What follows belongs to an exercise in optimizing a design on an open flow for small area; a production flow would make more cautious choices. Only simulation tests tie the RTL to the original design; equivalence was not proved. Some runs may be left out. An edit can pass the tests and still lose a function that they never use. Power figures rest on the tool's default switching activity, not on a simulated workload.

==> design/flow/design.v <==
package qspa_pkg;
  parameter INSTRUCTION_WIDTH = 32;
  parameter DATA_WIDTH = 32;
  parameter S0_IDX  = 4'd0;   
  parameter S13_IDX = 4'd13;  
  parameter S14_IDX = 4'd14;  
  parameter S15_IDX = 4'd15;  
  parameter FLAG_ZERO  = 0;
  parameter FLAG_OVF   = 1;
  parameter FLAG_CARRY = 2;
  parameter FLAG_IQ_EMPTY    = 3;
  parameter FLAG_DQ_EMPTY    = 4;
  parameter FLAG_SPARSE_MODE = 5;
  parameter FLAG_LOOP_ACTIVE = 6;
  parameter FLAG_STALL       = 7;
  typedef enum logic [5:0] { 
    NOP     = 6'h00,
    BRANCH  = 6'h01,
    LOOP    = 6'h02,
    HALT    = 6'h03,
    YIELD   = 6'h04,
    ADD_IMM     = 6'h11,
    SUB_IMM     = 6'h12,
    AND_IMM     = 6'h13,
    OR_IMM      = 6'h14,
    CMP_IMM     = 6'h15,
    MOV_IMM     = 6'h16,
    ADD_REG     = 6'h17,
    SUB_REG     = 6'h18,
    AND_REG     = 6'h19,
    OR_REG      = 6'h1A,
    CMP_REG     = 6'h1B,
    MOV_REG     = 6'h1C,
    SHL_IMM     = 6'h1D,
    SHL_REG     = 6'h1E,
    SHR_IMM     = 6'h1F,
    SHR_REG     = 6'h20,
    LCSET_IMM   = 6'h21,
    LCSET_REG   = 6'h22
  } op_t;
  typedef struct packed {
    logic [5:0]  opcode;
    logic [3:0]  vd;
    logic [3:0]  vs1;
    logic [3:0]  vs2;
    logic [13:0] imm14;
  } instr_v_t;
  typedef struct packed {
    logic [5:0]  opcode;
    logic [3:0]  sd;
    logic [3:0]  ss1;
    logic [17:0] imm18;
  } instr_si_t;
  typedef struct packed {
    logic [5:0]  opcode;
    logic [3:0]  sd;
    logic [3:0]  ss1;
    logic [3:0]  ss2;
    logic [13:0] reserved;
  } instr_sr_t;
  typedef struct packed {
    logic [5:0]  opcode;
    logic [3:0]  reserved_qid;
    logic [3:0]  ss1;
    logic [17:0] imm18;
  } instr_c_t;
endpackage
import qspa_pkg::*;
module qsp_regfile (
    input  logic                  clk,
    input  logic                  rst_n,
    input  logic [3:0]            rs1_addr,
    output logic [DATA_WIDTH-1:0] rs1_data,
    input  logic [3:0]            rs2_addr,
    output logic [DATA_WIDTH-1:0] rs2_data,
    input  logic                  we,       
    input  logic [3:0]            rd_addr,  
    input  logic [DATA_WIDTH-1:0] rd_data,  
    input  logic                  flag_zero,
    input  logic                  flag_carry,
    input  logic                  flag_ovf,
    input  logic                  flag_we,   
    output logic [DATA_WIDTH-1:0] status_reg_out
);
    logic [DATA_WIDTH-1:0]  regfile [15:0];  
    always_ff @(posedge clk) begin : write
        if (!rst_n) begin
            for (int i = 0; i < 16; i++) begin
                regfile[i] <= 'b0;
            end
        end else begin
            if (we && rd_addr != S0_IDX) begin
                regfile[rd_addr] <= rd_data;
            end
            if (flag_we) begin
                regfile[S15_IDX][FLAG_ZERO]  <= flag_zero;
                regfile[S15_IDX][FLAG_OVF]   <= flag_ovf;
                regfile[S15_IDX][FLAG_CARRY] <= flag_carry;
            end
        end
    end
    always_comb begin : read
        status_reg_out = regfile[S15_IDX];  
        rs1_data = (rs1_addr == S0_IDX) ? 'b0 : regfile[rs1_addr];
        rs2_data = (rs2_addr == S0_IDX) ? 'b0 : regfile[rs2_addr];
    end
endmodule
import qspa_pkg::*;
module qsp_decode (
    input  logic [INSTRUCTION_WIDTH-1:0] instruction,
    output logic [3:0]                   rs1_addr,
    output logic [3:0]                   rs2_addr,
    output logic [3:0]                   rd_addr,
    output logic                         we,        
    output logic [5:0]                          alu_op,       
    output logic [DATA_WIDTH-1:0]        imm_ext,   
    output logic                         use_imm,    
    output logic                         illegal    
);
    qspa_pkg::instr_v_t  instr_v;
    qspa_pkg::instr_si_t instr_si;
    qspa_pkg::instr_sr_t instr_sr;
    qspa_pkg::instr_c_t  instr_c;
    always_comb begin
        instr_v  = instruction;
        instr_si = instruction;
        instr_sr = instruction;
        instr_c  = instruction;
        alu_op = instruction[31:26]; 
        rs1_addr = 4'b0;
        rs2_addr = 4'b0;
        rd_addr  = 4'b0;
        imm_ext  = 'b0;
        use_imm  = 1'b0;
        we       = 1'b0;
        illegal  = 1'b0;
        case (alu_op)
            ADD_IMM, SHL_IMM, SHR_IMM, LCSET_IMM, SUB_IMM, CMP_IMM, MOV_IMM: begin
                rs1_addr = instr_si.ss1;
                rd_addr  = instr_si.sd;
                imm_ext = $signed(instr_si.imm18);
                use_imm = 1'b1;            
                we = (alu_op != CMP_IMM) && (alu_op != LCSET_IMM);
            end
            ADD_REG, SHL_REG, SHR_REG, LCSET_REG,  SUB_REG, CMP_REG, MOV_REG: begin
                rs1_addr = instr_sr.ss1;
                rs2_addr = instr_sr.ss2;
                rd_addr  = instr_sr.sd;
                use_imm = 1'b0;            
                we = (alu_op != CMP_REG) && (alu_op != LCSET_REG);
            end
            BRANCH, LOOP, HALT, YIELD, NOP: begin
                rs1_addr = instr_c.ss1;
                imm_ext = $signed(instr_c.imm18);  
                use_imm = 1'b1;  
                we      = 1'b0;  
            end
            default: begin
                illegal = 1'b1;  
            end
        endcase
    end
endmodule
import qspa_pkg::*;
module qsp_alu (
    input  logic [5:0]                alu_op,  
    input  logic [DATA_WIDTH-1:0] op1,     
    input  logic [DATA_WIDTH-1:0] op2,     
    output logic [DATA_WIDTH-1:0] result,
    output logic                  flag_zero,
    output logic                  flag_carry,
    output logic                  flag_ovf
);
  logic [DATA_WIDTH-1:0] cmp_result;
  always_comb begin : alu_case
    cmp_result = 'b0;
    case (alu_op)
      ADD_IMM, ADD_REG: begin
        {flag_carry, result} = op1 + op2;  
        flag_ovf = ((op1[DATA_WIDTH-1] == op2[DATA_WIDTH-1]) && (result[DATA_WIDTH-1] != op1[DATA_WIDTH-1]));
        flag_zero = (result == 0);
      end
      SUB_IMM, SUB_REG: begin
        {flag_carry, result} = op1 - op2;  
        flag_ovf = ((op1[DATA_WIDTH-1] != op2[DATA_WIDTH-1]) && (result[DATA_WIDTH-1] != op1[DATA_WIDTH-1]));
        flag_zero = (result == 0);
      end
      AND_IMM, AND_REG: begin
        result = op1 & op2;
        flag_zero = (result == 0);
        flag_carry = 0;  
        flag_ovf = 0;    
      end
      OR_IMM, OR_REG: begin
        result = op1 | op2;
        flag_zero = (result == 0);
        flag_carry = 0;  
        flag_ovf = 0;    
      end
      CMP_IMM, CMP_REG: begin
        {flag_carry, cmp_result} = op1 - op2;  
        flag_ovf = ((op1[DATA_WIDTH-1] != op2[DATA_WIDTH-1]) && (cmp_result[DATA_WIDTH-1] != op1[DATA_WIDTH-1]));
        flag_zero = (cmp_result == 0);
        result = 'b0;  
      end
      MOV_IMM, MOV_REG: begin
        result = op2;  
        flag_zero = (result == 0);
        flag_carry = 0;  
        flag_ovf = 0;    
      end
      SHL_IMM, SHL_REG: begin
        result = op1 << op2[$clog2(DATA_WIDTH)-1:0];  
        flag_zero = (result == 0);
        flag_carry = 0;
        flag_ovf = 0;
      end
      SHR_IMM, SHR_REG: begin
        result = $signed(op1) >>> op2[$clog2(DATA_WIDTH)-1:0]; 
        flag_zero = (result == 0);
        flag_carry = 0;
        flag_ovf = 0;
      end
      LCSET_IMM, LCSET_REG: begin
        result = op1; 
        flag_zero = 0;
        flag_carry = 0;
        flag_ovf = 0;
      end
      default: begin
        result = 'b0;
        flag_zero = 1'b0;
        flag_carry = 1'b0;
        flag_ovf = 1'b0;
      end
    endcase
  end
endmodule
import qspa_pkg::*;
module pipe_reg_dec_iss (
    input  logic                  clk,
    input  logic                  rst,
    input  logic                  stall,  
    input  logic                  flush,  
    input  logic [5:0]                   dec_alu_op,
    input  logic [3:0]            dec_rd_addr,
    input  logic                  dec_we,
    input  logic [DATA_WIDTH-1:0] dec_imm_ext,
    input  logic                  dec_use_imm,
    input  logic [DATA_WIDTH-1:0] dec_rs1_data,
    input  logic [DATA_WIDTH-1:0] dec_rs2_data,
    input  logic [3:0]            dec_rs1_addr,
    input  logic [3:0]            dec_rs2_addr,
    output logic [5:0]                   iss_alu_op,
    output logic [3:0]            iss_rd_addr,
    output logic                  iss_we,
    output logic [DATA_WIDTH-1:0] iss_imm_ext,
    output logic                  iss_use_imm,
    output logic [3:0] iss_rs1_addr,
    output logic [3:0] iss_rs2_addr,
    output logic [DATA_WIDTH-1:0] iss_rs1_data,
    output logic [DATA_WIDTH-1:0] iss_rs2_data
);
    always @(posedge clk) begin
        if (rst) begin
            iss_alu_op    <= NOP;
            iss_rd_addr   <= 'b0;
            iss_we        <= 1'b0;
            iss_imm_ext   <= 'b0;
            iss_use_imm   <= 1'b0;
            iss_rs1_data  <= 'b0;
            iss_rs2_data  <= 'b0;
            iss_rs1_addr  <= 'b0;
            iss_rs2_addr  <= 'b0;
        end else if (flush) begin
            iss_alu_op    <= NOP;
            iss_rd_addr   <= 'b0;
            iss_we        <= 1'b0;
            iss_imm_ext   <= 'b0;
            iss_use_imm   <= 1'b0;
            iss_rs1_data  <= 'b0;
            iss_rs2_data  <= 'b0;
            iss_rs1_addr  <= 'b0;
            iss_rs2_addr  <= 'b0;
        end else if (stall) begin
        end else begin
            iss_alu_op    <= dec_alu_op;
            iss_rd_addr   <= dec_rd_addr;
            iss_we        <= dec_we;
            iss_imm_ext   <= dec_imm_ext;
            iss_use_imm   <= dec_use_imm;
            iss_rs1_data  <= dec_rs1_data;
            iss_rs2_data  <= dec_rs2_data;
            iss_rs1_addr  <= dec_rs1_addr;
            iss_rs2_addr  <= dec_rs2_addr;
        end
    end
endmodule
import qspa_pkg::*;
module pipe_reg_iss_ex (
    input  logic                  clk,
    input  logic                  rst,
    input  logic                  stall,
    input  logic                  flush,
    input  logic [5:0]                   iss_alu_op,
    input  logic [3:0]            iss_rd_addr,
    input  logic                  iss_we,
    input  logic [DATA_WIDTH-1:0] iss_imm_ext,
    input  logic                  iss_use_imm,
    input  logic [DATA_WIDTH-1:0] iss_rs1_data,
    input  logic [DATA_WIDTH-1:0] iss_rs2_data,
    input  logic [3:0]            iss_rs1_addr,
    input  logic [3:0]            iss_rs2_addr,
    output logic [5:0]                   ex_alu_op,
    output logic [3:0]            ex_rd_addr,
    output logic                  ex_we,
    output logic [DATA_WIDTH-1:0] ex_imm_ext,
    output logic                  ex_use_imm,
    output logic [DATA_WIDTH-1:0] ex_rs1_data,
    output logic [DATA_WIDTH-1:0] ex_rs2_data,
    output logic [3:0]            ex_rs1_addr,
    output logic [3:0]            ex_rs2_addr
);
    always @(posedge clk) begin
        if (rst) begin
            ex_alu_op    <= NOP;
            ex_rd_addr   <= 'b0;
            ex_we        <= 1'b0;
            ex_imm_ext   <= 'b0;
            ex_use_imm   <= 1'b0;
            ex_rs1_data  <= 'b0;
            ex_rs2_data  <= 'b0;
            ex_rs1_addr  <= 'b0;
            ex_rs2_addr  <= 'b0;
        end else if (flush) begin
            ex_alu_op    <= NOP;
            ex_rd_addr   <= 'b0;
            ex_we        <= 1'b0;
            ex_imm_ext   <= 'b0;
            ex_use_imm   <= 1'b0;
            ex_rs1_data  <= 'b0;
            ex_rs2_data  <= 'b0;
            ex_rs1_addr  <= 'b0;
            ex_rs2_addr  <= 'b0;
        end else if (stall) begin
        end else begin
            ex_alu_op    <= iss_alu_op;
            ex_rd_addr   <= iss_rd_addr;
            ex_we        <= iss_we;
            ex_imm_ext   <= iss_imm_ext;
            ex_use_imm   <= iss_use_imm;
            ex_rs1_data  <= iss_rs1_data;
            ex_rs2_data  <= iss_rs2_data;
            ex_rs1_addr  <= iss_rs1_addr;
            ex_rs2_addr  <= iss_rs2_addr;
        end
    end
endmodule
import qspa_pkg::*;
module pipe_reg_ex_wb (
    input  logic                  clk,
    input  logic                  rst,
    input  logic                  stall,
    input  logic                  flush,
    input  logic [DATA_WIDTH-1:0] ex_alu_result,
    input  logic [3:0]            ex_rd_addr,
    input  logic                  ex_we,
    input  logic                  ex_flag_zero,
    input  logic                  ex_flag_carry,
    input  logic                  ex_flag_ovf,
    output logic [DATA_WIDTH-1:0] wb_alu_result,
    output logic [3:0]            wb_rd_addr,
    output logic                  wb_we,
    output logic                  wb_flag_zero,
    output logic                  wb_flag_carry,
    output logic                  wb_flag_ovf
);
    always @(posedge clk) begin
        if (rst) begin
            wb_alu_result <= 'b0;
            wb_rd_addr    <= 'b0;
            wb_we         <= 1'b0;
            wb_flag_zero  <= 1'b0;
            wb_flag_carry <= 1'b0;
            wb_flag_ovf   <= 1'b0;
        end else if (flush) begin
            wb_alu_result <= 'b0;
            wb_rd_addr    <= 'b0;
            wb_we         <= 1'b0;
            wb_flag_zero  <= 1'b0;
            wb_flag_carry <= 1'b0;
            wb_flag_ovf   <= 1'b0;
        end else if (stall) begin
        end else begin
            wb_alu_result <= ex_alu_result;
            wb_rd_addr    <= ex_rd_addr;
            wb_we         <= ex_we;
            wb_flag_zero  <= ex_flag_zero;
            wb_flag_carry <= ex_flag_carry;
            wb_flag_ovf   <= ex_flag_ovf;
        end
    end
endmodule
import qspa_pkg::*;
module qsp_core (
    input  logic         clk,
    input  logic         rst_n,
    input  logic [31:0]  instruction,
    output logic [31:0]  status_out,
    output logic         illegal  
);
    logic [5:0]                   dec_alu_op;
    logic [3:0]            dec_rs1_addr, dec_rs2_addr, dec_rd_addr;
    logic [DATA_WIDTH-1:0] dec_imm_ext;
    logic                  dec_we, dec_use_imm;
    logic [DATA_WIDTH-1:0] reg_rs1_data, reg_rs2_data;  
    logic [5:0]                   iss_alu_op;
    logic [3:0]            iss_rs1_addr, iss_rs2_addr, iss_rd_addr;
    logic [DATA_WIDTH-1:0] iss_imm_ext;
    logic                  iss_we, iss_use_imm;
    logic [DATA_WIDTH-1:0] iss_rs1_data, iss_rs2_data;
    logic [5:0]                   ex_alu_op;
    logic [3:0]            ex_rs1_addr, ex_rs2_addr, ex_rd_addr;
    logic [DATA_WIDTH-1:0] ex_imm_ext;
    logic                  ex_we, ex_use_imm;
    logic [DATA_WIDTH-1:0] ex_rs1_data, ex_rs2_data;
    logic [DATA_WIDTH-1:0] alu_result;
    logic [DATA_WIDTH-1:0] alu_op2_final;
    logic                  f_zero, f_carry, f_ovf;
    logic [DATA_WIDTH-1:0] wb_alu_result;
    logic [3:0]            wb_rd_addr;
    logic                  wb_we;
    logic                  wb_flag_zero, wb_flag_carry, wb_flag_ovf;
    logic                  ex_flag_zero, ex_flag_carry, ex_flag_ovf;
    logic [DATA_WIDTH-1:0] fwd_rs1_data;
    logic [DATA_WIDTH-1:0] fwd_rs2_data;
    assign alu_op2_final = ex_use_imm ? ex_imm_ext : fwd_rs2_data;
    qsp_regfile regfile_inst (
        .clk            (clk),
        .rst_n          (rst_n),
        .rs1_addr       (dec_rs1_addr),
        .rs2_addr       (dec_rs2_addr),
        .rs1_data       (reg_rs1_data),
        .rs2_data       (reg_rs2_data),
        .we             (wb_we),
        .rd_addr        (wb_rd_addr),
        .rd_data        (wb_alu_result),
        .flag_zero      (wb_flag_zero),
        .flag_carry     (wb_flag_carry),
        .flag_ovf       (wb_flag_ovf),
        .flag_we        (wb_we),   
        .status_reg_out (status_out)
    );
    qsp_decode decode_inst (
        .instruction (instruction),
        .rs1_addr    (dec_rs1_addr),
        .rs2_addr    (dec_rs2_addr),
        .rd_addr     (dec_rd_addr),
        .we          (dec_we),
        .alu_op      (dec_alu_op),
        .imm_ext     (dec_imm_ext),
        .use_imm     (dec_use_imm),
        .illegal     (illegal)  
    );
    pipe_reg_dec_iss pr_dec_iss (
        .clk          (clk),
        .rst          (!rst_n),
        .stall        (1'b0),  
        .flush        (1'b0),  
        .dec_alu_op   (dec_alu_op),
        .dec_rd_addr  (dec_rd_addr),
        .dec_we       (dec_we),
        .dec_imm_ext  (dec_imm_ext),
        .dec_use_imm  (dec_use_imm),
        .dec_rs1_data (reg_rs1_data),
        .dec_rs2_data (reg_rs2_data),
        .dec_rs1_addr (dec_rs1_addr),
        .dec_rs2_addr (dec_rs2_addr),
        .iss_alu_op   (iss_alu_op),
        .iss_rd_addr  (iss_rd_addr),
        .iss_we       (iss_we),
        .iss_imm_ext  (iss_imm_ext),
        .iss_use_imm  (iss_use_imm),
        .iss_rs1_data (iss_rs1_data),
        .iss_rs2_data (iss_rs2_data),
        .iss_rs1_addr (iss_rs1_addr),
        .iss_rs2_addr (iss_rs2_addr)
    );
    pipe_reg_iss_ex pr_iss_ex (
        .clk          (clk),
        .rst          (!rst_n),
        .stall        (1'b0),  
        .flush        (1'b0),  
        .iss_alu_op   (iss_alu_op),
        .iss_rd_addr  (iss_rd_addr),
        .iss_we       (iss_we),
        .iss_imm_ext  (iss_imm_ext),
        .iss_use_imm  (iss_use_imm),
        .iss_rs1_data (iss_rs1_data),
        .iss_rs2_data (iss_rs2_data),
        .iss_rs1_addr (iss_rs1_addr),
        .iss_rs2_addr (iss_rs2_addr),
        .ex_alu_op    (ex_alu_op),
        .ex_rd_addr   (ex_rd_addr),
        .ex_we        (ex_we),
        .ex_imm_ext   (ex_imm_ext),
        .ex_use_imm   (ex_use_imm),
        .ex_rs1_data  (ex_rs1_data),
        .ex_rs2_data  (ex_rs2_data),
        .ex_rs1_addr  (ex_rs1_addr),
        .ex_rs2_addr  (ex_rs2_addr)
    );
    qsp_alu alu_inst (
        .alu_op       (ex_alu_op),
        .op1      (fwd_rs1_data),
        .op2      (alu_op2_final),
        .result   (alu_result),
        .flag_zero   (f_zero),
        .flag_carry  (f_carry),
        .flag_ovf    (f_ovf)
    );
    pipe_reg_ex_wb pr_ex_wb (
        .clk             (clk),
        .rst             (!rst_n),
        .stall           (1'b0),  
        .flush           (1'b0),  
        .ex_alu_result   (alu_result),
        .ex_rd_addr      (ex_rd_addr),
        .ex_we           (ex_we),
        .ex_flag_zero    (f_zero),
        .ex_flag_carry   (f_carry),
        .ex_flag_ovf     (f_ovf),
        .wb_alu_result   (wb_alu_result),
        .wb_rd_addr      (wb_rd_addr),
        .wb_we           (wb_we),
        .wb_flag_zero    (wb_flag_zero),
        .wb_flag_carry   (wb_flag_carry),
        .wb_flag_ovf     (wb_flag_ovf)
    );
    always_comb begin : forwarding_logic
        fwd_rs1_data = ex_rs1_data;
        fwd_rs2_data = ex_rs2_data;
        if (wb_we && (wb_rd_addr != S0_IDX) && (wb_rd_addr == ex_rs1_addr)) begin
            fwd_rs1_data = wb_alu_result;
        end
        if (wb_we && (wb_rd_addr != S0_IDX) && (wb_rd_addr == ex_rs2_addr)) begin
            fwd_rs2_data = wb_alu_result;
        end
    end
endmodule
==> design/flow/run.sh <==
#!/bin/bash
# synth_recipe.tcl (not shown) runs the flow's synth.tcl, then flattens the netlist and writes it again
# the make line also repeats each setting of config.mk as NAME=value (left out here)
make -C /OpenROAD-flow-scripts/flow DESIGN_CONFIG=/design/flow/config.mk WORK_HOME=/design/flow/orfs CLKGATE_MAP_FILE= SYNTH_SCRIPT=/design/flow/synth_recipe.tcl finish
==> design/flow/config.mk <==
export PLATFORM = sky130hd
export DESIGN_NAME = qsp_core
export DESIGN_NICKNAME = qsp_core
export VERILOG_FILES = /design/flow/design.v
export SDC_FILE = /design/flow/constraint.sdc
export NUM_CORES = 4
export LEC_CHECK = 0
export CAP_MARGIN = 20
export CORE_MARGIN = 2
export CORE_UTILIZATION = 40
export SLEW_MARGIN = 20
==> design/flow/constraint.sdc <==
create_clock -name core_clock -period 7.0 [get_ports {clk}]
set_input_delay 1.4000 -clock core_clock [delete_from_list [all_inputs] [get_ports {clk}]]
set_output_delay 1.4000 -clock core_clock [all_outputs]
set_load 0.01 [all_outputs]
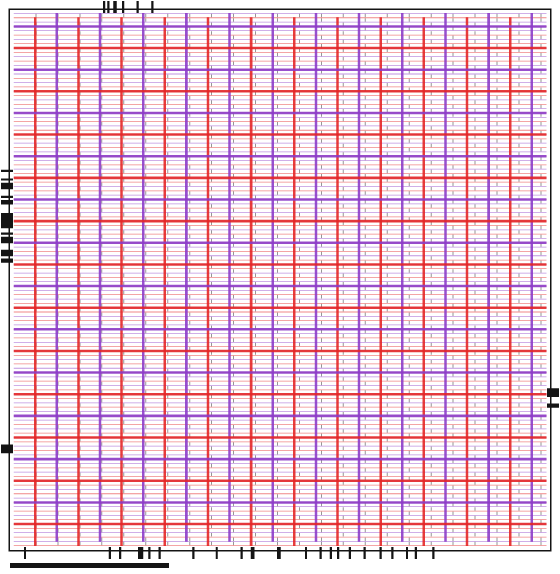
run_1/pdn.png
The bar under the picture is 100 µm long. Pins as bars on the die edge. Tap cells in grey.
legend:
  purple:
    net: VDD
  red:
    net: VSS
rows: 123
signal pins: 67
tap cells: 1500
met1 rails: 124
met4 straps: 24
Die X-Extent: 339 µm
maximum ir drop on the vdd rail: 0.208 mV
Chip Height: 339 µm

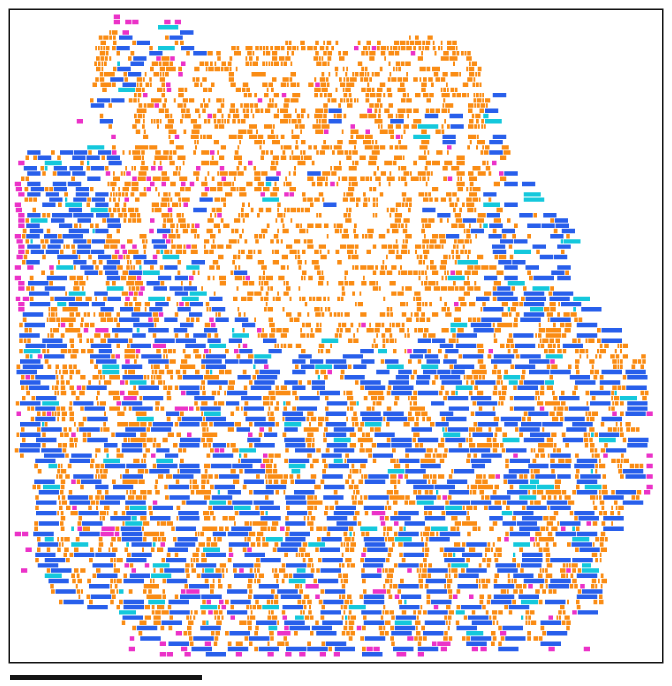
run_1/cell_classes.png
The bar under the picture is 100 µm long.
legend:
  cyan:
    class: clock drivers and dummy loads
    cells: 160
  orange:
    class: all other logic
    cells: 3450
  magenta:
    class: other buffers and delay cells
    cells: 243
  blue:
    class: flip-flops
    cells: 756
design area: 50700 µm²
end-of-flow core utilization: 45.3%
Core ar.: 112000 µm²
number of rows in the core area: 123
register share of the cell area: 39.9%

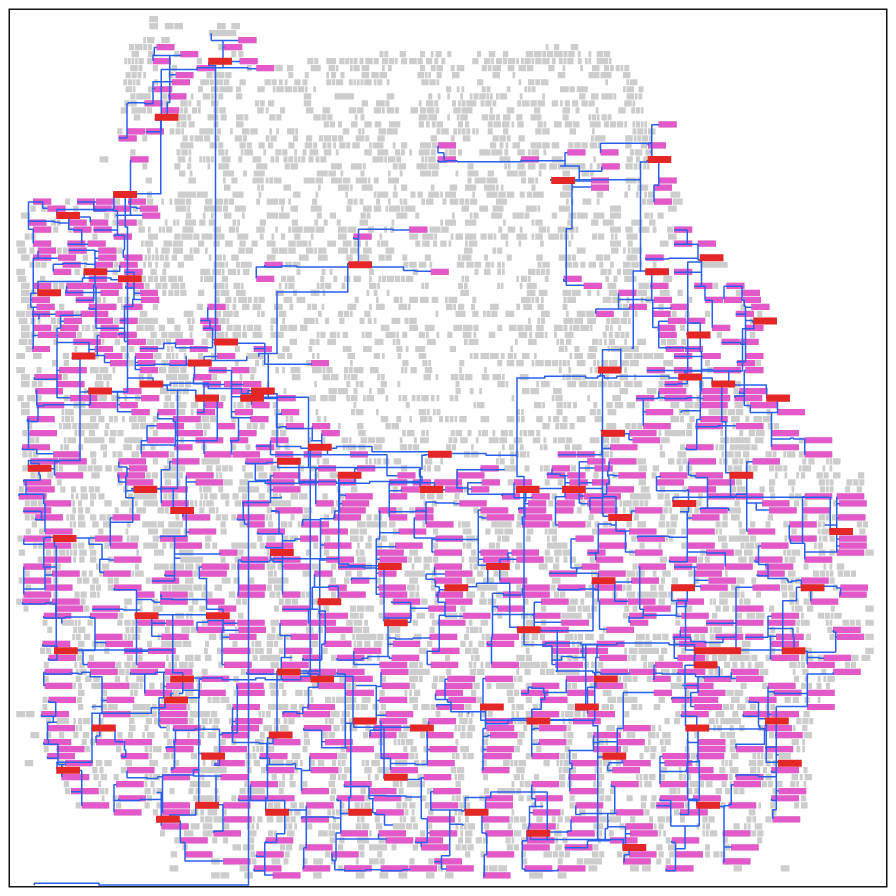
run_1/clock_map.png
legend:
  red:
    item: cells driving clock nets
    count: 86
  magenta:
    item: flip-flops
    count: 756
  blue:
    item: clock wires
    length: 10400 µm
routed clock nets: 87
clock latency of the later-clocked register in the worst-skew pair: 0.68 ns
worst setup skew after layout: 0.0353 ns

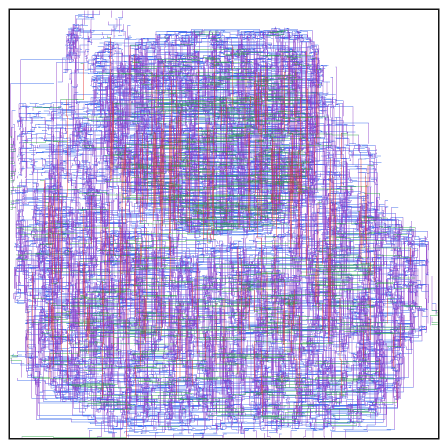
run_1/metal_stack.png
legend:
  blue:
    layer: met1
    wire_length: 72.6 mm
  red:
    layer: met4
    wire_length: 9680 µm
  green:
    layer: met3
    wire_length: 16000 µm
  purple:
    layer: met2
    wire_length: 83.6 mm

==> run notes, run 1 <==
Status:
- The run finished with no timing, DRC or antenna violations.

Clock tree:
- The post-CTS setup-driven buffer insertion count is 0.
- After clock tree synthesis, the repair step resized 0 gates.
- The level count of the clock H-tree is 3.
- TritonCTS built the clock tree.
- The number of buffers added to fix hold violations after cts is 0.

STA:
- The final number of max-transition violations was 0.
- The transition time of the tightest slew-check pin is 1.19 ns.
- Setup repair after global routing left no endpoint under its margin.
- The number of endpoints with negative hold slack in the final report is 0.
- Hold timing on the final database bottoms out at a slack of about 0.43 ns.

Yosys:
- Yosys attributes the largest share of cell area to sky130_fd_sc_hd__edfxtp_1, sky130_fd_sc_hd__dfxtp_1, sky130_fd_sc_hd__and2_1.
- After synthesis, the share of cell area in mux cells is 9.56%.
- The proportion of synthesized chip area in sequential cells is between 40% and 50%.
- The top cell type by total area after synthesis is sky130_fd_sc_hd__edfxtp_1.
- The dominant register cell in the synthesized netlist is sky130_fd_sc_hd__edfxtp_1.
- The mean instance size in the synthesized netlist is 9.80 µm².
- The most common cell in the netlist is sky130_fd_sc_hd__and2_1.
- After synthesis, the largest family of logic cells by area is simple AND/OR/NAND/NOR gates.
- The number of warning messages in the yosys log is 7.
- The synthesized netlist devotes between 10% and 20% of its cell area to compound gates.
- The post-synthesis register bit count is 756.
- The adder and majority gate portion of the synthesized area is a little under 3%.
- The fraction of synthesis flops using an asynchronous set or reset pin is 0%.
- Synthesis handed over a netlist of 4594 instances.

Hold path:
- The number of stages on the worst hold path is 1.
- The hold path startpoint is pr_dec_iss.iss_rd_addr[3]$_SDFF_PN0_.
- The classification of the worst-slack hold path is flop to flop.

Global route:
- The largest net degree at the start of global routing is 84.
- The total grt overflow is 0.
- In the global route stage, met3 resource usage came out at between 4 and 5%.
- The global routing usage on met1 is 40.2%.
- The most heavily used metal layer in global routing is met2.
- The global-route wire length before repair is 262000 µm.

Setup path:
- The biggest cell delay along the critical path is about 0.56 ns.
- The kind of cell with the highest combined delay along the critical path is simple AND/OR/NAND/NOR gates.
- The cell depth of the worst setup path is 18.
- In this run the register-to-register setup slack is 0.42 ns.
- STA classifies the critical path endpoint as a flop.
- The number of cells on the worst reg-to-reg path is 18.
- In this run the worst setup path begins at pr_ex_wb.wb_rd_addr[2]$_SDFF_PN0_.
- The cell with the largest stage delay on the worst path is sky130_fd_sc_hd__or4b_1.
- The most repeated library cell on the critical path is sky130_fd_sc_hd__or4_1.
- The critical path goes through xor2_1 -> nor4_4 -> and2_2 -> mux2i_1 -> o21ai_0 -> ha_1 -> a211oi_1 -> o21ai_1 -> a221oi_1 -> a311o_1 -> xor2_1 -> nand4_1 -> or4b_1 -> or4_1 -> or4_1 -> or4_1 -> or4_1 -> a31oi_1.
- The critical path capture point is pr_ex_wb.wb_flag_zero$_SDFF_PN0_.
- The highest fanout seen on the critical path is 8.
- The required time of the critical path is approximately 7.6 ns.

Final layout:
- The most area-hungry cell class in the final design is multi-input combinational cells.
- The non-clock buffering overhead in the final layout is around 4.2%.
- The register with the most flip-flops in the layout has 512 of them.
- The total number of sequential cells is 756.
- The count of inserted antenna diode cells is 3.
- The portion of the layout cell area used by clock cells is 5.64%.
- The number of buffers other than clock buffers in the final layout is 243.
- The post-route non-filler standard cell count is 6112.
- The library cells used most frequently in the layout, excluding fill and tap cells, are sky130_fd_sc_hd__and2_1, sky130_fd_sc_hd__edfxtp_1, sky130_fd_sc_hd__nand2_1, sky130_fd_sc_hd__mux2i_1, sky130_fd_sc_hd__a211oi_1.
- The area growth from synthesis to layout is 12.7%.
- The post-route netlist has 10.0% of its cells at a drive strength greater than 1.
- The most frequent standard cell in the layout excluding fill and tap cells is sky130_fd_sc_hd__and2_1.
- The multi-input gate area in the final layout is 23200 µm².
- The layout multi-input combinational cell count is between 3000 and 4000.
- The count of inverters not on the clock network in the layout is 101.
- Multi-input gates account for between 40 and 50% of the area.
- The final-layout fill cell count is between 10000 and 15000.

Pwr:
- The switching share of power is 28.1%.
- Summed over all sequential cells, the power is 5.02 mW.
- After layout, the design draws a total of 11.4 mW.
- The top contributor to total power is registers.
- The clock network power share is 40.4%.
- Summed over all combinational cells, the power is 1.77 mW.
- In this run the power spent charging and discharging nets is 3.20 mW.
- Per report_power, the sequential group accounts for 44.1% of the total.
- The internal power of the cells totals 8.19 mW.
- The reported leakage power is 19.2 nW.

Detailed routing:
- The final antenna-violating net count is 0.
- For this block, the routed nets add up to 182000 µm of wire.
- The total iterations of the first detailed-routing run is 6.
- For this run, design rule violations remaining after detail routing come to 0.
- Summing over every cut layer, the via total after detailed routing is 38600.
- In the final routing, the length of wire on met1 measures 72600 µm.
- The top layer reached by signal wires is met4.
- The routed wire length on met2 is 83600 µm.
- The initial DRC count is around 4900.
- After detailed routing, the number of vias per cell comes to 6.32.

Job:
- The count of max-cap constraint violations is 0.

Placed design:
- The final estimated routing congestion in global placement is 1.02.
- Detailed placement finished with a half-perimeter wire length of 123000 µm.
- The post-place setup slack is ~0.60 ns.
- Port buffering added 66 buffers.

Floorplan:
- The I/O pin count is 67.
- The die area is 115000 µm².
run_1/final_ir_drop.png
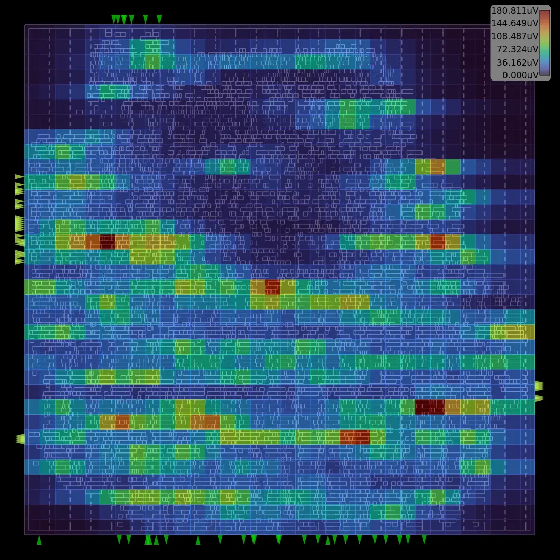

--- run 2 (changed files replaced; the others as in run 1) ---
removed: design/flow/run.sh
==> design/flow/design.v <==
module qsp_regfile (
    input  logic         clk,
    input  logic         rst_n,
    input  logic         we,         
    input  logic [3:0]   rd,
    input  logic [31:0]  wdata,
    input  logic [2:0]   flags,      
    output logic [479:0] regs        
);
    wire [31:0] d = wdata & {32{rst_n}};
    genvar i;
    generate
        for (i = 1; i < 15; i++) begin : g_r
            always_ff @(posedge clk)
                if (!rst_n || (we && rd == i)) regs[32*i-32 +: 32] <= d;
        end
    endgenerate
    always_ff @(posedge clk)
        if (!rst_n || (we && rd == 4'd15)) regs[479:451] <= d[31:3];
    always_ff @(posedge clk)
        if (!rst_n || we) regs[450:448] <= flags & {3{rst_n}};
endmodule
module qsp_core (
    input  logic         clk,
    input  logic         rst_n,
    input  logic [31:0]  instruction,
    output logic [31:0]  status_out,
    output logic         illegal
);
    wire [5:0]  opc = instruction[31:26];
    wire [3:0]  rd  = instruction[25:22];
    wire [3:0]  rs1 = instruction[21:18];
    wire [3:0]  rs2 = instruction[17:14];
    wire [31:0] imm = {{14{instruction[17]}}, instruction[17:0]};
    logic op_add, op_sub, op_mov, op_shl, op_shr, op2_reg;
    always_comb begin
        op_add = 1'b0; op_sub = 1'b0; op_mov = 1'b0; op_shl = 1'b0; op_shr = 1'b0;
        op2_reg = 1'b0; illegal = 1'b0;
        case (opc)
            6'h00, 6'h01, 6'h02, 6'h03, 6'h04,
            6'h15, 6'h1B, 6'h21, 6'h22: ;
            6'h11: op_add = 1'b1;
            6'h17: begin op_add = 1'b1; op2_reg = 1'b1; end
            6'h12: op_sub = 1'b1;
            6'h18: begin op_sub = 1'b1; op2_reg = 1'b1; end
            6'h16: op_mov = 1'b1;
            6'h1C: begin op_mov = 1'b1; op2_reg = 1'b1; end
            6'h1D: op_shl = 1'b1;
            6'h1E: begin op_shl = 1'b1; op2_reg = 1'b1; end
            6'h1F: op_shr = 1'b1;
            6'h20: begin op_shr = 1'b1; op2_reg = 1'b1; end
            default: illegal = 1'b1;
        endcase
    end
    wire we = op_add | op_sub | op_mov | op_shl | op_shr;
    logic        v1, v2, v3;
    logic [3:0]  rd1, rd2, rd3;
    logic [31:0] res1, res2, res3;
    logic        c2, c3, o2, o3;
    logic [479:0] regs;
    qsp_regfile regfile_inst (
        .clk   (clk),
        .rst_n (rst_n),
        .we    (v3),
        .rd    (rd3),
        .wdata (res3),
        .flags ({c3, o3, ~|res3}),
        .regs  (regs)
    );
    assign status_out = regs[479:448];
    wire fwd1 = v1 && (rd1 != 4'd0) && (rd1 == rs1);
    wire fwd2 = v1 && (rd1 != 4'd0) && (rd1 == rs2);
    logic [31:0] rf1, rf2;
    always_comb begin
        rf1 = '0;
        rf2 = '0;
        for (int i = 1; i < 16; i++) begin
            rf1 = rf1 | ({32{rs1 == i}} & regs[32*i-32 +: 32]);
            rf2 = rf2 | ({32{rs2 == i}} & regs[32*i-32 +: 32]);
        end
    end
    wire [31:0] op1  = fwd1 ? res1 : rf1;
    wire [31:0] rv2  = fwd2 ? res1 : rf2;
    wire [31:0] op2  = op2_reg ? rv2 : imm;
    wire [31:0] b = op_sub ? ~op2 : op2;
    wire [32:0] sum = {1'b0, op1} + {1'b0, b} + {32'd0, op_sub};
    logic [31:0] op1_rev, sh_rev;
    always_comb for (int i = 0; i < 32; i++) op1_rev[i] = op1[31-i];
    wire [31:0] shin = op_shl ? op1_rev : op1;
    wire        fill = op_shr & op1[31];
    wire [32:0] shx  = $signed({fill, shin}) >>> op2[4:0];
    wire [31:0] sh   = shx[31:0];
    always_comb for (int i = 0; i < 32; i++) sh_rev[i] = sh[31-i];
    wire [31:0] result = ({32{op_add | op_sub}} & sum[31:0])
                       | ({32{op_mov}} & op2)
                       | ({32{op_shr}} & sh)
                       | ({32{op_shl}} & sh_rev);
    logic as1, sub1, eq1, a1;
    wire  s1  = res1[31];
    wire  co1 = eq1 ? a1 : ~s1;             
    always_ff @(posedge clk) begin
        v1 <= rst_n & we;
        v2 <= rst_n & v1;
        v3 <= rst_n & v2;
        rd1 <= rd;  rd2 <= rd1;  rd3 <= rd2;
        res1 <= result; res2 <= res1; res3 <= res2;
        as1  <= op_add | op_sub;
        sub1 <= op_sub;
        eq1  <= op1[31] == b[31];
        a1   <= op1[31];
        c2 <= as1 & (co1 ^ sub1);
        o2 <= as1 & eq1 & (s1 != a1);
        c3 <= c2;
        o3 <= o2;
    end
endmodule
==> design/flow/flow/run.sh <==
#!/bin/bash
# Layout flow: the standard flow (standard.sh) with these changes:
#  - synthesis runs the standard script, except that ABC maps with map.abc,
#    a delay-constrained mapping with area recovery, in place of ORFS's
#    speed script (the flip-flops are mapped before ABC, as in the standard
#    synthesis);
#  - global placement is not timing driven;
#  - ports are buffered with buf_2;
#  - CTS uses clkbuf_16 in clusters of up to 20 sinks, without dummy loads.
# Each step's full log is in orfs/logs/; make's output is in make.log.
set -euo pipefail
W=$(pwd)
sed -e "s|log_cmd abc {\*}\$abc_args|log_cmd abc -script $W/flow/map.abc {*}[lrange \$abc_args 2 end]|" \
  "$FLOW_HOME/scripts/synth.tcl" > "$W/synth_map.tcl"
grep -q "flow/map.abc" "$W/synth_map.tcl"
sed -e "s|source \$::env(SCRIPTS_DIR)/synth.tcl|source $W/synth_map.tcl|" \
  "$W/synth_recipe.tcl" > "$W/synth_recipe_map.tcl"
grep -q "synth_map.tcl" "$W/synth_recipe_map.tcl"
bash standard.sh \
  SYNTH_SCRIPT="$W/synth_recipe_map.tcl" \
  GPL_TIMING_DRIVEN=0 \
  BUFFER_PORTS_ARGS="-buffer_cell sky130_fd_sc_hd__buf_2" \
  CTS_ARGS="-sink_clustering_enable -repair_clock_nets -sink_clustering_size 20 -sink_clustering_max_diameter 100 -buf_list sky130_fd_sc_hd__clkbuf_16 -dont_use_dummy_load" \
  finish > "$W/make.log" 2>&1
==> design/flow/flow/map.abc <==
strash
dch
map -D 4000
topo
stime -c
buffer -c
upsize -c -D 4000
dnsize -c -D 4000
==> design/flow/standard.sh <==
#!/bin/bash
# synth_recipe.tcl (not shown) runs the flow's synth.tcl, then flattens the netlist and writes it again
# the make line also repeats each setting of config.mk as NAME=value (left out here)
make -C /OpenROAD-flow-scripts/flow DESIGN_CONFIG=/design/flow/config.mk WORK_HOME=/design/flow/orfs CLKGATE_MAP_FILE= SYNTH_SCRIPT=/design/flow/synth_recipe.tcl "${@:-finish}"
==> design/flow/config.mk <==
export PLATFORM = sky130hd
export DESIGN_NAME = qsp_core
export DESIGN_NICKNAME = qsp_core
export VERILOG_FILES = /design/flow/design.v
export SDC_FILE = /design/flow/constraint.sdc
export NUM_CORES = 4
export LEC_CHECK = 0
export CAP_MARGIN = 20
export CORE_MARGIN = 2
export CORE_UTILIZATION = 55
export PLACE_DENSITY = 0.65
export SLEW_MARGIN = 20
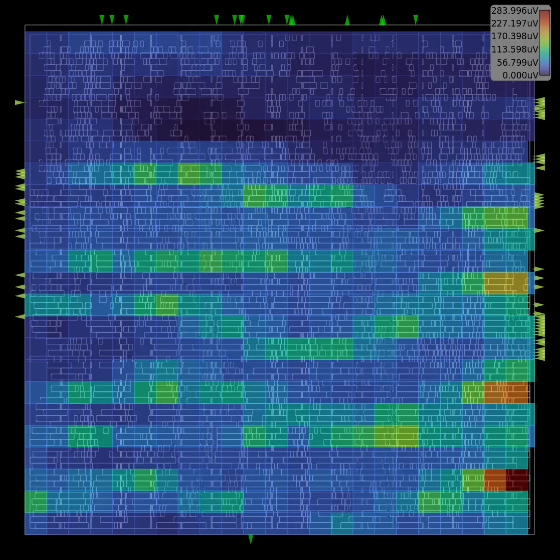
run_2/final_ir_drop.png
pwr/cell area: 244 nW/µm²
Final Total Pwr: 7.93 mW
Internal Dissipation: 5.44 mW

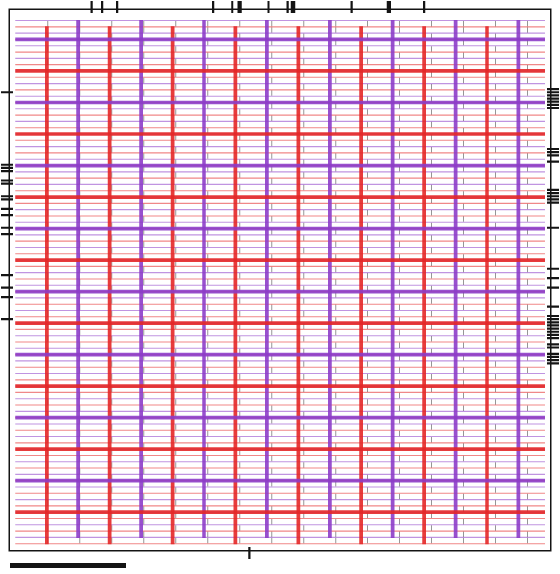
run_2/pdn.png
The bar under the picture is 50 µm long. Pins as bars on the die edge. Tap cells in grey.
legend:
  purple:
    net: VDD
  red:
    net: VSS
met4 straps: 16
signal pins: 67
rows: 83
tap cells: 680
met5 straps: 16

==> run notes, run 2 <==
Setup path:
- The kind of cell adding the most delay to the critical path is compound AO/OA/AOI/OAI gates.
- The most critical setup path has its endpoint at res1[23]$_DFF_P_.
- The cell depth of the worst setup path is 23 (+5).
- Traced cell by cell, the critical path runs through buf_2 -> inv_1 -> nor2_1 -> nand2_2 -> clkinvlp_4 -> buf_4 -> buf_2 -> a22oi_1 -> nand2_1 -> a221oi_1 -> nand4_1 -> a2111oi_1 -> nor2_1 -> nand2_1 -> nand2_1 -> o21ai_0 -> mux2i_1 -> o21ai_0 -> nand2_1 -> o211ai_1 -> o21ai_0 -> a22oi_1 -> o221ai_1.
- The worst register-to-register path begins at rd1[0]$_DFF_P_.
- For this design, the slowest cell found on the critical path is sky130_fd_sc_hd__a2111oi_1.
- The highest fanout seen on the critical path is 10 (+2).
- STA classifies the critical path endpoint as a flop.
- The number of cells on the worst reg-to-reg path is 18 (unchanged).
- The biggest cell delay along the critical path came to 1.10 ns (+0.54 ns).
- The required time of the critical path is 7.41 ns (-0.19 ns).
- The most critical setup path has its startpoint at instruction[18].
- The reg-to-reg setup timing slack is 0.55 ns (+0.13 ns).
- The most repeated library cell on the critical path is sky130_fd_sc_hd__nand2_1.

Detailed routing:
- The total iterations of the first detailed-routing run was 7 (+1).
- The total number of vias is 26900 (-30%).
- The number of DRC violations after detailed routing is 0 (unchanged).
- The sum of routed wire length over all layers was 125000 µm (-31%).
- The initial DRC count was 6141 (+25%).
- The via-per-instance ratio is 7.26 (+15%).
- The top layer reached by signal wires is met5.
- The routed wire length on met2 came to 49500 µm (-41%).
- The sum of routed wire segments on met1 came to 45300 µm (-38%).

Status:
- The run finished, with violations left.
- The reasons given for failing layout checks are negative setup slack.

Floorplan:
- The I/O pin count is 67 (unchanged).
- The number of placement rows came to 83 (-33%).
- The floorplan core area was 51600 µm² (-54%).
- The die area is 54300 µm² (-53%).
- The floorplan die width is 233 µm (-31%).

Final layout:
- The total number of sequential cells is 599 (-21%).
- In the final design, more cell area goes to sequential cells than to any other class.
- The flip-flop count of the largest register after layout is 480 (-6.3%).
- The area growth from synthesis to layout was 12.7% (about the same).
- The final-layout fill cell count is 4135 (-61%).
- The multi-input gate area in the final layout was 10500 µm² (-55%).
- The proportion of layout cells with a drive suffix above 1 was 11.1% (+1.1 points).
- The post-route non-filler standard cell count is 3706 (-39%).
- The final design instance area without fill is 32500 µm² (-36%).
- The portion of the layout cell area used by clock cells is 2.69% (-2.9 points).
- In the layout the commonest cells are sky130_fd_sc_hd__edfxtp_1, sky130_fd_sc_hd__nand2_1, sky130_fd_sc_hd__inv_1, sky130_fd_sc_hd__nor2_1, sky130_fd_sc_hd__o21ai_0.
- The count of inserted antenna diode cells is 2 (-1).
- The proportion of cell area occupied by registers is 51.7% (+12 points).
- The fraction of standard cell area in multi-input logic is 32.4% (-13 points).
- The most frequent standard cell in the layout excluding fill and tap cells is sky130_fd_sc_hd__edfxtp_1.
- The number of buffers other than clock buffers in the final layout is 297 (+22%).
- The layout multi-input combinational cell count is 1756 (-48%).
- The non-clock buffering overhead in the final layout is 6.47% (+2.2 points).
- The count of inverters not on the clock network in the layout is 337 (+230%).

STA:
- The total of endpoints with negative setup slack in the final report is 2.
- The number of endpoints with negative hold slack in the final report is 0 (unchanged).
- The final hold slack is 0.332 ns (-0.0968 ns).
- After layout, the worst setup slack is -0.00787 ns.
- The maximum clock skew at final layout came to 0.0461 ns (+0.0109 ns).
- The final number of max-transition violations is 0 (unchanged).

Pwr:
- The combinational power is 1.62 mW (-8%).
- The maximum vdd ir drop was 0.267 mV (+28%).
- The switching component of the power is 2.49 mW (-22%).
- The share of power burned in registers came to 53.7% (+9.6 points).
- Per report_power, the combinational group accounts for 20.5% of the total.
- The reported leakage power is 12.2 nW (-37%).
- The clock network power share came to 25.9% (-14 points).
- The top contributor to total power is registers.

Clock tree:
- The number of buffers added to fix hold violations after cts was 0 (unchanged).
- The number of cells upsized or downsized after cts was 100 (+100).
- The clock latency on the worst-skew pair is 0.59 ns (-0.09 ns).
- The level count of the clock H-tree was 2 (-1).
- TritonCTS built the clock tree.
- The post-CTS setup-driven buffer insertion count is 8 (+8).

Global route:
- The global-route wire length before repair is 173000 µm (-34%).
- The global routing usage on met1 is 62.7% (+23 points).
- The largest net degree at the start of global routing is 21 (-75%).
- The global routing usage on met3 was 17.1% (+12 points).

Yosys:
- Among all cell types in the netlist, the one instantiated most often is sky130_fd_sc_hd__edfxtp_1.
- The fraction of the mapped netlist area in simple logic gates is between 10% and 20%.
- The mean instance size in the synthesized netlist is 10.1 µm² (+2.9%).
- The fraction of synthesis flops using an asynchronous set or reset pin was 0% (unchanged).
- The mux cell area share after synthesis is 0.416% (-9.1 points).
- The dominant register cell in the synthesized netlist is sky130_fd_sc_hd__edfxtp_1.
- By area, the combinational part of the netlist is dominated by compound AO/OA/AOI/OAI gates.
- Ranked by total cell area, the synthesized netlist is headed by sky130_fd_sc_hd__edfxtp_1, sky130_fd_sc_hd__dfxtp_1, sky130_fd_sc_hd__nand2_1.
- The count of mapped cells out of synthesis is 2862 (-38%).
- The proportion of synthesized chip area in sequential cells is 58.2% (+13 points).
- The post-synthesis register bit count is 599 (-21%).
- Of all cell types, the one taking the most synthesized area is sky130_fd_sc_hd__edfxtp_1.

Hold path:
- The tightest min-delay check is of the flop to flop type.
- The worst hold path terminates at res3[15]$_DFF_P_.
- The number of stages on the worst hold path is 0 (-1).

Placed design:
- In this run, placement finished with an instance count of about 3600.
- The post-place setup slack is -2.55 ns (-3.14 ns).
- The half-perimeter wire length after detailed placement is 93300 µm (-24%).
- The final estimated routing congestion in global placement was 1.02 (+0.75%).

Job:
- The count of max-cap constraint violations came to 0 (unchanged).
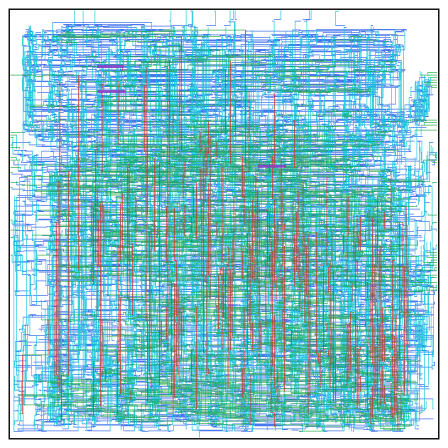
run_2/metal_stack.png
legend:
  purple:
    layer: met5
    wire_length: 40.5 µm
  blue:
    layer: met1
    wire_length: 45.3 mm
  cyan:
    layer: met2
    wire_length: 49.5 mm
  green:
    layer: met3
    wire_length: 22.5 mm
  red:
    layer: met4
    wire_length: 8120 µm

run_2/cell_classes.png
The bar under the picture is 50 µm long.
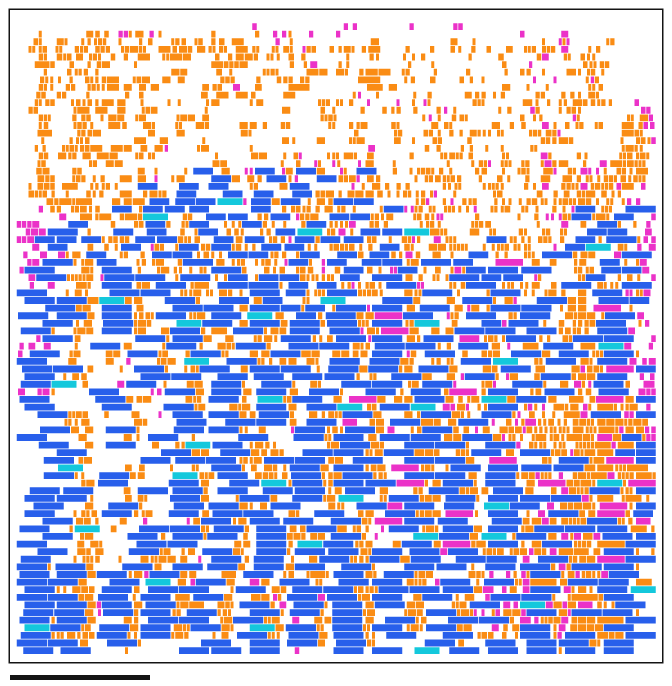

## Run 3: what changed since run 2
--- a/design/flow/design.v
+++ b/design/flow/design.v
@@ -56,7 +56,7 @@
     logic        v1, v2, v3;
     logic [3:0]  rd1, rd2, rd3;
     logic [31:0] res1, res2, res3;
-    logic        c2, c3, o2, o3;
+    logic        c1, c2, c3, o1, o2, o3;
     logic [479:0] regs;
     qsp_regfile regfile_inst (
         .clk   (clk),
@@ -84,6 +84,7 @@
     wire [31:0] op2  = op2_reg ? rv2 : imm;
     wire [31:0] b = op_sub ? ~op2 : op2;
     wire [32:0] sum = {1'b0, op1} + {1'b0, b} + {32'd0, op_sub};
+    wire        ovf = (op1[31] == b[31]) && (sum[31] != op1[31]);
     logic [31:0] op1_rev, sh_rev;
     always_comb for (int i = 0; i < 32; i++) op1_rev[i] = op1[31-i];
     wire [31:0] shin = op_shl ? op1_rev : op1;
@@ -95,22 +96,15 @@
                        | ({32{op_mov}} & op2)
                        | ({32{op_shr}} & sh)
                        | ({32{op_shl}} & sh_rev);
-    logic as1, sub1, eq1, a1;
-    wire  s1  = res1[31];
-    wire  co1 = eq1 ? a1 : ~s1;             
     always_ff @(posedge clk) begin
         v1 <= rst_n & we;
         v2 <= rst_n & v1;
         v3 <= rst_n & v2;
         rd1 <= rd;  rd2 <= rd1;  rd3 <= rd2;
         res1 <= result; res2 <= res1; res3 <= res2;
-        as1  <= op_add | op_sub;
-        sub1 <= op_sub;
-        eq1  <= op1[31] == b[31];
-        a1   <= op1[31];
-        c2 <= as1 & (co1 ^ sub1);
-        o2 <= as1 & eq1 & (s1 != a1);
-        c3 <= c2;
-        o3 <= o2;
+        c1 <= (op_add & sum[32]) | (op_sub & ~sum[32]);
+        o1 <= (op_add | op_sub) & ovf;
+        c2 <= c1; c3 <= c2;
+        o2 <= o1; o3 <= o2;
     end
 endmodule
==> design/flow/run.sh (new file) <==
#!/bin/bash
# synth_recipe.tcl (not shown) runs the flow's synth.tcl, then flattens the netlist and writes it again
# the make line also repeats each setting of config.mk as NAME=value (left out here)
make -C /OpenROAD-flow-scripts/flow DESIGN_CONFIG=/design/flow/config.mk WORK_HOME=/design/flow/orfs CLKGATE_MAP_FILE= SYNTH_SCRIPT=/design/flow/synth_recipe.tcl finish
--- a/design/flow/config.mk
+++ b/design/flow/config.mk
@@ -7,6 +7,5 @@
 export LEC_CHECK = 0
 export CAP_MARGIN = 20
 export CORE_MARGIN = 2
-export CORE_UTILIZATION = 55
-export PLACE_DENSITY = 0.65
+export CORE_UTILIZATION = 40
 export SLEW_MARGIN = 20
removed: design/flow/flow/run.sh
removed: design/flow/flow/map.abc
removed: design/flow/standard.sh
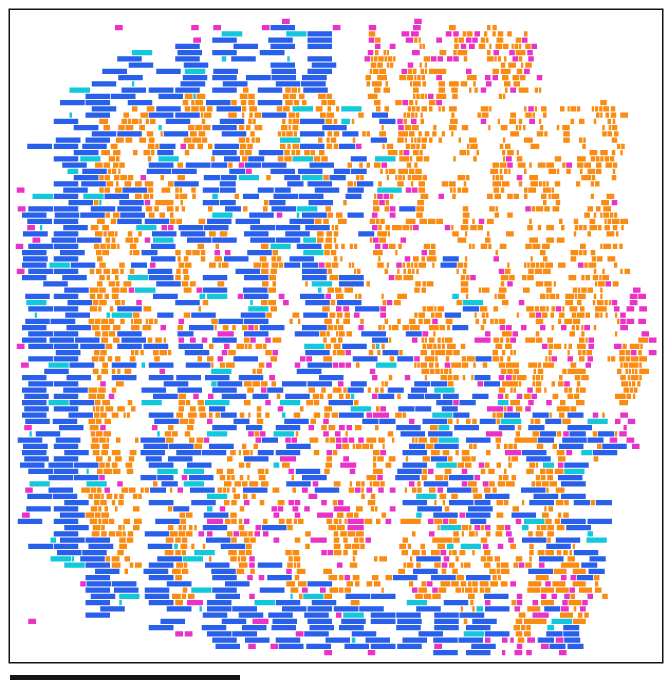
run_3/cell_classes.png
The bar under the picture is 100 µm long.
legend:
  magenta:
    class: other buffers and delay cells
    cells: 394
  blue:
    class: flip-flops
    cells: 597
  cyan:
    class: clock drivers and dummy loads
    cells: 119
  orange:
    class: all other logic
    cells: 1908
design area: 37300 µm²
register share of the cell area: 45.0%

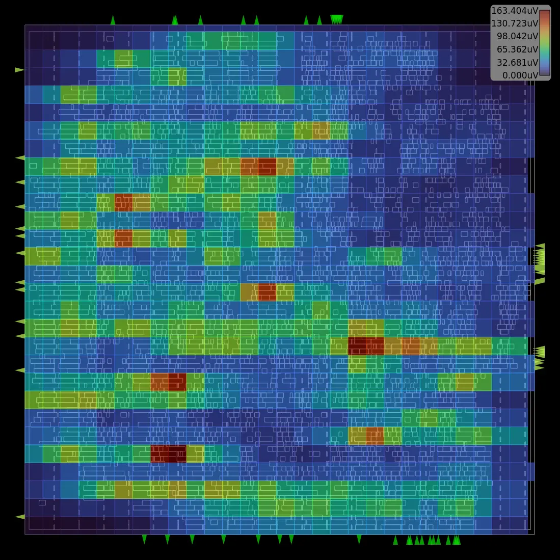
run_3/final_ir_drop.png
pwr/cell area: 263 nW/µm²
Internal Dissipation: 6.79 mW
net load switching power: 3.00 mW

==> run notes, run 3 <==
Clock tree:
- The clock latency on the worst-skew pair is 0.62 ns (+0.03 ns).
- The clock transition at the registers of the reported paths is roughly 0.06 ns.
- The number of clock sinks is 597.
- The number of cells upsized or downsized after cts is 0 (-100%).
- The post-CTS setup-driven buffer insertion count is 0 (-8).
- The buffer cell driving the clock tree root is sky130_fd_sc_hd__clkbuf_16.
- The number of buffers added to fix hold violations after cts is 0 (unchanged).
- TritonCTS built the clock tree.
- The maximum count of clock buffers along a single path is 3.
- The level count of the clock H-tree is 3 (+1).
- Counting the buffers created by CTS gives 66.

Pwr:
- The maximum vdd ir drop is 0.192 mV (-28%).
- The power in the clock group is 3.47 mW.
- The power consumed by sequential cells is 4.27 mW.
- The share of power burned in registers is 43.6% (-10 points).
- The total power of the final layout is 9.79 mW (+23%).
- The reported leakage power came to 13.6 nW (+11%).
- The combinational power was 2.05 mW (+27%).
- The relative contribution of combinational cells to total power is 20.9% (+0.4 points).
- Net switching is 30.7% of the power.
- The biggest slice of the total power is consumed by registers.
- The clock network power share came to 35.5% (+9.6 points).

Setup path:
- The number of cells on the worst reg-to-reg path was 22 (+4).
- The cell depth of the worst setup path is 26 (+13%).
- The most repeated library cell on the critical path is sky130_fd_sc_hd__buf_4.
- Counting both buffers and inverters, the worst setup path holds a total of 6.
- The biggest cell delay along the critical path came to 0.45 ns (-0.65 ns).
- The worst setup path is captured at a flop.
- The highest fanout seen on the critical path was 13 (+3).
- The reg-to-reg critical path startpoint is rd1[1]$_DFF_P_.
- The largest individual stage delay along the critical path comes from the cell sky130_fd_sc_hd__clkdlybuf4s50_1.
- In this run the critical register-to-register path is captured at res1[30]$_DFF_P_.
- The worst setup path is launched from a primary input.
- The most critical setup path has its endpoint at res1[30]$_DFF_P_.
- In this design, the largest share of critical-path delay is due to compound AO/OA/AOI/OAI gates.
- The path type of the worst setup path is primary input to flop.
- STA puts the critical path data arrival time at 7.31 ns.
- The required time of the critical path is 7.53 ns (+0.12 ns).
- The origin of the worst setup path is instruction[15].
- The reg-to-reg setup timing slack is 1.24 ns (+0.69 ns).

Final layout:
- The post-route non-filler standard cell count is 4062 (+9.6%).
- The proportion of layout cells with a drive suffix above 1 was 19.2% (+8.0 points).
- The final-layout fill cell count is 7014 (+70%).
- The layout multi-input combinational cell count came to 1852 (+5.5%).
- The area growth from synthesis to layout is 19.0%.
- By area, sequential cells come first.
- More flip-flops sit in one register than any other, and that register is regfile_inst.regs.
- Cells fill 48.1% of the core in the end.
- The count of inverters not on the clock network in the layout is 56 (-83%).
- The portion of the layout cell area used by clock cells came to 5.77% (+3.1 points).
- The flip-flop count of the largest register after layout is 480 (unchanged).
- The multi-input gate area in the final layout is 13500 µm² (+28%).
- The net count of the finished layout is 3037.
- The total number of sequential cells is 597 (-0.33%).
- The number of buffers other than clock buffers in the final layout was 394 (+33%).
- In the finished layout, the clock tree contains a buffer count of 87.
- The non-clock buffering overhead in the final layout is 8.90% (+2.4 points).
- The library cell used most frequently in the layout, excluding fill and tap cells, is sky130_fd_sc_hd__edfxtp_1.
- Leaving out fill and tap cells, the most frequent cells in the layout are sky130_fd_sc_hd__edfxtp_1, sky130_fd_sc_hd__buf_4, sky130_fd_sc_hd__a22oi_1, sky130_fd_sc_hd__nor2_1, sky130_fd_sc_hd__nand2_1.
- The count of inserted antenna diode cells is 4 (+2).
- In the final layout, flip-flops and latches occupy 16800 µm².
- The fraction of standard cell area in multi-input logic is 36.3% (+3.8 points).

Job:
- The count of max-cap constraint violations is 0 (unchanged).

Global route:
- The global routing usage on met3 is 12.8% (-4.3 points).
- The global routing usage on met1 is 47.7% (-15 points).
- For met2 alone, demand over resource in global routing was between 50% and 60%.
- The largest net degree at the start of global routing is 47 (+120%).
- The most heavily used metal layer in global routing is met2.
- The global-route wire length before repair is 217000 µm (+25%).
- The number of global-route vias before repair is about 28000.
- The initial antenna violation count is 14.
- The total grt overflow is 0.

Yosys:
- Among all flip-flop cells after synthesis, the most frequent one is sky130_fd_sc_hd__edfxtp_1.
- The adder and majority gate portion of the synthesized area is under 10%.
- The synthesized design devotes to its leading area cell type 46.0% of total area.
- In the synthesized netlist, the cells that appear most often are sky130_fd_sc_hd__edfxtp_1, sky130_fd_sc_hd__a22oi_1, sky130_fd_sc_hd__nor2_1, sky130_fd_sc_hd__o21ai_0, sky130_fd_sc_hd__clkbuf_1.
- The number of enable flip-flop cells after synthesis is 480.
- The synthesized netlist devotes 22.9% of its cell area to compound gates.
- By area the synthesized netlist is led by sky130_fd_sc_hd__edfxtp_1, sky130_fd_sc_hd__dfxtp_1, sky130_fd_sc_hd__a22oi_1.
- The mean instance size in the synthesized netlist is 11.4 µm² (+13%).
- Summing the areas of all xor and xnor instances in the mapped netlist gives between 1.5 and 2% of the synthesized area.
- The post-synthesis register bit count is 597 (-0.33%).
- Among all cell types in the netlist, the one instantiated most often is sky130_fd_sc_hd__edfxtp_1.
- The fraction of the mapped netlist area in simple logic gates is 10.5% (-0.42 points).
- The mux cell area share after synthesis is 5.56% (+5.1 points).
- The fraction of synthesis flops using an asynchronous set or reset pin is 0% (unchanged).
- The proportion of synthesized chip area in sequential cells is 53.5% (-4.7 points).
- The count of mapped cells out of synthesis is 2741 (-4.2%).
- In this run the cell area of the synthesized design comes to 31300 µm².
- Yosys printed 2 warnings.
- The combinational family with the most area after synthesis is compound AO/OA/AOI/OAI gates.
- In this run, distinct cell masters in the synthesized netlist total 95.
- sky130_fd_sc_hd__edfxtp_1 takes more of the synthesized area than any other cell.

Placed design:
- The area after detailed placement is ~35000 µm².
- The placed cell count is 3938 (+8.3%).
- The half-perimeter wire length after detailed placement came to 109000 µm (+17%).
- The post-place setup slack is -0.425 ns (+2.12 ns).
- The final estimated routing congestion in global placement is 1.07 (+4.1%).
- Input and output buffers added on the ports amount to 66.

STA:
- Setup repair after global routing left no endpoint under its margin.
- The time the final worst path needs with I/O delays and setup is 6.78 ns.
- The smallest setup slack after layout is 0.220 ns (+0.227 ns).
- In the finished design, the share of the clock period the worst path needs comes to 96.9%.
- The final hold slack is 0.324 ns (-0.00875 ns).
- The number of endpoints with negative hold slack in the final report is 0 (unchanged).
- The achievable clock frequency is 0.147 GHz.
- The setup total negative slack is 0 ns.
- The maximum clock skew at final layout is 0.0314 ns (-0.0147 ns).
- The final number of max-transition violations is 0 (unchanged).
- The transition time of the tightest slew-check pin is 1.16 ns.
- Headroom to the max-slew limit came out at 22.1%.
- The total of endpoints with negative setup slack in the final report is 0 (-2).

Detailed routing:
- After detailed routing, the met3 layer carries roughly 22000 µm of wire.
- The total iterations of the first detailed-routing run is 8 (+1).
- The top layer reached by signal wires is met5.
- The routed wire length on met2 came to 66400 µm (+34%).
- The initial DRC count came to 5537 (-9.8%).
- The sum of routed wire segments on met1 is 57200 µm (+26%).
- The via-per-instance ratio is 7.11 (-2.1%).
- The number of DRC violations after detailed routing was 0 (unchanged).
- The count of nets left with antenna violations once routing finished came out at 0.

Floorplan:
- Once the floorplan was initialized, standard cells occupied 40.4% of the core.
- The floorplan core area came to 77500 µm² (+50%).
- The die area is 80500 µm² (+48%).
- The die is between 200 and 300 µm tall.
- The flow inserted roughly 1000 tap cells.
- The floorplan die width is 284 µm (+22%).
- The number of placement rows is 102 (+23%).
- The I/O pin count is 67 (unchanged).

Hold path:
- The destination of the worst hold path is res3[29]$_DFF_P_.
- The worst hold path begins at res2[29]$_DFF_P_.
- The number of stages on the worst hold path is 0 (unchanged).
- The min-delay analysis places its worst path in the category flop to flop.

Status:
- The run finished with no timing, DRC or antenna violations.
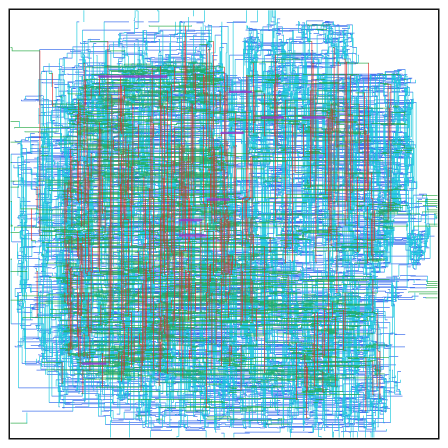
run_3/metal_stack.png
legend:
  blue:
    layer: met1
    wire_length: 57.2 mm
  green:
    layer: met3
    wire_length: 22.0 mm
  purple:
    layer: met5
    wire_length: 158 µm
  red:
    layer: met4
    wire_length: 11900 µm
  cyan:
    layer: met2
    wire_length: 66.4 mm
Routed Wire Length: 158000 µm
wire length per cell: 38.8 µm
Global Route Usage Sum: 38.0%
count of vias placed by the detailed router: 28900

run_3/clock_map.png
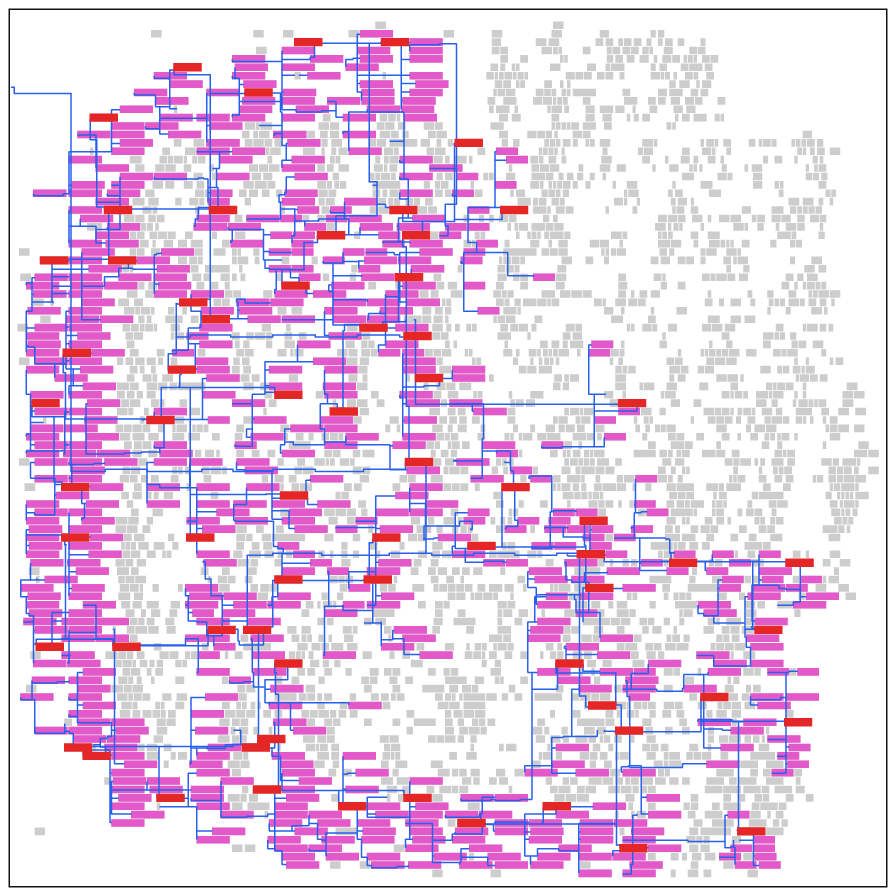

--- run 4 (changed files replaced; the others as in run 3) ---
==> design/flow/design.v <==
module qsp_regfile (
    input  logic         clk,
    input  logic         rst_n,
    input  logic         we,         
    input  logic [3:0]   rd,
    input  logic [31:0]  wdata,
    input  logic [2:0]   flags,      
    output logic [479:0] regs        
);
    wire [31:0] d = wdata & {32{rst_n}};
    genvar i;
    generate
        for (i = 1; i < 15; i++) begin : g_r
            always_ff @(posedge clk)
                if (!rst_n || (we && rd == i)) regs[32*i-32 +: 32] <= d;
        end
    endgenerate
    always_ff @(posedge clk)
        if (!rst_n || (we && rd == 4'd15)) regs[479:451] <= d[31:3];
    always_ff @(posedge clk)
        if (!rst_n || we) regs[450:448] <= flags & {3{rst_n}};
endmodule
module qsp_aoi222 (
    input  logic a1, a2, b1, b2, c1, c2,
    output logic y
);
    assign y = ~((a1 & a2) | (b1 & b2) | (c1 & c2));
endmodule
module qsp_rdport (
    input  logic [479:0] regs,      
    input  logic [14:0]  sel,       
    output logic [31:0]  q
);
    genvar b, g;
    generate
        for (b = 0; b < 32; b++) begin : g_bit
            logic [4:0] y;
            for (g = 0; g < 5; g++) begin : g_grp
                qsp_aoi222 u_aoi (
                    .a1 (sel[3*g]),     .a2 (regs[32*(3*g) + b]),
                    .b1 (sel[3*g + 1]), .b2 (regs[32*(3*g + 1) + b]),
                    .c1 (sel[3*g + 2]), .c2 (regs[32*(3*g + 2) + b]),
                    .y  (y[g])
                );
            end
            assign q[b] = ~&y;
        end
    endgenerate
endmodule
module qsp_core (
    input  logic         clk,
    input  logic         rst_n,
    input  logic [31:0]  instruction,
    output logic [31:0]  status_out,
    output logic         illegal
);
    wire [5:0]  opc = instruction[31:26];
    wire [3:0]  rd  = instruction[25:22];
    wire [3:0]  rs1 = instruction[21:18];
    wire [3:0]  rs2 = instruction[17:14];
    wire [31:0] imm = {{14{instruction[17]}}, instruction[17:0]};
    logic op_add, op_sub, op_mov, op_shl, op_shr, op2_reg;
    always_comb begin
        op_add = 1'b0; op_sub = 1'b0; op_mov = 1'b0; op_shl = 1'b0; op_shr = 1'b0;
        op2_reg = 1'b0; illegal = 1'b0;
        case (opc)
            6'h00, 6'h01, 6'h02, 6'h03, 6'h04,
            6'h15, 6'h1B, 6'h21, 6'h22: ;
            6'h11: op_add = 1'b1;
            6'h17: begin op_add = 1'b1; op2_reg = 1'b1; end
            6'h12: op_sub = 1'b1;
            6'h18: begin op_sub = 1'b1; op2_reg = 1'b1; end
            6'h16: op_mov = 1'b1;
            6'h1C: begin op_mov = 1'b1; op2_reg = 1'b1; end
            6'h1D: op_shl = 1'b1;
            6'h1E: begin op_shl = 1'b1; op2_reg = 1'b1; end
            6'h1F: op_shr = 1'b1;
            6'h20: begin op_shr = 1'b1; op2_reg = 1'b1; end
            default: illegal = 1'b1;
        endcase
    end
    wire we = op_add | op_sub | op_mov | op_shl | op_shr;
    logic        v1, v2, v3;
    logic [3:0]  rd1, rd2, rd3;
    logic [31:0] res1, res2, res3;
    logic        c2, c3, o2, o3;
    logic [479:0] regs;
    qsp_regfile regfile_inst (
        .clk   (clk),
        .rst_n (rst_n),
        .we    (v3),
        .rd    (rd3),
        .wdata (res3),
        .flags ({c3, o3, ~|res3}),
        .regs  (regs)
    );
    assign status_out = regs[479:448];
    wire fwd1 = v1 && (rd1 != 4'd0) && (rd1 == rs1);
    wire fwd2 = v1 && (rd1 != 4'd0) && (rd1 == rs2);
    logic [14:0] sel1, sel2;
    always_comb
        for (int i = 1; i < 16; i++) begin
            sel1[i-1] = rs1 == i;
            sel2[i-1] = rs2 == i;
        end
    logic [31:0] rf1, rf2;
    qsp_rdport rp1 (.regs(regs), .sel(sel1), .q(rf1));
    qsp_rdport rp2 (.regs(regs), .sel(sel2), .q(rf2));
    wire [31:0] op1  = fwd1 ? res1 : rf1;
    wire [31:0] rv2  = fwd2 ? res1 : rf2;
    wire [31:0] op2  = op2_reg ? rv2 : imm;
    wire [31:0] b = op_sub ? ~op2 : op2;
    logic [32:0] sum;
    logic [31:0] g0, p0;
    logic [31:0] G, P;
    logic [32:0] cy;
    always_comb begin
        g0 = op1 & b;
        p0 = op1 ^ b;
        G = g0; P = p0;
        for (int d = 1; d < 32; d = d * 2)
            for (int i = 2*d - 1; i < 32; i += 2*d) begin
                G[i] = G[i] | (P[i] & G[i-d]);
                P[i] = P[i] & P[i-d];
            end
        for (int d = 8; d >= 1; d = d / 2)
            for (int i = 3*d - 1; i < 32; i += 2*d) begin
                G[i] = G[i] | (P[i] & G[i-d]);
                P[i] = P[i] & P[i-d];
            end
        cy[0] = op_sub;
        for (int i = 0; i < 32; i++) cy[i+1] = G[i] | (P[i] & op_sub);
        for (int i = 0; i < 32; i++) sum[i] = p0[i] ^ cy[i];
        sum[32] = cy[32];
    end
    logic [31:0] op1_rev, sh_rev;
    always_comb for (int i = 0; i < 32; i++) op1_rev[i] = op1[31-i];
    wire [31:0] shin = op_shl ? op1_rev : op1;
    wire        fill = op_shr & op1[31];
    logic [31:0] t1, t2, t3, t4, sh;
    always_comb begin
        t4 = op2[4] ? {{16{fill}}, shin[31:16]} : shin;
        t3 = op2[3] ? {{8{fill}}, t4[31:8]} : t4;
        t2 = op2[2] ? {{4{fill}}, t3[31:4]} : t3;
        t1 = op2[1] ? {{2{fill}}, t2[31:2]} : t2;
        sh = op2[0] ? {fill, t1[31:1]} : t1;
    end
    always_comb for (int i = 0; i < 32; i++) sh_rev[i] = sh[31-i];
    wire [31:0] result = ({32{op_add | op_sub}} & sum[31:0])
                       | ({32{op_mov}} & op2)
                       | ({32{op_shr}} & sh)
                       | ({32{op_shl}} & sh_rev);
    logic as1, sub1, eq1, a1;
    wire  s1  = res1[31];
    wire  co1 = eq1 ? a1 : ~s1;             
    always_ff @(posedge clk) begin
        v1 <= rst_n & we;
        v2 <= rst_n & v1;
        v3 <= rst_n & v2;
        rd1 <= rd;  rd2 <= rd1;  rd3 <= rd2;
        res1 <= result; res2 <= res1; res3 <= res2;
        as1  <= op_add | op_sub;
        sub1 <= op_sub;
        eq1  <= op1[31] == b[31];
        a1   <= op1[31];
        c2 <= as1 & (co1 ^ sub1);
        o2 <= as1 & eq1 & (s1 != a1);
        c3 <= c2;
        o3 <= o2;
    end
endmodule
==> design/flow/config.mk <==
export PLATFORM = sky130hd
export DESIGN_NAME = qsp_core
export DESIGN_NICKNAME = qsp_core
export VERILOG_FILES = /design/flow/design.v
export SDC_FILE = /design/flow/constraint.sdc
export NUM_CORES = 4
export LEC_CHECK = 0
export CAP_MARGIN = 20
export CORE_MARGIN = 2
export CORE_UTILIZATION = 55
export CTS_BUF_LIST = sky130_fd_sc_hd__clkbuf_8
export CTS_CLUSTER_DIAMETER = 60
export CTS_CLUSTER_SIZE = 15
export PLACE_DENSITY = 0.65
export SLEW_MARGIN = 20
export SYNTH_HIERARCHICAL = 1
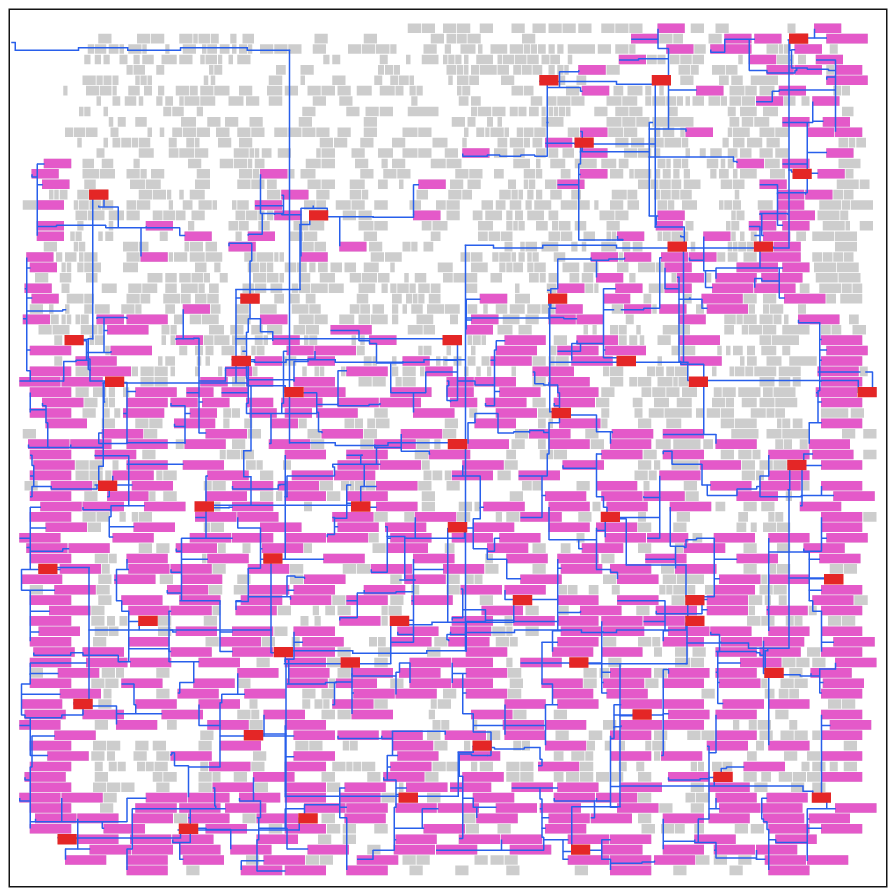
run_4/clock_map.png
legend:
  magenta:
    item: flip-flops
    count: 599
  red:
    item: cells driving clock nets
    count: 50
  blue:
    item: clock wires
    length: 6620 µm
routed clock nets: 51

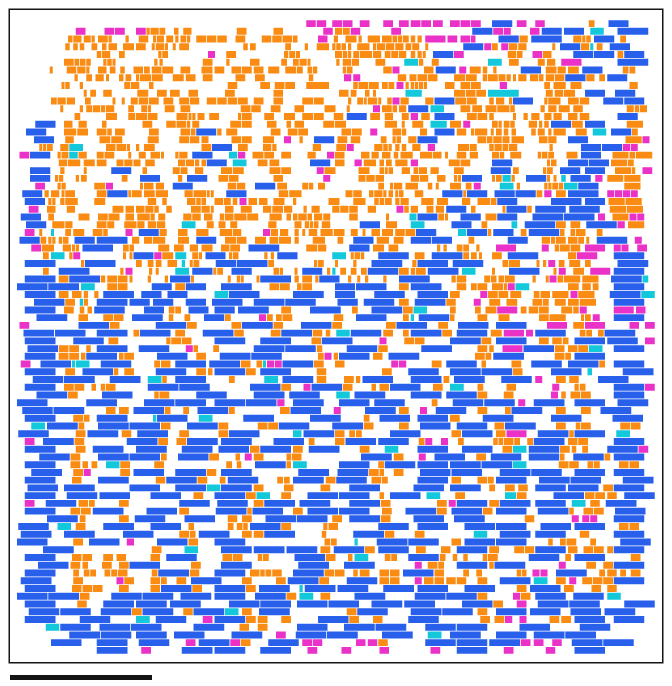
run_4/cell_classes.png
The bar under the picture is 50 µm long.
legend:
  magenta:
    class: other buffers and delay cells
    cells: 175
  orange:
    class: all other logic
    cells: 1379
  cyan:
    class: clock drivers and dummy loads
    cells: 76
  blue:
    class: flip-flops
    cells: 599
Core ar.: 50100 µm²
number of rows in the core area: 82

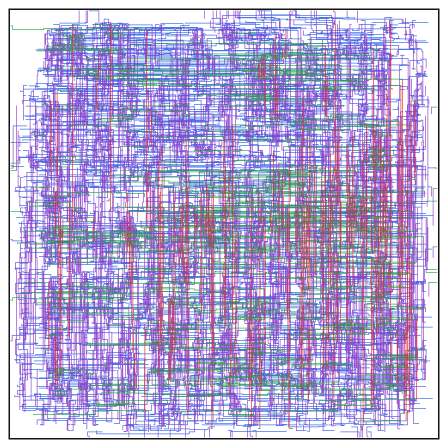
run_4/metal_stack.png
legend:
  blue:
    layer: met1
    wire_length: 37.7 mm
  purple:
    layer: met2
    wire_length: 45.3 mm
  red:
    layer: met4
    wire_length: 7280 µm
  green:
    layer: met3
    wire_length: 13600 µm
Routed Wire Length: 104000 µm
count of vias placed by the detailed router: 22400
Global Route Usage Sum: 38.6%
wire length per cell: 35.8 µm

==> run notes, run 4 <==
Setup path:
- The biggest cell delay along the critical path is 0.89 ns (+0.44 ns).
- The reg-to-reg setup timing slack is 1.89 ns (+0.65 ns).
- The worst path arrival time came to 6.97 ns (-0.34 ns).
- The buffers plus inverters on the worst setup path is 2 (-4).
- The reg-to-reg critical path startpoint is rd1[1]$_DFF_P_.
- The cell with the largest stage delay on the worst path is sky130_fd_sc_hd__nor2_4.
- The sort of element at the end of the critical path is a flop.
- The path type of the worst setup path is primary input to flop.
- The number of cells on the worst reg-to-reg path is 19 (-14%).
- The worst setup path is launched from a primary input.

Yosys:
- The fraction of synthesized cell area taken by the top area cell type is 51.7% (+5.6 points).
- The mux cell area share after synthesis is 8.17% (+2.6 points).
- The fraction of the mapped netlist area in simple logic gates is 8.25% (-2.3 points).
- The mean instance size in the synthesized netlist is 13.6 µm² (+19%).
- The count of mapped cells out of synthesis came to 2056 (-25%).
- The count of different cell masters after synthesis is 68 (-28%).
- In the post-synthesis netlist, the biggest area contributors are sky130_fd_sc_hd__edfxtp_1, sky130_fd_sc_hd__a222oi_1, sky130_fd_sc_hd__dfxtp_1.
- The adder and majority gate portion of the synthesized area is 1.57% (+0.11 points).
- The synthesized-area fraction occupied by ao, oa, aoi and oai cells came to 18.0% (-4.9 points).
- The fraction of synthesis flops using an asynchronous set or reset pin was 0% (unchanged).
- The proportion of synthesized chip area in sequential cells is 60.2% (+6.7 points).
- The commonest cells after synthesis are sky130_fd_sc_hd__edfxtp_1, sky130_fd_sc_hd__a222oi_1, sky130_fd_sc_hd__mux2i_1, sky130_fd_sc_hd__dfxtp_1, sky130_fd_sc_hd__nand2_1.

Pwr:
- The switching component of the power is 2.23 mW (-26%).
- The share of power burned in registers is 56.3% (+13 points).
- The cell internal power dissipation is 5.28 mW (-22%).
- The reported leakage power is 10.7 nW (-21%).
- The power consumed by sequential cells is 4.23 mW (-0.9%).
- Ranked by power, first place goes to registers.

Clock tree:
- The number of buffers added to fix hold violations after cts is 0 (unchanged).
- The number of cells upsized or downsized after cts came to 0 (unchanged).
- TritonCTS built the clock tree.
- The post-CTS setup-driven buffer insertion count is 0 (unchanged).

Final layout:
- The final design instance area without fill is 31300 µm² (-16%).
- The proportion of layout cells with a drive suffix above 1 is 14.1% (-5.1 points).
- The flip-flop count of the largest register after layout is 480 (unchanged).
- The layout multi-input combinational cell count was 1366 (-26%).
- The final-layout fill cell count was 3936 (-44%).
- The register with the most flip-flops in the final layout is regfile_inst.regs.
- In the layout the commonest cells are sky130_fd_sc_hd__edfxtp_1, sky130_fd_sc_hd__a222oi_1, sky130_fd_sc_hd__mux2i_1, sky130_fd_sc_hd__dfxtp_1, sky130_fd_sc_hd__nand2_1.
- The most area-hungry cell class in the final design is sequential cells.
- The count of inserted antenna diode cells is 0 (-4).
- The area growth from synthesis to layout is 12.2%.
- The final design utilization is 62.5% (+14 points).
- Leaving out fill and tap cells, the most frequent cell in the layout is sky130_fd_sc_hd__edfxtp_1.
- The fraction of standard cell area in multi-input logic is 35.4% (-0.87 points).
- The number of buffers other than clock buffers in the final layout is 175 (-56%).
- The net count of the finished layout is 2274 (-25%).

Detailed routing:
- The detailed router used layers up to and including met4.
- The final antenna-violating net count was 0 (unchanged).
- The number of DRC violations after detailed routing was 0 (unchanged).
- The routed wire length on met2 came to 45300 µm (-32%).
- The sum of routed wire segments on met1 is 37700 µm (-34%).
- The initial DRC count came to 5277 (-4.7%).

Placed design:
- The area after detailed placement is 30400 µm² (-13%).
- The half-perimeter wire length after detailed placement is 68700 µm (-37%).
- The placed cell count is 2825 (-28%).

STA:
- The maximum clock skew at final layout is 0.0386 ns (+0.00712 ns).
- The transition time of the tightest slew-check pin is 1.17 ns (+0.00894 ns).
- The final hold slack is 0.319 ns (-0.00463 ns).
- The total of endpoints with negative setup slack in the final report is 0 (unchanged).
- The smallest setup slack after layout is 0.647 ns (+0.428 ns).
- The final number of max-transition violations is 0 (unchanged).
- The time the final worst path needs with I/O delays and setup is 6.35 ns (-0.428 ns).
- The number of endpoints with negative hold slack in the final report is 0 (unchanged).
- The relative max-transition margin is 22.1% (+0.035 points).
- Setup repair after global routing left no endpoint under its margin.
- The setup total negative slack was 0 ns (unchanged).

Hold path:
- The hold path startpoint is rd2[1]$_DFF_P_.
- The worst hold path terminates at rd3[1]$_DFF_P_.

Global route:
- The initial antenna violation count is 0 (-14).
- The global-route met2 utilization was 58.2% (+2.4 points).
- The global routing usage on met3 came to 9.04% (-3.8 points).
- The total grt overflow came to 0 (unchanged).
- The global routing usage on met1 came to 51.3% (+3.6 points).

Status:
- The run finished with no timing, DRC or antenna violations.

Floorplan:
- The starting density of the core came to 55.7% (+15 points).
- The die height is 229 µm (-19%).
- The die area is 52500 µm² (-35%).

Job:
- The count of max-cap constraint violations came to 0 (unchanged).
run_4/pdn.png
The bar under the picture is 50 µm long. Pins as bars on the die edge. Tap cells in grey.
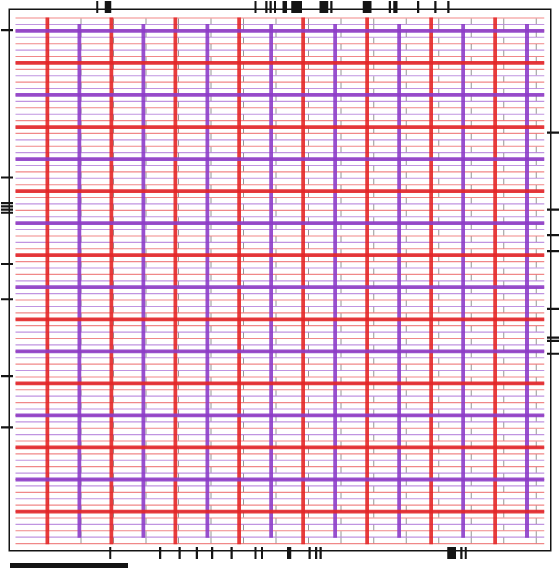

## Run 5: what changed since run 4
==> design/flow/flow/run.sh (new file) <==
#!/bin/bash
# Layout flow: the standard flow (standard.sh) with these changes:
#  - synthesis runs the standard script, except that ABC maps with map.abc
#    (ABC's &nf mapper with a 4 ns delay target and area recovery) in place
#    of ORFS's speed script; the flip-flops are mapped before ABC, as in the
#    standard synthesis;
#  - ports are buffered with buf_2;
#  - CTS uses clkbuf_8 in clusters of up to 15 sinks, without dummy loads.
# Each step's full log is in orfs/logs/; make's output is in make.log.
set -euo pipefail
W=$(pwd)
sed -e "s|log_cmd abc {\*}\$abc_args|log_cmd abc -script $W/flow/map.abc {*}[lrange \$abc_args 2 end]|" \
  "$FLOW_HOME/scripts/synth.tcl" > "$W/synth_map.tcl"
grep -q "flow/map.abc" "$W/synth_map.tcl"
sed -e "s|source \$::env(SCRIPTS_DIR)/synth.tcl|source $W/synth_map.tcl|" \
  "$W/synth_recipe.tcl" > "$W/synth_recipe_map.tcl"
grep -q "synth_map.tcl" "$W/synth_recipe_map.tcl"
bash standard.sh \
  SYNTH_SCRIPT="$W/synth_recipe_map.tcl" \
  BUFFER_PORTS_ARGS="-buffer_cell sky130_fd_sc_hd__buf_2" \
  CTS_ARGS="-sink_clustering_enable -repair_clock_nets -sink_clustering_size 15 -sink_clustering_max_diameter 60 -buf_list sky130_fd_sc_hd__clkbuf_8 -dont_use_dummy_load" \
  finish > "$W/make.log" 2>&1
==> design/flow/flow/map.abc (new file) <==
strash
&get -n
&st
&dch
&nf -D 4000
&put
topo
stime -c
buffer -c
upsize -c -D 4000
dnsize -c -D 4000
==> design/flow/standard.sh (new file) <==
#!/bin/bash
# synth_recipe.tcl (not shown) runs the flow's synth.tcl, then flattens the netlist and writes it again
# the make line also repeats each setting of config.mk as NAME=value (left out here)
make -C /OpenROAD-flow-scripts/flow DESIGN_CONFIG=/design/flow/config.mk WORK_HOME=/design/flow/orfs CLKGATE_MAP_FILE= SYNTH_SCRIPT=/design/flow/synth_recipe.tcl "${@:-finish}"
--- a/design/flow/config.mk
+++ b/design/flow/config.mk
@@ -8,9 +8,7 @@
 export CAP_MARGIN = 20
 export CORE_MARGIN = 2
 export CORE_UTILIZATION = 55
-export CTS_BUF_LIST = sky130_fd_sc_hd__clkbuf_8
-export CTS_CLUSTER_DIAMETER = 60
-export CTS_CLUSTER_SIZE = 15
 export PLACE_DENSITY = 0.65
+export SETUP_SLACK_MARGIN = 0.1
 export SLEW_MARGIN = 20
 export SYNTH_HIERARCHICAL = 1
removed: design/flow/run.sh
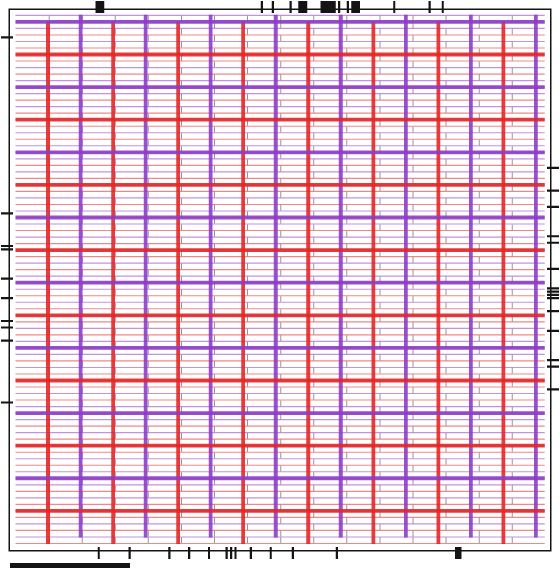
run_5/pdn.png
The bar under the picture is 50 µm long. Pins as bars on the die edge. Tap cells in grey.
legend:
  purple:
    net: VDD
  red:
    net: VSS
rows: 81
signal pins: 67
tap cells: 622

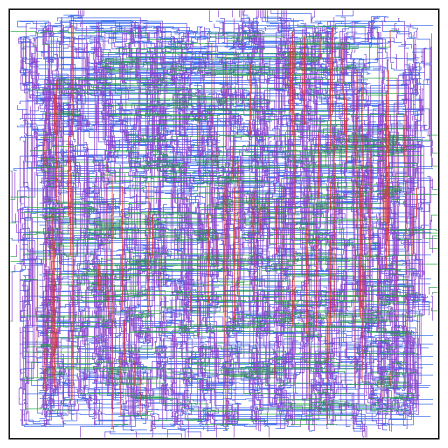
run_5/metal_stack.png
legend:
  blue:
    layer: met1
    wire_length: 36.3 mm
  green:
    layer: met3
    wire_length: 12700 µm
  red:
    layer: met4
    wire_length: 5640 µm
  purple:
    layer: met2
    wire_length: 44.2 mm

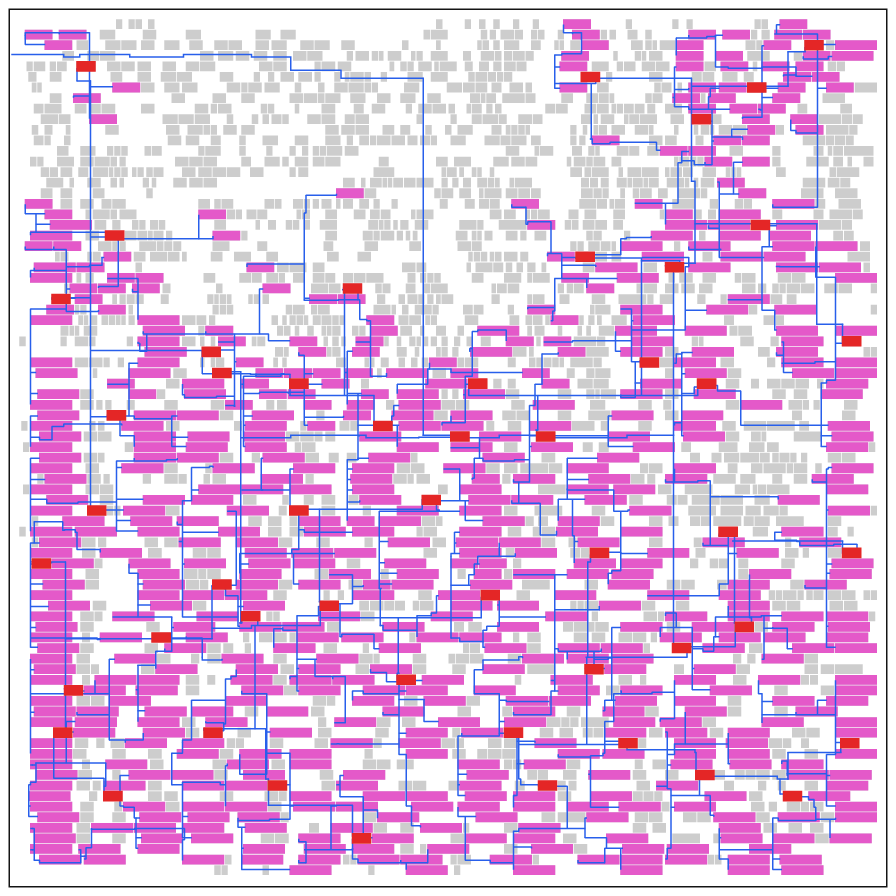
run_5/clock_map.png
legend:
  red:
    item: cells driving clock nets
    count: 50
  magenta:
    item: flip-flops
    count: 599
  blue:
    item: clock wires
    length: 6330 µm
flops lie: spread over the die
worst setup skew after layout: 0.117 ns
Clock power frac: 23.2%
power consumed by the clock network: 1.72 mW
clock latency of the later-clocked register in the worst-skew pair: 0.70 ns

==> run notes, run 5 <==
Pwr:
- The reported leakage power was 10.8 nW (+0.34%).
- The cell internal power dissipation is 5.26 mW (-0.49%).
- Per report_power, the combinational group accounts for between 10% and 20% of the total.
- In this run, power in combinational logic comes to ~1.4 mW.
- The switching component of the power is 2.16 mW (-3.1%).
- The share of power burned in registers is 58.0% (+1.7 points).
- Ranked by power, first place goes to registers.
- The design draws 7.42 mW.
- The power consumed by sequential cells is 4.31 mW (+2%).

Yosys:
- The count of mapped cells out of synthesis is 1989 (-3.3%).
- Counting instances in the post-synthesis netlist gives the leading cell types as sky130_fd_sc_hd__edfxtp_1, sky130_fd_sc_hd__a222oi_1, sky130_fd_sc_hd__dfxtp_1, sky130_fd_sc_hd__mux2i_1, sky130_fd_sc_hd__o21ai_0.
- The mux cell area share after synthesis came to 5.45% (-2.7 points).
- The count of different cell masters after synthesis is 56 (-18%).
- The most used flip-flop cell after synthesis is sky130_fd_sc_hd__edfxtp_1.
- The fraction of synthesized cell area taken by the top area cell type came to 53.5% (+1.8 points).
- Ranked by total cell area, the synthesized netlist is headed by sky130_fd_sc_hd__edfxtp_1, sky130_fd_sc_hd__a222oi_1, sky130_fd_sc_hd__dfxtp_1.
- The combinational family with the most area after synthesis is compound AO/OA/AOI/OAI gates.
- The proportion of synthesized chip area in sequential cells is 62.4% (+2.1 points).
- The synthesized-area fraction occupied by ao, oa, aoi and oai cells came to 19.3% (+1.3 points).
- The fraction of the mapped netlist area in simple logic gates is 8.33% (+0.083 points).
- The adder and majority gate portion of the synthesized area is 1.63% (+0.056 points).
- The post-synthesis share of cell area spent on xor and xnor gates is 1.59%.
- The number of enable flip-flop cells after synthesis is 480.
- The fraction of synthesis flops using an asynchronous set or reset pin is 0% (unchanged).
- The mean instance size in the synthesized netlist is 13.5 µm² (-0.17%).

Placed design:
- The area after detailed placement is 29600 µm² (-2.6%).
- The half-perimeter wire length after detailed placement is 68000 µm (-1.0%).
- The placed cell count is 2750 (-2.7%).

Status:
- The flow ran to the end and the layout has no timing, DRC or antenna violations.

Final layout:
- The count of cells in the finished layout, fillers not included, comes to 2800.
- The area growth from synthesis to layout is 12.4%.
- The count of inverters not on the clock network in the layout is 27.
- The most area-hungry cell class in the final design is sequential cells.
- The count of inserted antenna diode cells is 0 (unchanged).
- The layout multi-input combinational cell count is 1291 (-5.5%).
- The register with the highest flop count is regfile_inst.regs.
- The final-layout fill cell count is 3740 (-5.0%).
- The number of buffers other than clock buffers in the final layout is 211 (+21%).
- The library cells used most frequently in the layout, excluding fill and tap cells, are sky130_fd_sc_hd__edfxtp_1, sky130_fd_sc_hd__a222oi_1, sky130_fd_sc_hd__buf_4, sky130_fd_sc_hd__dfxtp_1, sky130_fd_sc_hd__mux2i_1.
- Leaving out fill and tap cells, the most frequent cell in the layout is sky130_fd_sc_hd__edfxtp_1.
- The flip-flop count of the largest register after layout is 480 (unchanged).
- The final design utilization came to 62.3% (-0.25 points).
- The fraction of standard cell area in multi-input logic came to 33.9% (-1.5 points).
- The final design instance area without fill is 30300 µm² (-3.2%).
- The net count of the finished layout is 2249 (-1.1%).
- Non-clock buffering takes up 5.43% of total cell area after layout.
- The proportion of layout cells with a drive suffix above 1 is 17.3% (+3.2 points).

STA:
- The final number of max-transition violations is 0 (unchanged).
- The number of endpoints with negative hold slack in the final report is 0 (unchanged).
- The setup total negative slack came to 0 ns (unchanged).
- The transition time of the tightest slew-check pin came to 1.07 ns (-0.0951 ns).
- The smallest setup slack after layout is 0.525 ns (-0.123 ns).
- The final hold slack is 0.266 ns (-0.0529 ns).
- Setup repair after global routing left no endpoint under its margin.
- The time the final worst path needs with I/O delays and setup is 6.48 ns (+0.123 ns).
- The total of endpoints with negative setup slack in the final report came to 0 (unchanged).
- The relative max-transition margin is 28.0% (+5.9 points).

Global route:
- The number of global-route vias before repair is 20500.
- The global-route met2 utilization is 59.9% (+1.7 points).
- The global routing usage on met1 is 52.7% (+1.4 points).
- The global-route usage over all layers was 38.7% (+0.055 points).
- The total grt overflow is 0 (unchanged).
- The global routing usage on met3 is 7.30% (-1.7 points).
- The initial antenna violation count is 0 (unchanged).

Floorplan:
- The number of placement rows is 81 (-1.2%).
- The starting density of the core is 55.4% (-0.33 points).
- The floorplan core area is 48600 µm² (-2.8%).
- The die height was 225 µm (-1.7%).
- The die area came to 50800 µm² (-3.4%).

Setup path:
- The reg-to-reg setup timing slack is 1.37 ns (-0.52 ns).
- The setup path with the least slack is of type primary input to flop.
- The capture point of the worst reg-to-reg path is res1[27]$_DFF_P_.
- The biggest cell delay along the critical path is 0.83 ns (-0.06 ns).
- The most critical setup path has its endpoint at res1[27]$_DFF_P_.
- STA classifies the critical path startpoint as a primary input.
- The number of cells on the worst reg-to-reg path was 18 (-1).
- STA classifies the critical path endpoint as a flop.
- The cell with the largest stage delay on the worst path is sky130_fd_sc_hd__nor2_4.
- The startpoint identified for the worst register-to-register timing path is rd1[0]$_DFF_P_.
- The worst path arrival time is 6.96 ns (about the same).
- The buffers plus inverters on the worst setup path is 2 (unchanged).

Detailed routing:
- The top layer reached by signal wires is met4.
- The sum of routed wire segments on met1 was 36300 µm (-3.9%).
- The initial DRC count is 4811 (-8.8%).
- The number of DRC violations after detailed routing is 0 (unchanged).
- The final antenna-violating net count is 0 (unchanged).
- The routed wire length on met2 is 44200 µm (-2.4%).
- The sum of routed wire length over all layers came to 98800 µm (-4.9%).
- The total number of vias is 21700 (-3.1%).
- The wire length per cell is 35.3 µm (-1.5%).

Clock tree:
- The level count of the clock H-tree is 2.
- The number of cells upsized or downsized after cts is 0 (unchanged).
- The number of buffers inserted during clock tree synthesis is 50.
- The number of buffers added to fix hold violations after cts is 0 (unchanged).
- TritonCTS built the clock tree.
- The post-CTS setup-driven buffer insertion count is 0 (unchanged).

Hold path:
- The destination of the worst hold path is res3[18]$_DFF_P_.
- In this run the most critical hold path is launched from res2[18]$_DFF_P_.

Job:
- The count of max-cap constraint violations came to 0 (unchanged).
run_5/final_ir_drop.png
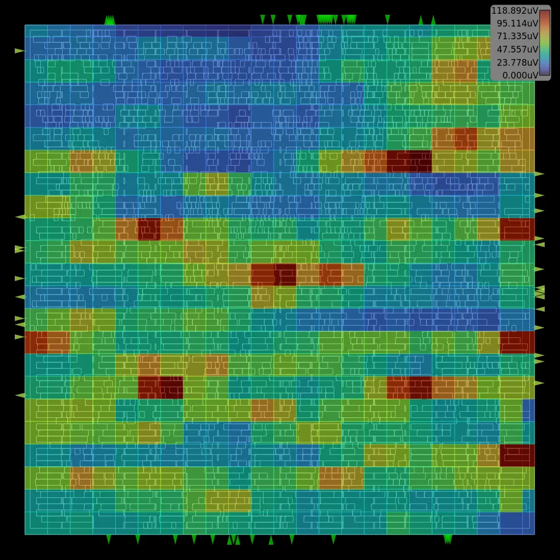

## Run 6: what changed since run 5
--- a/design/flow/flow/run.sh
+++ b/design/flow/flow/run.sh
@@ -1,7 +1,7 @@
 #!/bin/bash
 # Layout flow: the standard flow (standard.sh) with these changes:
 #  - synthesis runs the standard script, except that ABC maps with map.abc
-#    (ABC's &nf mapper with a 4 ns delay target and area recovery) in place
+#    (ABC's &nf mapper with its delay target relaxed by 30%) in place
 #    of ORFS's speed script; the flip-flops are mapped before ABC, as in the
 #    standard synthesis;
 #  - ports are buffered with buf_2;
==> design/flow/flow/map.abc (replaced) <==
strash
&get -n
&st
&dch
&nf -R 30
&put
topo
stime -c
buffer -c
upsize -c -D 4000
dnsize -c -D 4000
--- a/design/flow/config.mk
+++ b/design/flow/config.mk
@@ -9,6 +9,5 @@
 export CORE_MARGIN = 2
 export CORE_UTILIZATION = 55
 export PLACE_DENSITY = 0.65
-export SETUP_SLACK_MARGIN = 0.1
 export SLEW_MARGIN = 20
 export SYNTH_HIERARCHICAL = 1
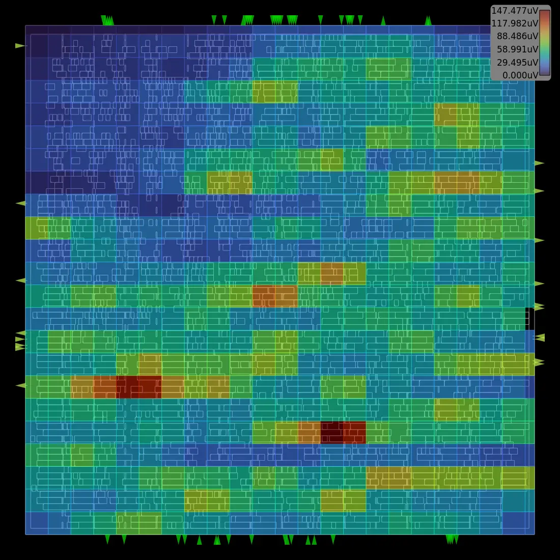
run_6/final_ir_drop.png
Final Total Pwr: 7.32 mW
pwr/cell area: 248 nW/µm²
Internal Dissipation: 5.18 mW

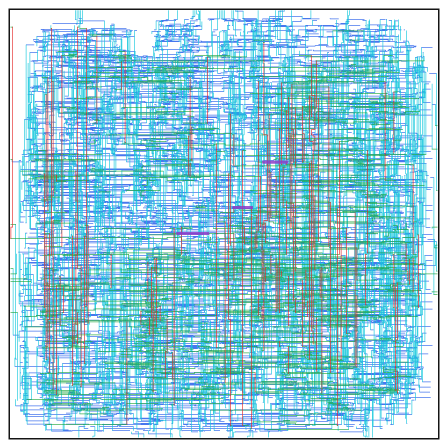
run_6/metal_stack.png
legend:
  green:
    layer: met3
    wire_length: 12900 µm
  blue:
    layer: met1
    wire_length: 36.1 mm
  purple:
    layer: met5
    wire_length: 36.8 µm
  red:
    layer: met4
    wire_length: 5730 µm
  cyan:
    layer: met2
    wire_length: 43.6 mm

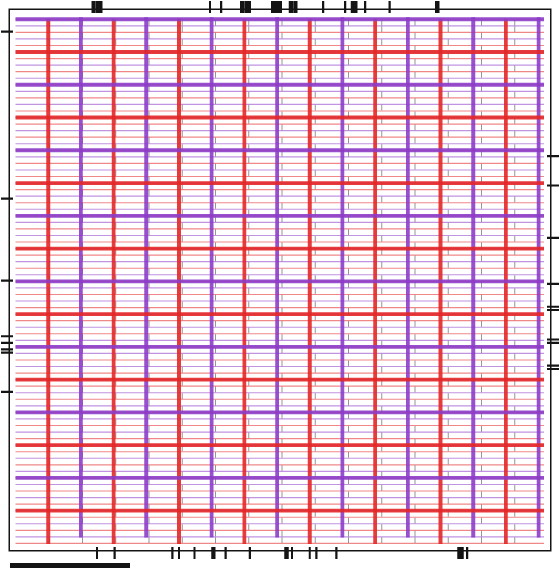
run_6/pdn.png
The bar under the picture is 50 µm long. Pins as bars on the die edge. Tap cells in grey.
legend:
  red:
    net: VSS
  purple:
    net: VDD
rows: 80
met4 straps: 16
met5 straps: 16
met1 rails: 81
Chip Height: 224 µm
Core ar.: 47700 µm²
Die X-Extent: 224 µm

==> run notes, run 6 <==
STA:
- The maximum clock skew at final layout was 0.0976 ns (-0.0192 ns).
- The final number of max-transition violations is 0 (unchanged).
- The total of endpoints with negative setup slack in the final report is 0 (unchanged).
- The smallest setup slack after layout is 0.847 ns (+0.323 ns).
- The final hold slack is 0.276 ns (+0.00973 ns).
- The setup total negative slack is 0 ns (unchanged).

Detailed routing:
- The sum of routed wire length over all layers is 98400 µm (-0.41%).
- The initial DRC count is 4971 (+3.3%).
- The routed wire length on met2 came to 43600 µm (-1.3%).
- The top layer reached by signal wires is met5.
- The wire length per cell is 35.6 µm (+0.92%).
- The number of DRC violations after detailed routing is 0 (unchanged).

Pwr:
- The power consumed by sequential cells is 4.31 mW (about the same).
- The clock network power share is 23.3% (about the same).
- The combinational power is 1.31 mW (-6%).
- The share of power burned in registers is 58.8% (+0.8 points).
- The top contributor to total power is registers.

Setup path:
- The cell with the largest stage delay on the worst path is sky130_fd_sc_hd__o21ai_0.
- The biggest cell delay along the critical path came to 0.44 ns (-0.39 ns).
- The startpoint identified for the worst register-to-register timing path is rd1[0]$_DFF_P_.
- The endpoint identified for the worst register-to-register timing path is res1[19]$_DFF_P_.
- The worst setup path is of the primary input to flop kind.
- The critical path capture point is res1[19]$_DFF_P_.
- The number of cells on the worst reg-to-reg path was 20 (+2).
- The sort of element at the end of the critical path is a flop.

Clock tree:
- The level count of the clock H-tree came to 2 (unchanged).
- The post-CTS setup-driven buffer insertion count was 0 (unchanged).
- The number of buffers inserted during clock tree synthesis came to 48 (-4.0%).
- The number of cells upsized or downsized after cts was 0 (unchanged).
- The number of buffers added to fix hold violations after cts came to 0 (unchanged).

Global route:
- The global routing usage on met1 is 52.5% (-0.19 points).
- The global-route usage over all layers is 38.4% (-0.31 points).
- The initial antenna violation count is 4 (+4).
- The total grt overflow came to 0 (unchanged).
- The global-route met2 utilization is 58.5% (-1.4 points).
- The global routing usage on met3 came to 7.92% (+0.62 points).

Yosys:
- The dominant register cell in the synthesized netlist is sky130_fd_sc_hd__edfxtp_1.
- The fraction of synthesis flops using an asynchronous set or reset pin is 0% (unchanged).
- The adder and majority gate portion of the synthesized area is 1.64% (+0.017 points).
- The mean instance size in the synthesized netlist is 13.3 µm² (-1.8%).
- Yosys attributes the largest share of cell area to sky130_fd_sc_hd__edfxtp_1, sky130_fd_sc_hd__a222oi_1, sky130_fd_sc_hd__dfxtp_1.
- The proportion of synthesized chip area in sequential cells came to 63.0% (+0.64 points).
- The count of mapped cells out of synthesis is 2004 (+0.75%).
- The count of different cell masters after synthesis is 49 (-13%).
- The fraction of the mapped netlist area in simple logic gates came to 8.72% (+0.39 points).
- The number of enable flip-flop cells after synthesis came to 480 (unchanged).

Final layout:
- The post-route non-filler standard cell count is 2763 (-1.3%).
- Relative to the synthesized area, the layout overhead comes to 10.6%.
- The final design instance area without fill was 29500 µm² (-2.7%).
- Leaving out fill and tap cells, the most frequent cell in the layout is sky130_fd_sc_hd__edfxtp_1.
- The fraction of standard cell area in multi-input logic is 33.8% (-0.12 points).
- By area, the class that comes first in the final layout consists of sequential cells.
- The proportion of layout cells with a drive suffix above 1 is 14.1% (-3.2 points).
- The count of inverters not on the clock network in the layout is 27 (unchanged).

Placed design:
- The half-perimeter wire length after detailed placement is 66200 µm (-2.7%).

Floorplan:
- The number of placement rows is 80 (-1.2%).
- The die area is 50200 µm² (-1.0%).
- The starting density of the core came to 55.8% (+0.47 points).

Job:
- The count of max-cap constraint violations is 0 (unchanged).

Status:
- The run finished with no timing, DRC or antenna violations.

Hold path:
- The worst hold path terminates at res3[29]$_DFF_P_.
run_6/clock_map.png
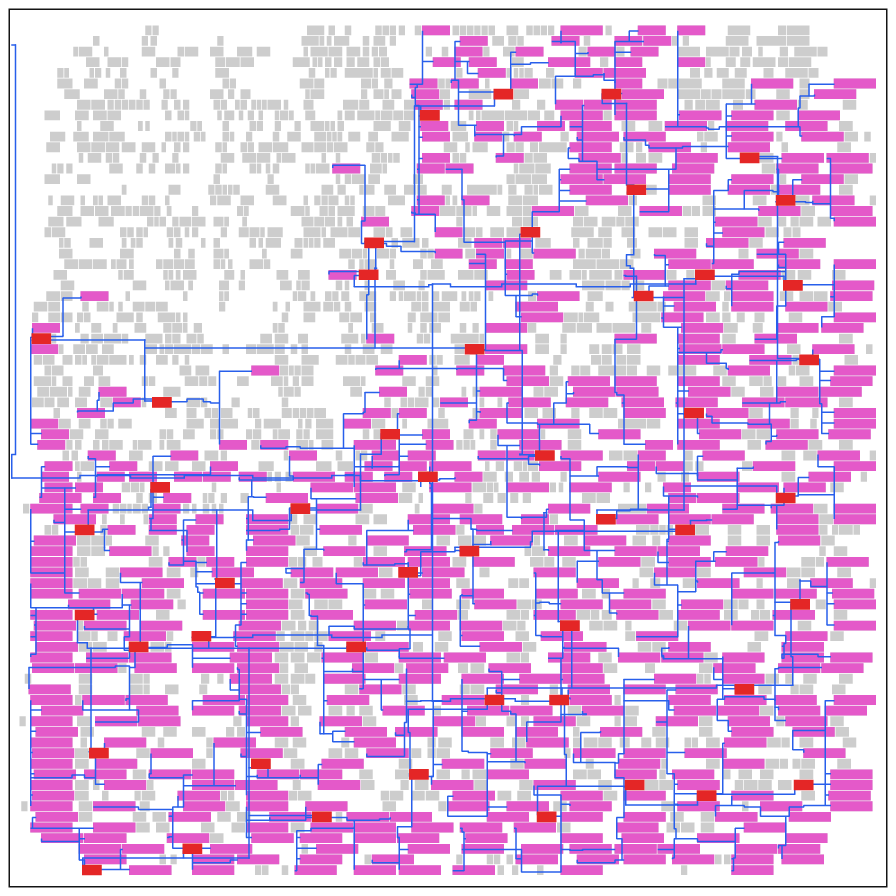

## Run 7: what changed since run 6
--- a/design/flow/config.mk
+++ b/design/flow/config.mk
@@ -7,7 +7,7 @@
 export LEC_CHECK = 0
 export CAP_MARGIN = 20
 export CORE_MARGIN = 2
-export CORE_UTILIZATION = 55
-export PLACE_DENSITY = 0.65
+export CORE_UTILIZATION = 65
+export PLACE_DENSITY = 0.75
 export SLEW_MARGIN = 20
 export SYNTH_HIERARCHICAL = 1
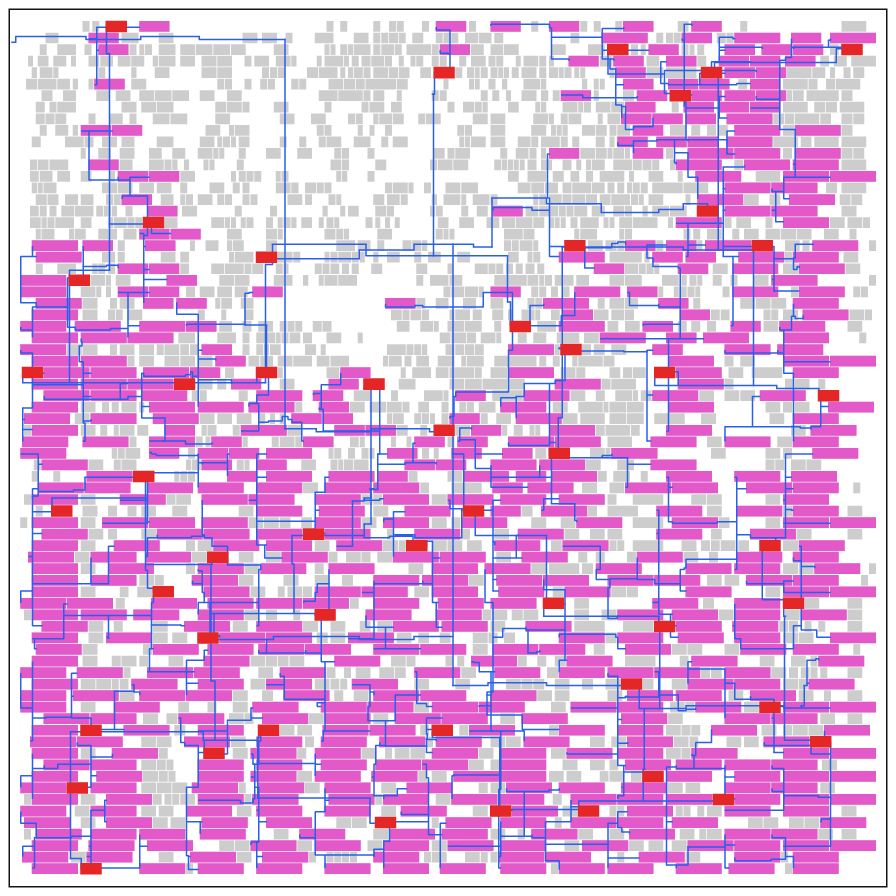
run_7/clock_map.png
legend:
  blue:
    item: clock wires
    length: 6150 µm
  red:
    item: cells driving clock nets
    count: 49
  magenta:
    item: flip-flops
    count: 599
flops lie: spread over the die
routed clock nets: 50

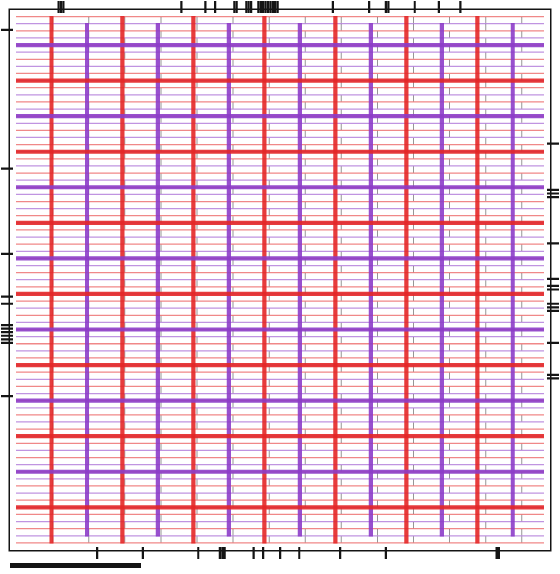
run_7/pdn.png
The bar under the picture is 50 µm long. Pins as bars on the die edge. Tap cells in grey.
legend:
  purple:
    net: VDD
  red:
    net: VSS
met4 straps: 14
met5 straps: 14
tap cells: 532
signal pins: 67
met1 rails: 75

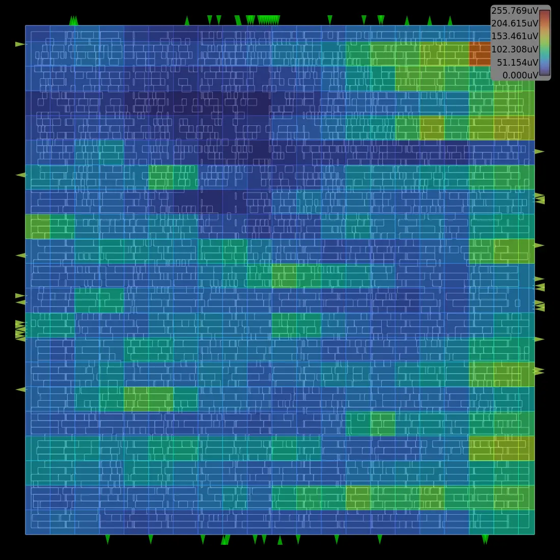
run_7/final_ir_drop.png
net load switching power: 2.14 mW
Final Total Pwr: 7.34 mW
Internal Dissipation: 5.20 mW
pwr/cell area: 249 nW/µm²

==> run notes, run 7 <==
Status:
- The run finished with no timing, DRC or antenna violations.

Final layout:
- After filler insertion, the fill cell instance count of the layout stands at 2695.
- The area taken by flip-flops and latches is 16800 µm².
- The flip-flop count of the largest register after layout is 480.
- The area growth from synthesis to layout is 10.8%.
- The portion of the layout cell area used by clock cells is 2.28%.
- For this run, the post-layout net count is 2222.
- Leaving out the clock tree, the finished layout contains a buffer count of 169.
- By area, the class that comes first in the final layout consists of sequential cells.
- The final design instance area without fill is 29500 µm² (+0.20%).
- The register with the most flip-flops in the final layout is regfile_inst.regs.
- Sequential cells make up 56.9% of the cell area.
- The total number of sequential cells is 599.
- The non-clock buffering overhead in the final layout is 4.41%.
- The final design utilization is 72.7%.
- The top cell types in the final layout, fill and taps aside, are sky130_fd_sc_hd__edfxtp_1, sky130_fd_sc_hd__a222oi_1, sky130_fd_sc_hd__dfxtp_1, sky130_fd_sc_hd__a21oi_1, sky130_fd_sc_hd__nand2_1.
- The count of inverters not on the clock network in the layout is 27 (unchanged).
- The number of clock buffers in the layout is 49.
- The fraction of standard cell area in multi-input logic is 33.8% (about the same).
- The most frequent standard cell in the layout excluding fill and tap cells is sky130_fd_sc_hd__edfxtp_1.
- The number of multi-input combinational cells in the layout is 1307.
- The post-route non-filler standard cell count is 2686 (-2.8%).
- Summing all multi-input logic gate instances after layout gives 9990 µm².
- The repair_antennas step left the layout with diodes totalling 3.
- The proportion of layout cells with a drive suffix above 1 is 14.3% (+0.16 points).

Detailed routing:
- The total iterations of the first detailed-routing run is 12.
- The initial DRC count is 5355 (+7.7%).
- The routed wire length on met2 was 41900 µm (-3.8%).
- The wire length per cell is 35.9 µm (+0.69%).
- The top layer reached by signal wires is met5.
- The number of DRC violations after detailed routing came to 0 (unchanged).
- The detailed router placed 22000 vias in this run.
- The via-per-instance ratio is slightly above 8.
- Summed over all nets, wire length on met3 after detailed routing comes to 15200 µm.
- The sum of routed wire segments on met1 is between 30000 and 40000 µm.
- The sum of routed wire length over all layers is 96300 µm (-2.1%).
- The final antenna-violating net count is 0.

Global route:
- The global-route usage over all layers was 45.0% (+6.7 points).
- The initial antenna violation count is 2 (-2).
- The global routing stage identified its most utilized layer as met2.
- The global routing usage on met3 is 11.9% (+4.0 points).
- The total grt overflow is 0 (unchanged).
- Entering global routing, the biggest net connects 57 pins.
- The global routing usage on met1 is 58.9% (+6.4 points).
- The global-route met2 utilization is 67.3% (+8.8 points).
- The number of global-route vias before repair came to between 20000 and 25000.
- The global-route wire length before repair is between 100000 and 150000 µm.

Yosys:
- The biggest area contributor in the post-synthesis netlist is sky130_fd_sc_hd__edfxtp_1.
- The dominant register cell in the synthesized netlist is sky130_fd_sc_hd__edfxtp_1.
- The fraction of synthesis flops using an asynchronous set or reset pin is 0% (unchanged).
- The synthesized netlist occupies a cell area of 26700 µm².
- The count of mapped cells out of synthesis is 2004 (unchanged).
- Ranked by total cell area, the synthesized netlist is headed by sky130_fd_sc_hd__edfxtp_1, sky130_fd_sc_hd__a222oi_1, sky130_fd_sc_hd__dfxtp_1.
- The share of synthesized area in the top cell type comes to 54.1%.
- The proportion of synthesized chip area in sequential cells is 63.0% (unchanged).
- In the synthesized netlist, mux cells make up 4.42% of the area.
- The fraction of the mapped netlist area in simple logic gates was 8.72% (unchanged).
- The synthesized-area fraction occupied by ao, oa, aoi and oai cells is 19.2%.
- The adder and majority gate portion of the synthesized area is 1.64% (unchanged).
- The post-synthesis register bit count is approximately 600.
- The number of enable flip-flop cells after synthesis is 480 (unchanged).
- The most common cell in the netlist is sky130_fd_sc_hd__edfxtp_1.
- By area, the combinational part of the netlist is dominated by compound AO/OA/AOI/OAI gates.
- The count of different cell masters after synthesis is 49 (unchanged).
- The number of warning messages in the yosys log is 8.
- After Yosys synthesis, XOR and XNOR cells account for 1.64% of the synthesized area.
- The mean instance size in the synthesized netlist came to 13.3 µm² (unchanged).
- In the synthesized netlist, the cells that appear most often are sky130_fd_sc_hd__edfxtp_1, sky130_fd_sc_hd__a222oi_1, sky130_fd_sc_hd__dfxtp_1, sky130_fd_sc_hd__o21ai_0, sky130_fd_sc_hd__a21oi_1.

Placed design:
- The post-place setup slack is approximately 0.47 ns.
- The count of input and output buffers is 66.
- Counting tap cells, the placed design contains a total of 2633 instances.
- The area after detailed placement is 28800 µm².
- Routability-driven placement finished with a final weighted congestion of around 1.0.
- The half-perimeter wire length after detailed placement is 64700 µm (-2.3%).

Setup path:
- The origin of the worst setup path is instruction[14].
- The cell with the largest stage delay on the worst path is sky130_fd_sc_hd__nor2_4.
- The endpoint identified for the worst register-to-register timing path is res1[27]$_DFF_P_.
- The worst setup path is of the primary input to flop kind.
- The number of cells on the worst reg-to-reg path is 19 (-5.0%).
- Walking the worst path, the cells encountered are buf_2 -> nand2b_1 -> nor2_4 -> a222oi_1 -> and3_1 -> nand3_1 -> o21ai_0 -> o21ai_0 -> xnor2_1 -> ha_1 -> a21oi_1 -> o21ai_0 -> a31o_2 -> a221oi_1 -> nor3_1 -> nor2_1 -> nand2_1 -> and2_1 -> o21a_1 -> o21a_1 -> o31a_1 -> a22oi_1 -> o221ai_1.
- Broken down by cell family, the worst path's largest delay share belongs to compound AO/OA/AOI/OAI gates.
- The cell depth of the worst setup path is 23.
- The cell that appears most often on the critical path is sky130_fd_sc_hd__o21ai_0.
- The buffers plus inverters on the worst setup path is 1.
- In this run the worst path has a maximum fanout of 13.
- STA classifies the critical path startpoint as a primary input.
- The reg-to-reg critical path startpoint is rd1[1]$_DFF_P_.
- The reg-to-reg setup timing slack is 1.41 ns.
- The sort of element at the end of the critical path is a flop.
- The critical path capture point is res1[27]$_DFF_P_.
- Data on the critical path is required at its endpoint by 7.48 ns.
- The biggest cell delay along the critical path is 0.54 ns (+0.10 ns).
- At the worst endpoint, the arrival time is 6.60 ns.

Hold path:
- The classification of the worst-slack hold path is flop to flop.
- The worst hold path begins at res2[11]$_DFF_P_.
- The destination of the worst hold path is res3[11]$_DFF_P_.
- The number of stages on the worst hold path is 0.

STA:
- The total of endpoints with negative setup slack in the final report is 0 (unchanged).
- The fraction of the cycle the final worst path needs is 87.5%.
- The final number of max-transition violations is 0 (unchanged).
- The setup total negative slack is 0 ns (unchanged).
- The transition time of the tightest slew-check pin is between 1 and 1.5 ns.
- The smallest setup slack after layout is 0.875 ns (+0.0278 ns).
- The number of endpoints with negative hold slack in the final report is 0.
- The relative max-transition margin is 22.2%.
- The maximum clock skew at final layout is 0.126 ns (+0.0286 ns).
- The achievable clock frequency is 0.163 GHz.
- Setup repair after global routing left no endpoint under its margin.
- The final hold slack was 0.228 ns (-0.0482 ns).
- The time the final worst path needs with I/O delays and setup is 6.13 ns.

Clock tree:
- The clock tree from TritonCTS is built.
- The level count of the clock H-tree is 2 (unchanged).
- The clock latency on the worst-skew pair is 0.72 ns.
- The number of buffers added to fix hold violations after cts is 0 (unchanged).
- The post-CTS setup-driven buffer insertion count was 0 (unchanged).
- CTS saw about 600 sinks.
- The number of buffers inserted during clock tree synthesis is 49 (+2.1%).
- The number of cells upsized or downsized after cts is 0 (unchanged).
- The maximum count of clock buffers along a single path is 3.
- The buffer cell driving the clock tree root is sky130_fd_sc_hd__clkbuf_8.
- Clock-pin slew was measured on the worst setup and hold paths at 0.09 ns.

Pwr:
- The share of power burned in registers came to 58.7% (about the same).
- The switching share of power is between 20 and 30%.
- The clock network power share is 23.4% (about the same).
- Per report_power, the Clock row totals 1.71 mW.
- The combinational power is 1.32 mW (about the same).
- The reported leakage power is 10.4 nW.
- The power consumed by sequential cells is 4.31 mW (about the same).
- The relative contribution of combinational cells to total power is 17.9%.
- The top contributor to total power is registers.
- The maximum vdd ir drop is about 0.27 mV.

Floorplan:
- The die height is 207 µm (-7.9%).
- The number of placement rows is 74 (-7.5%).
- The I/O pin count is 67.
- The floorplan die width came to 207 µm (-7.9%).
- The starting density of the core is 65.6% (+9.8 points).
- The tap cell count is 532.
- The floorplan core area is 40600 µm² (-15%).
- The die area is 42700 µm² (-15%).

Job:
- The count of max-cap constraint violations was 0 (unchanged).

==> layout pictures side by side <==
Cells coloured by class.
The bar under the picture is 50 µm long.
Plate I
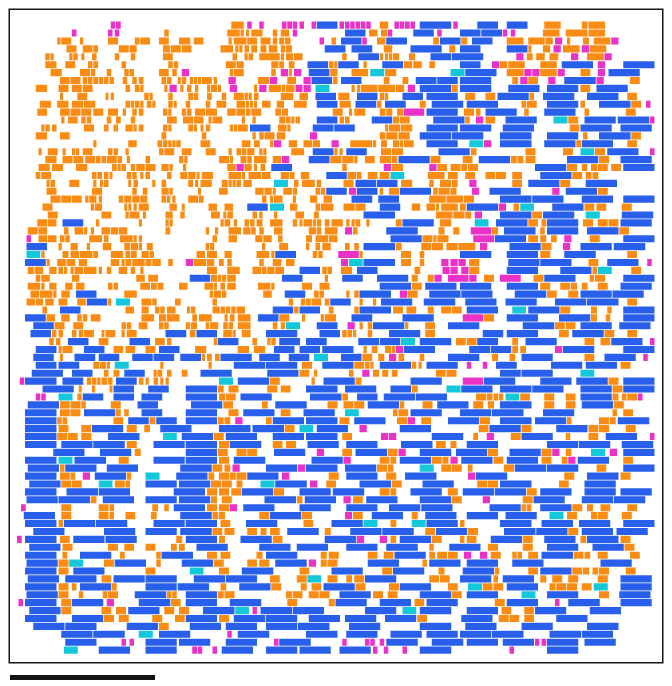
Plate II
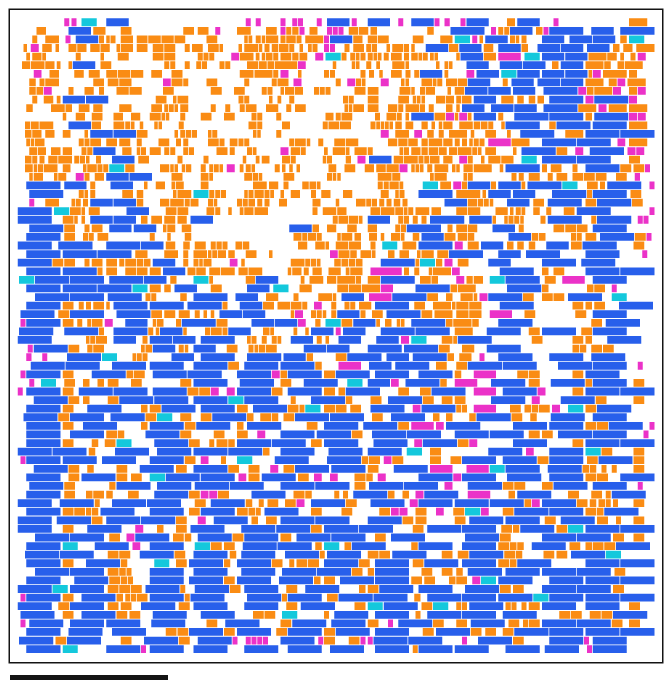
Plate II is run 7.
Plate I is run 6.
The one with the highest utilization is Plate II.
The one with the largest die is Plate I.

Key to Plate I:
legend:
  blue:
    class: flip-flops
    cells: 599
  orange:
    class: all other logic
    cells: 1334
  cyan:
    class: cells driving clock nets
    cells: 48
  magenta:
    class: other buffers and delay cells
    cells: 166

[re-timing with driven ports]
In the flow no input, the clock included, has a driving cell. The finished layouts below were timed again as built, in two steps. Step 1, drivers: a clkbuf_16 drives clk and a buf_2 each remaining input, both assumed. Step 2, shift: input delay + t, output delay - t, t = (earliest + latest rising clock arrival at the registers) / 2. This alone moves slack from input paths to output paths. Slacks: ideal / step 1 / step 2; pairs: ideal / step 1.
run | shift t [ns] | slack for setup (ns) | clock arrival spread, ns | worst slew at a driven data input, ns
run 1 | 0.742 | 0.415 / 0.415 / 0.415 | 0.036 / 0.036 | 0.06
run 2 | 0.633 | -0.008 / 0.034 / -0.599 | 0.046 / 0.046 | 0.04
run 3 | 0.675 | 0.220 / 0.266 / -0.409 | 0.036 / 0.036 | 0.04
run 4 | 0.760 | 0.647 / 0.672 / -0.088 | 0.040 / 0.040 | 0.05
run 5 | 0.700 | 0.525 / 0.547 / -0.152 | 0.116 / 0.117 | 0.07
run 6 | 0.701 | 0.847 / 0.813 / 0.112 | 0.097 / 0.097 | 0.09
run 7 | 0.714 | 0.875 / 0.884 / 0.170 | 0.126 / 0.126 | 0.12
With both steps, setup timing fails in run 3, run 4 and run 5, where it was met with ideal ports.
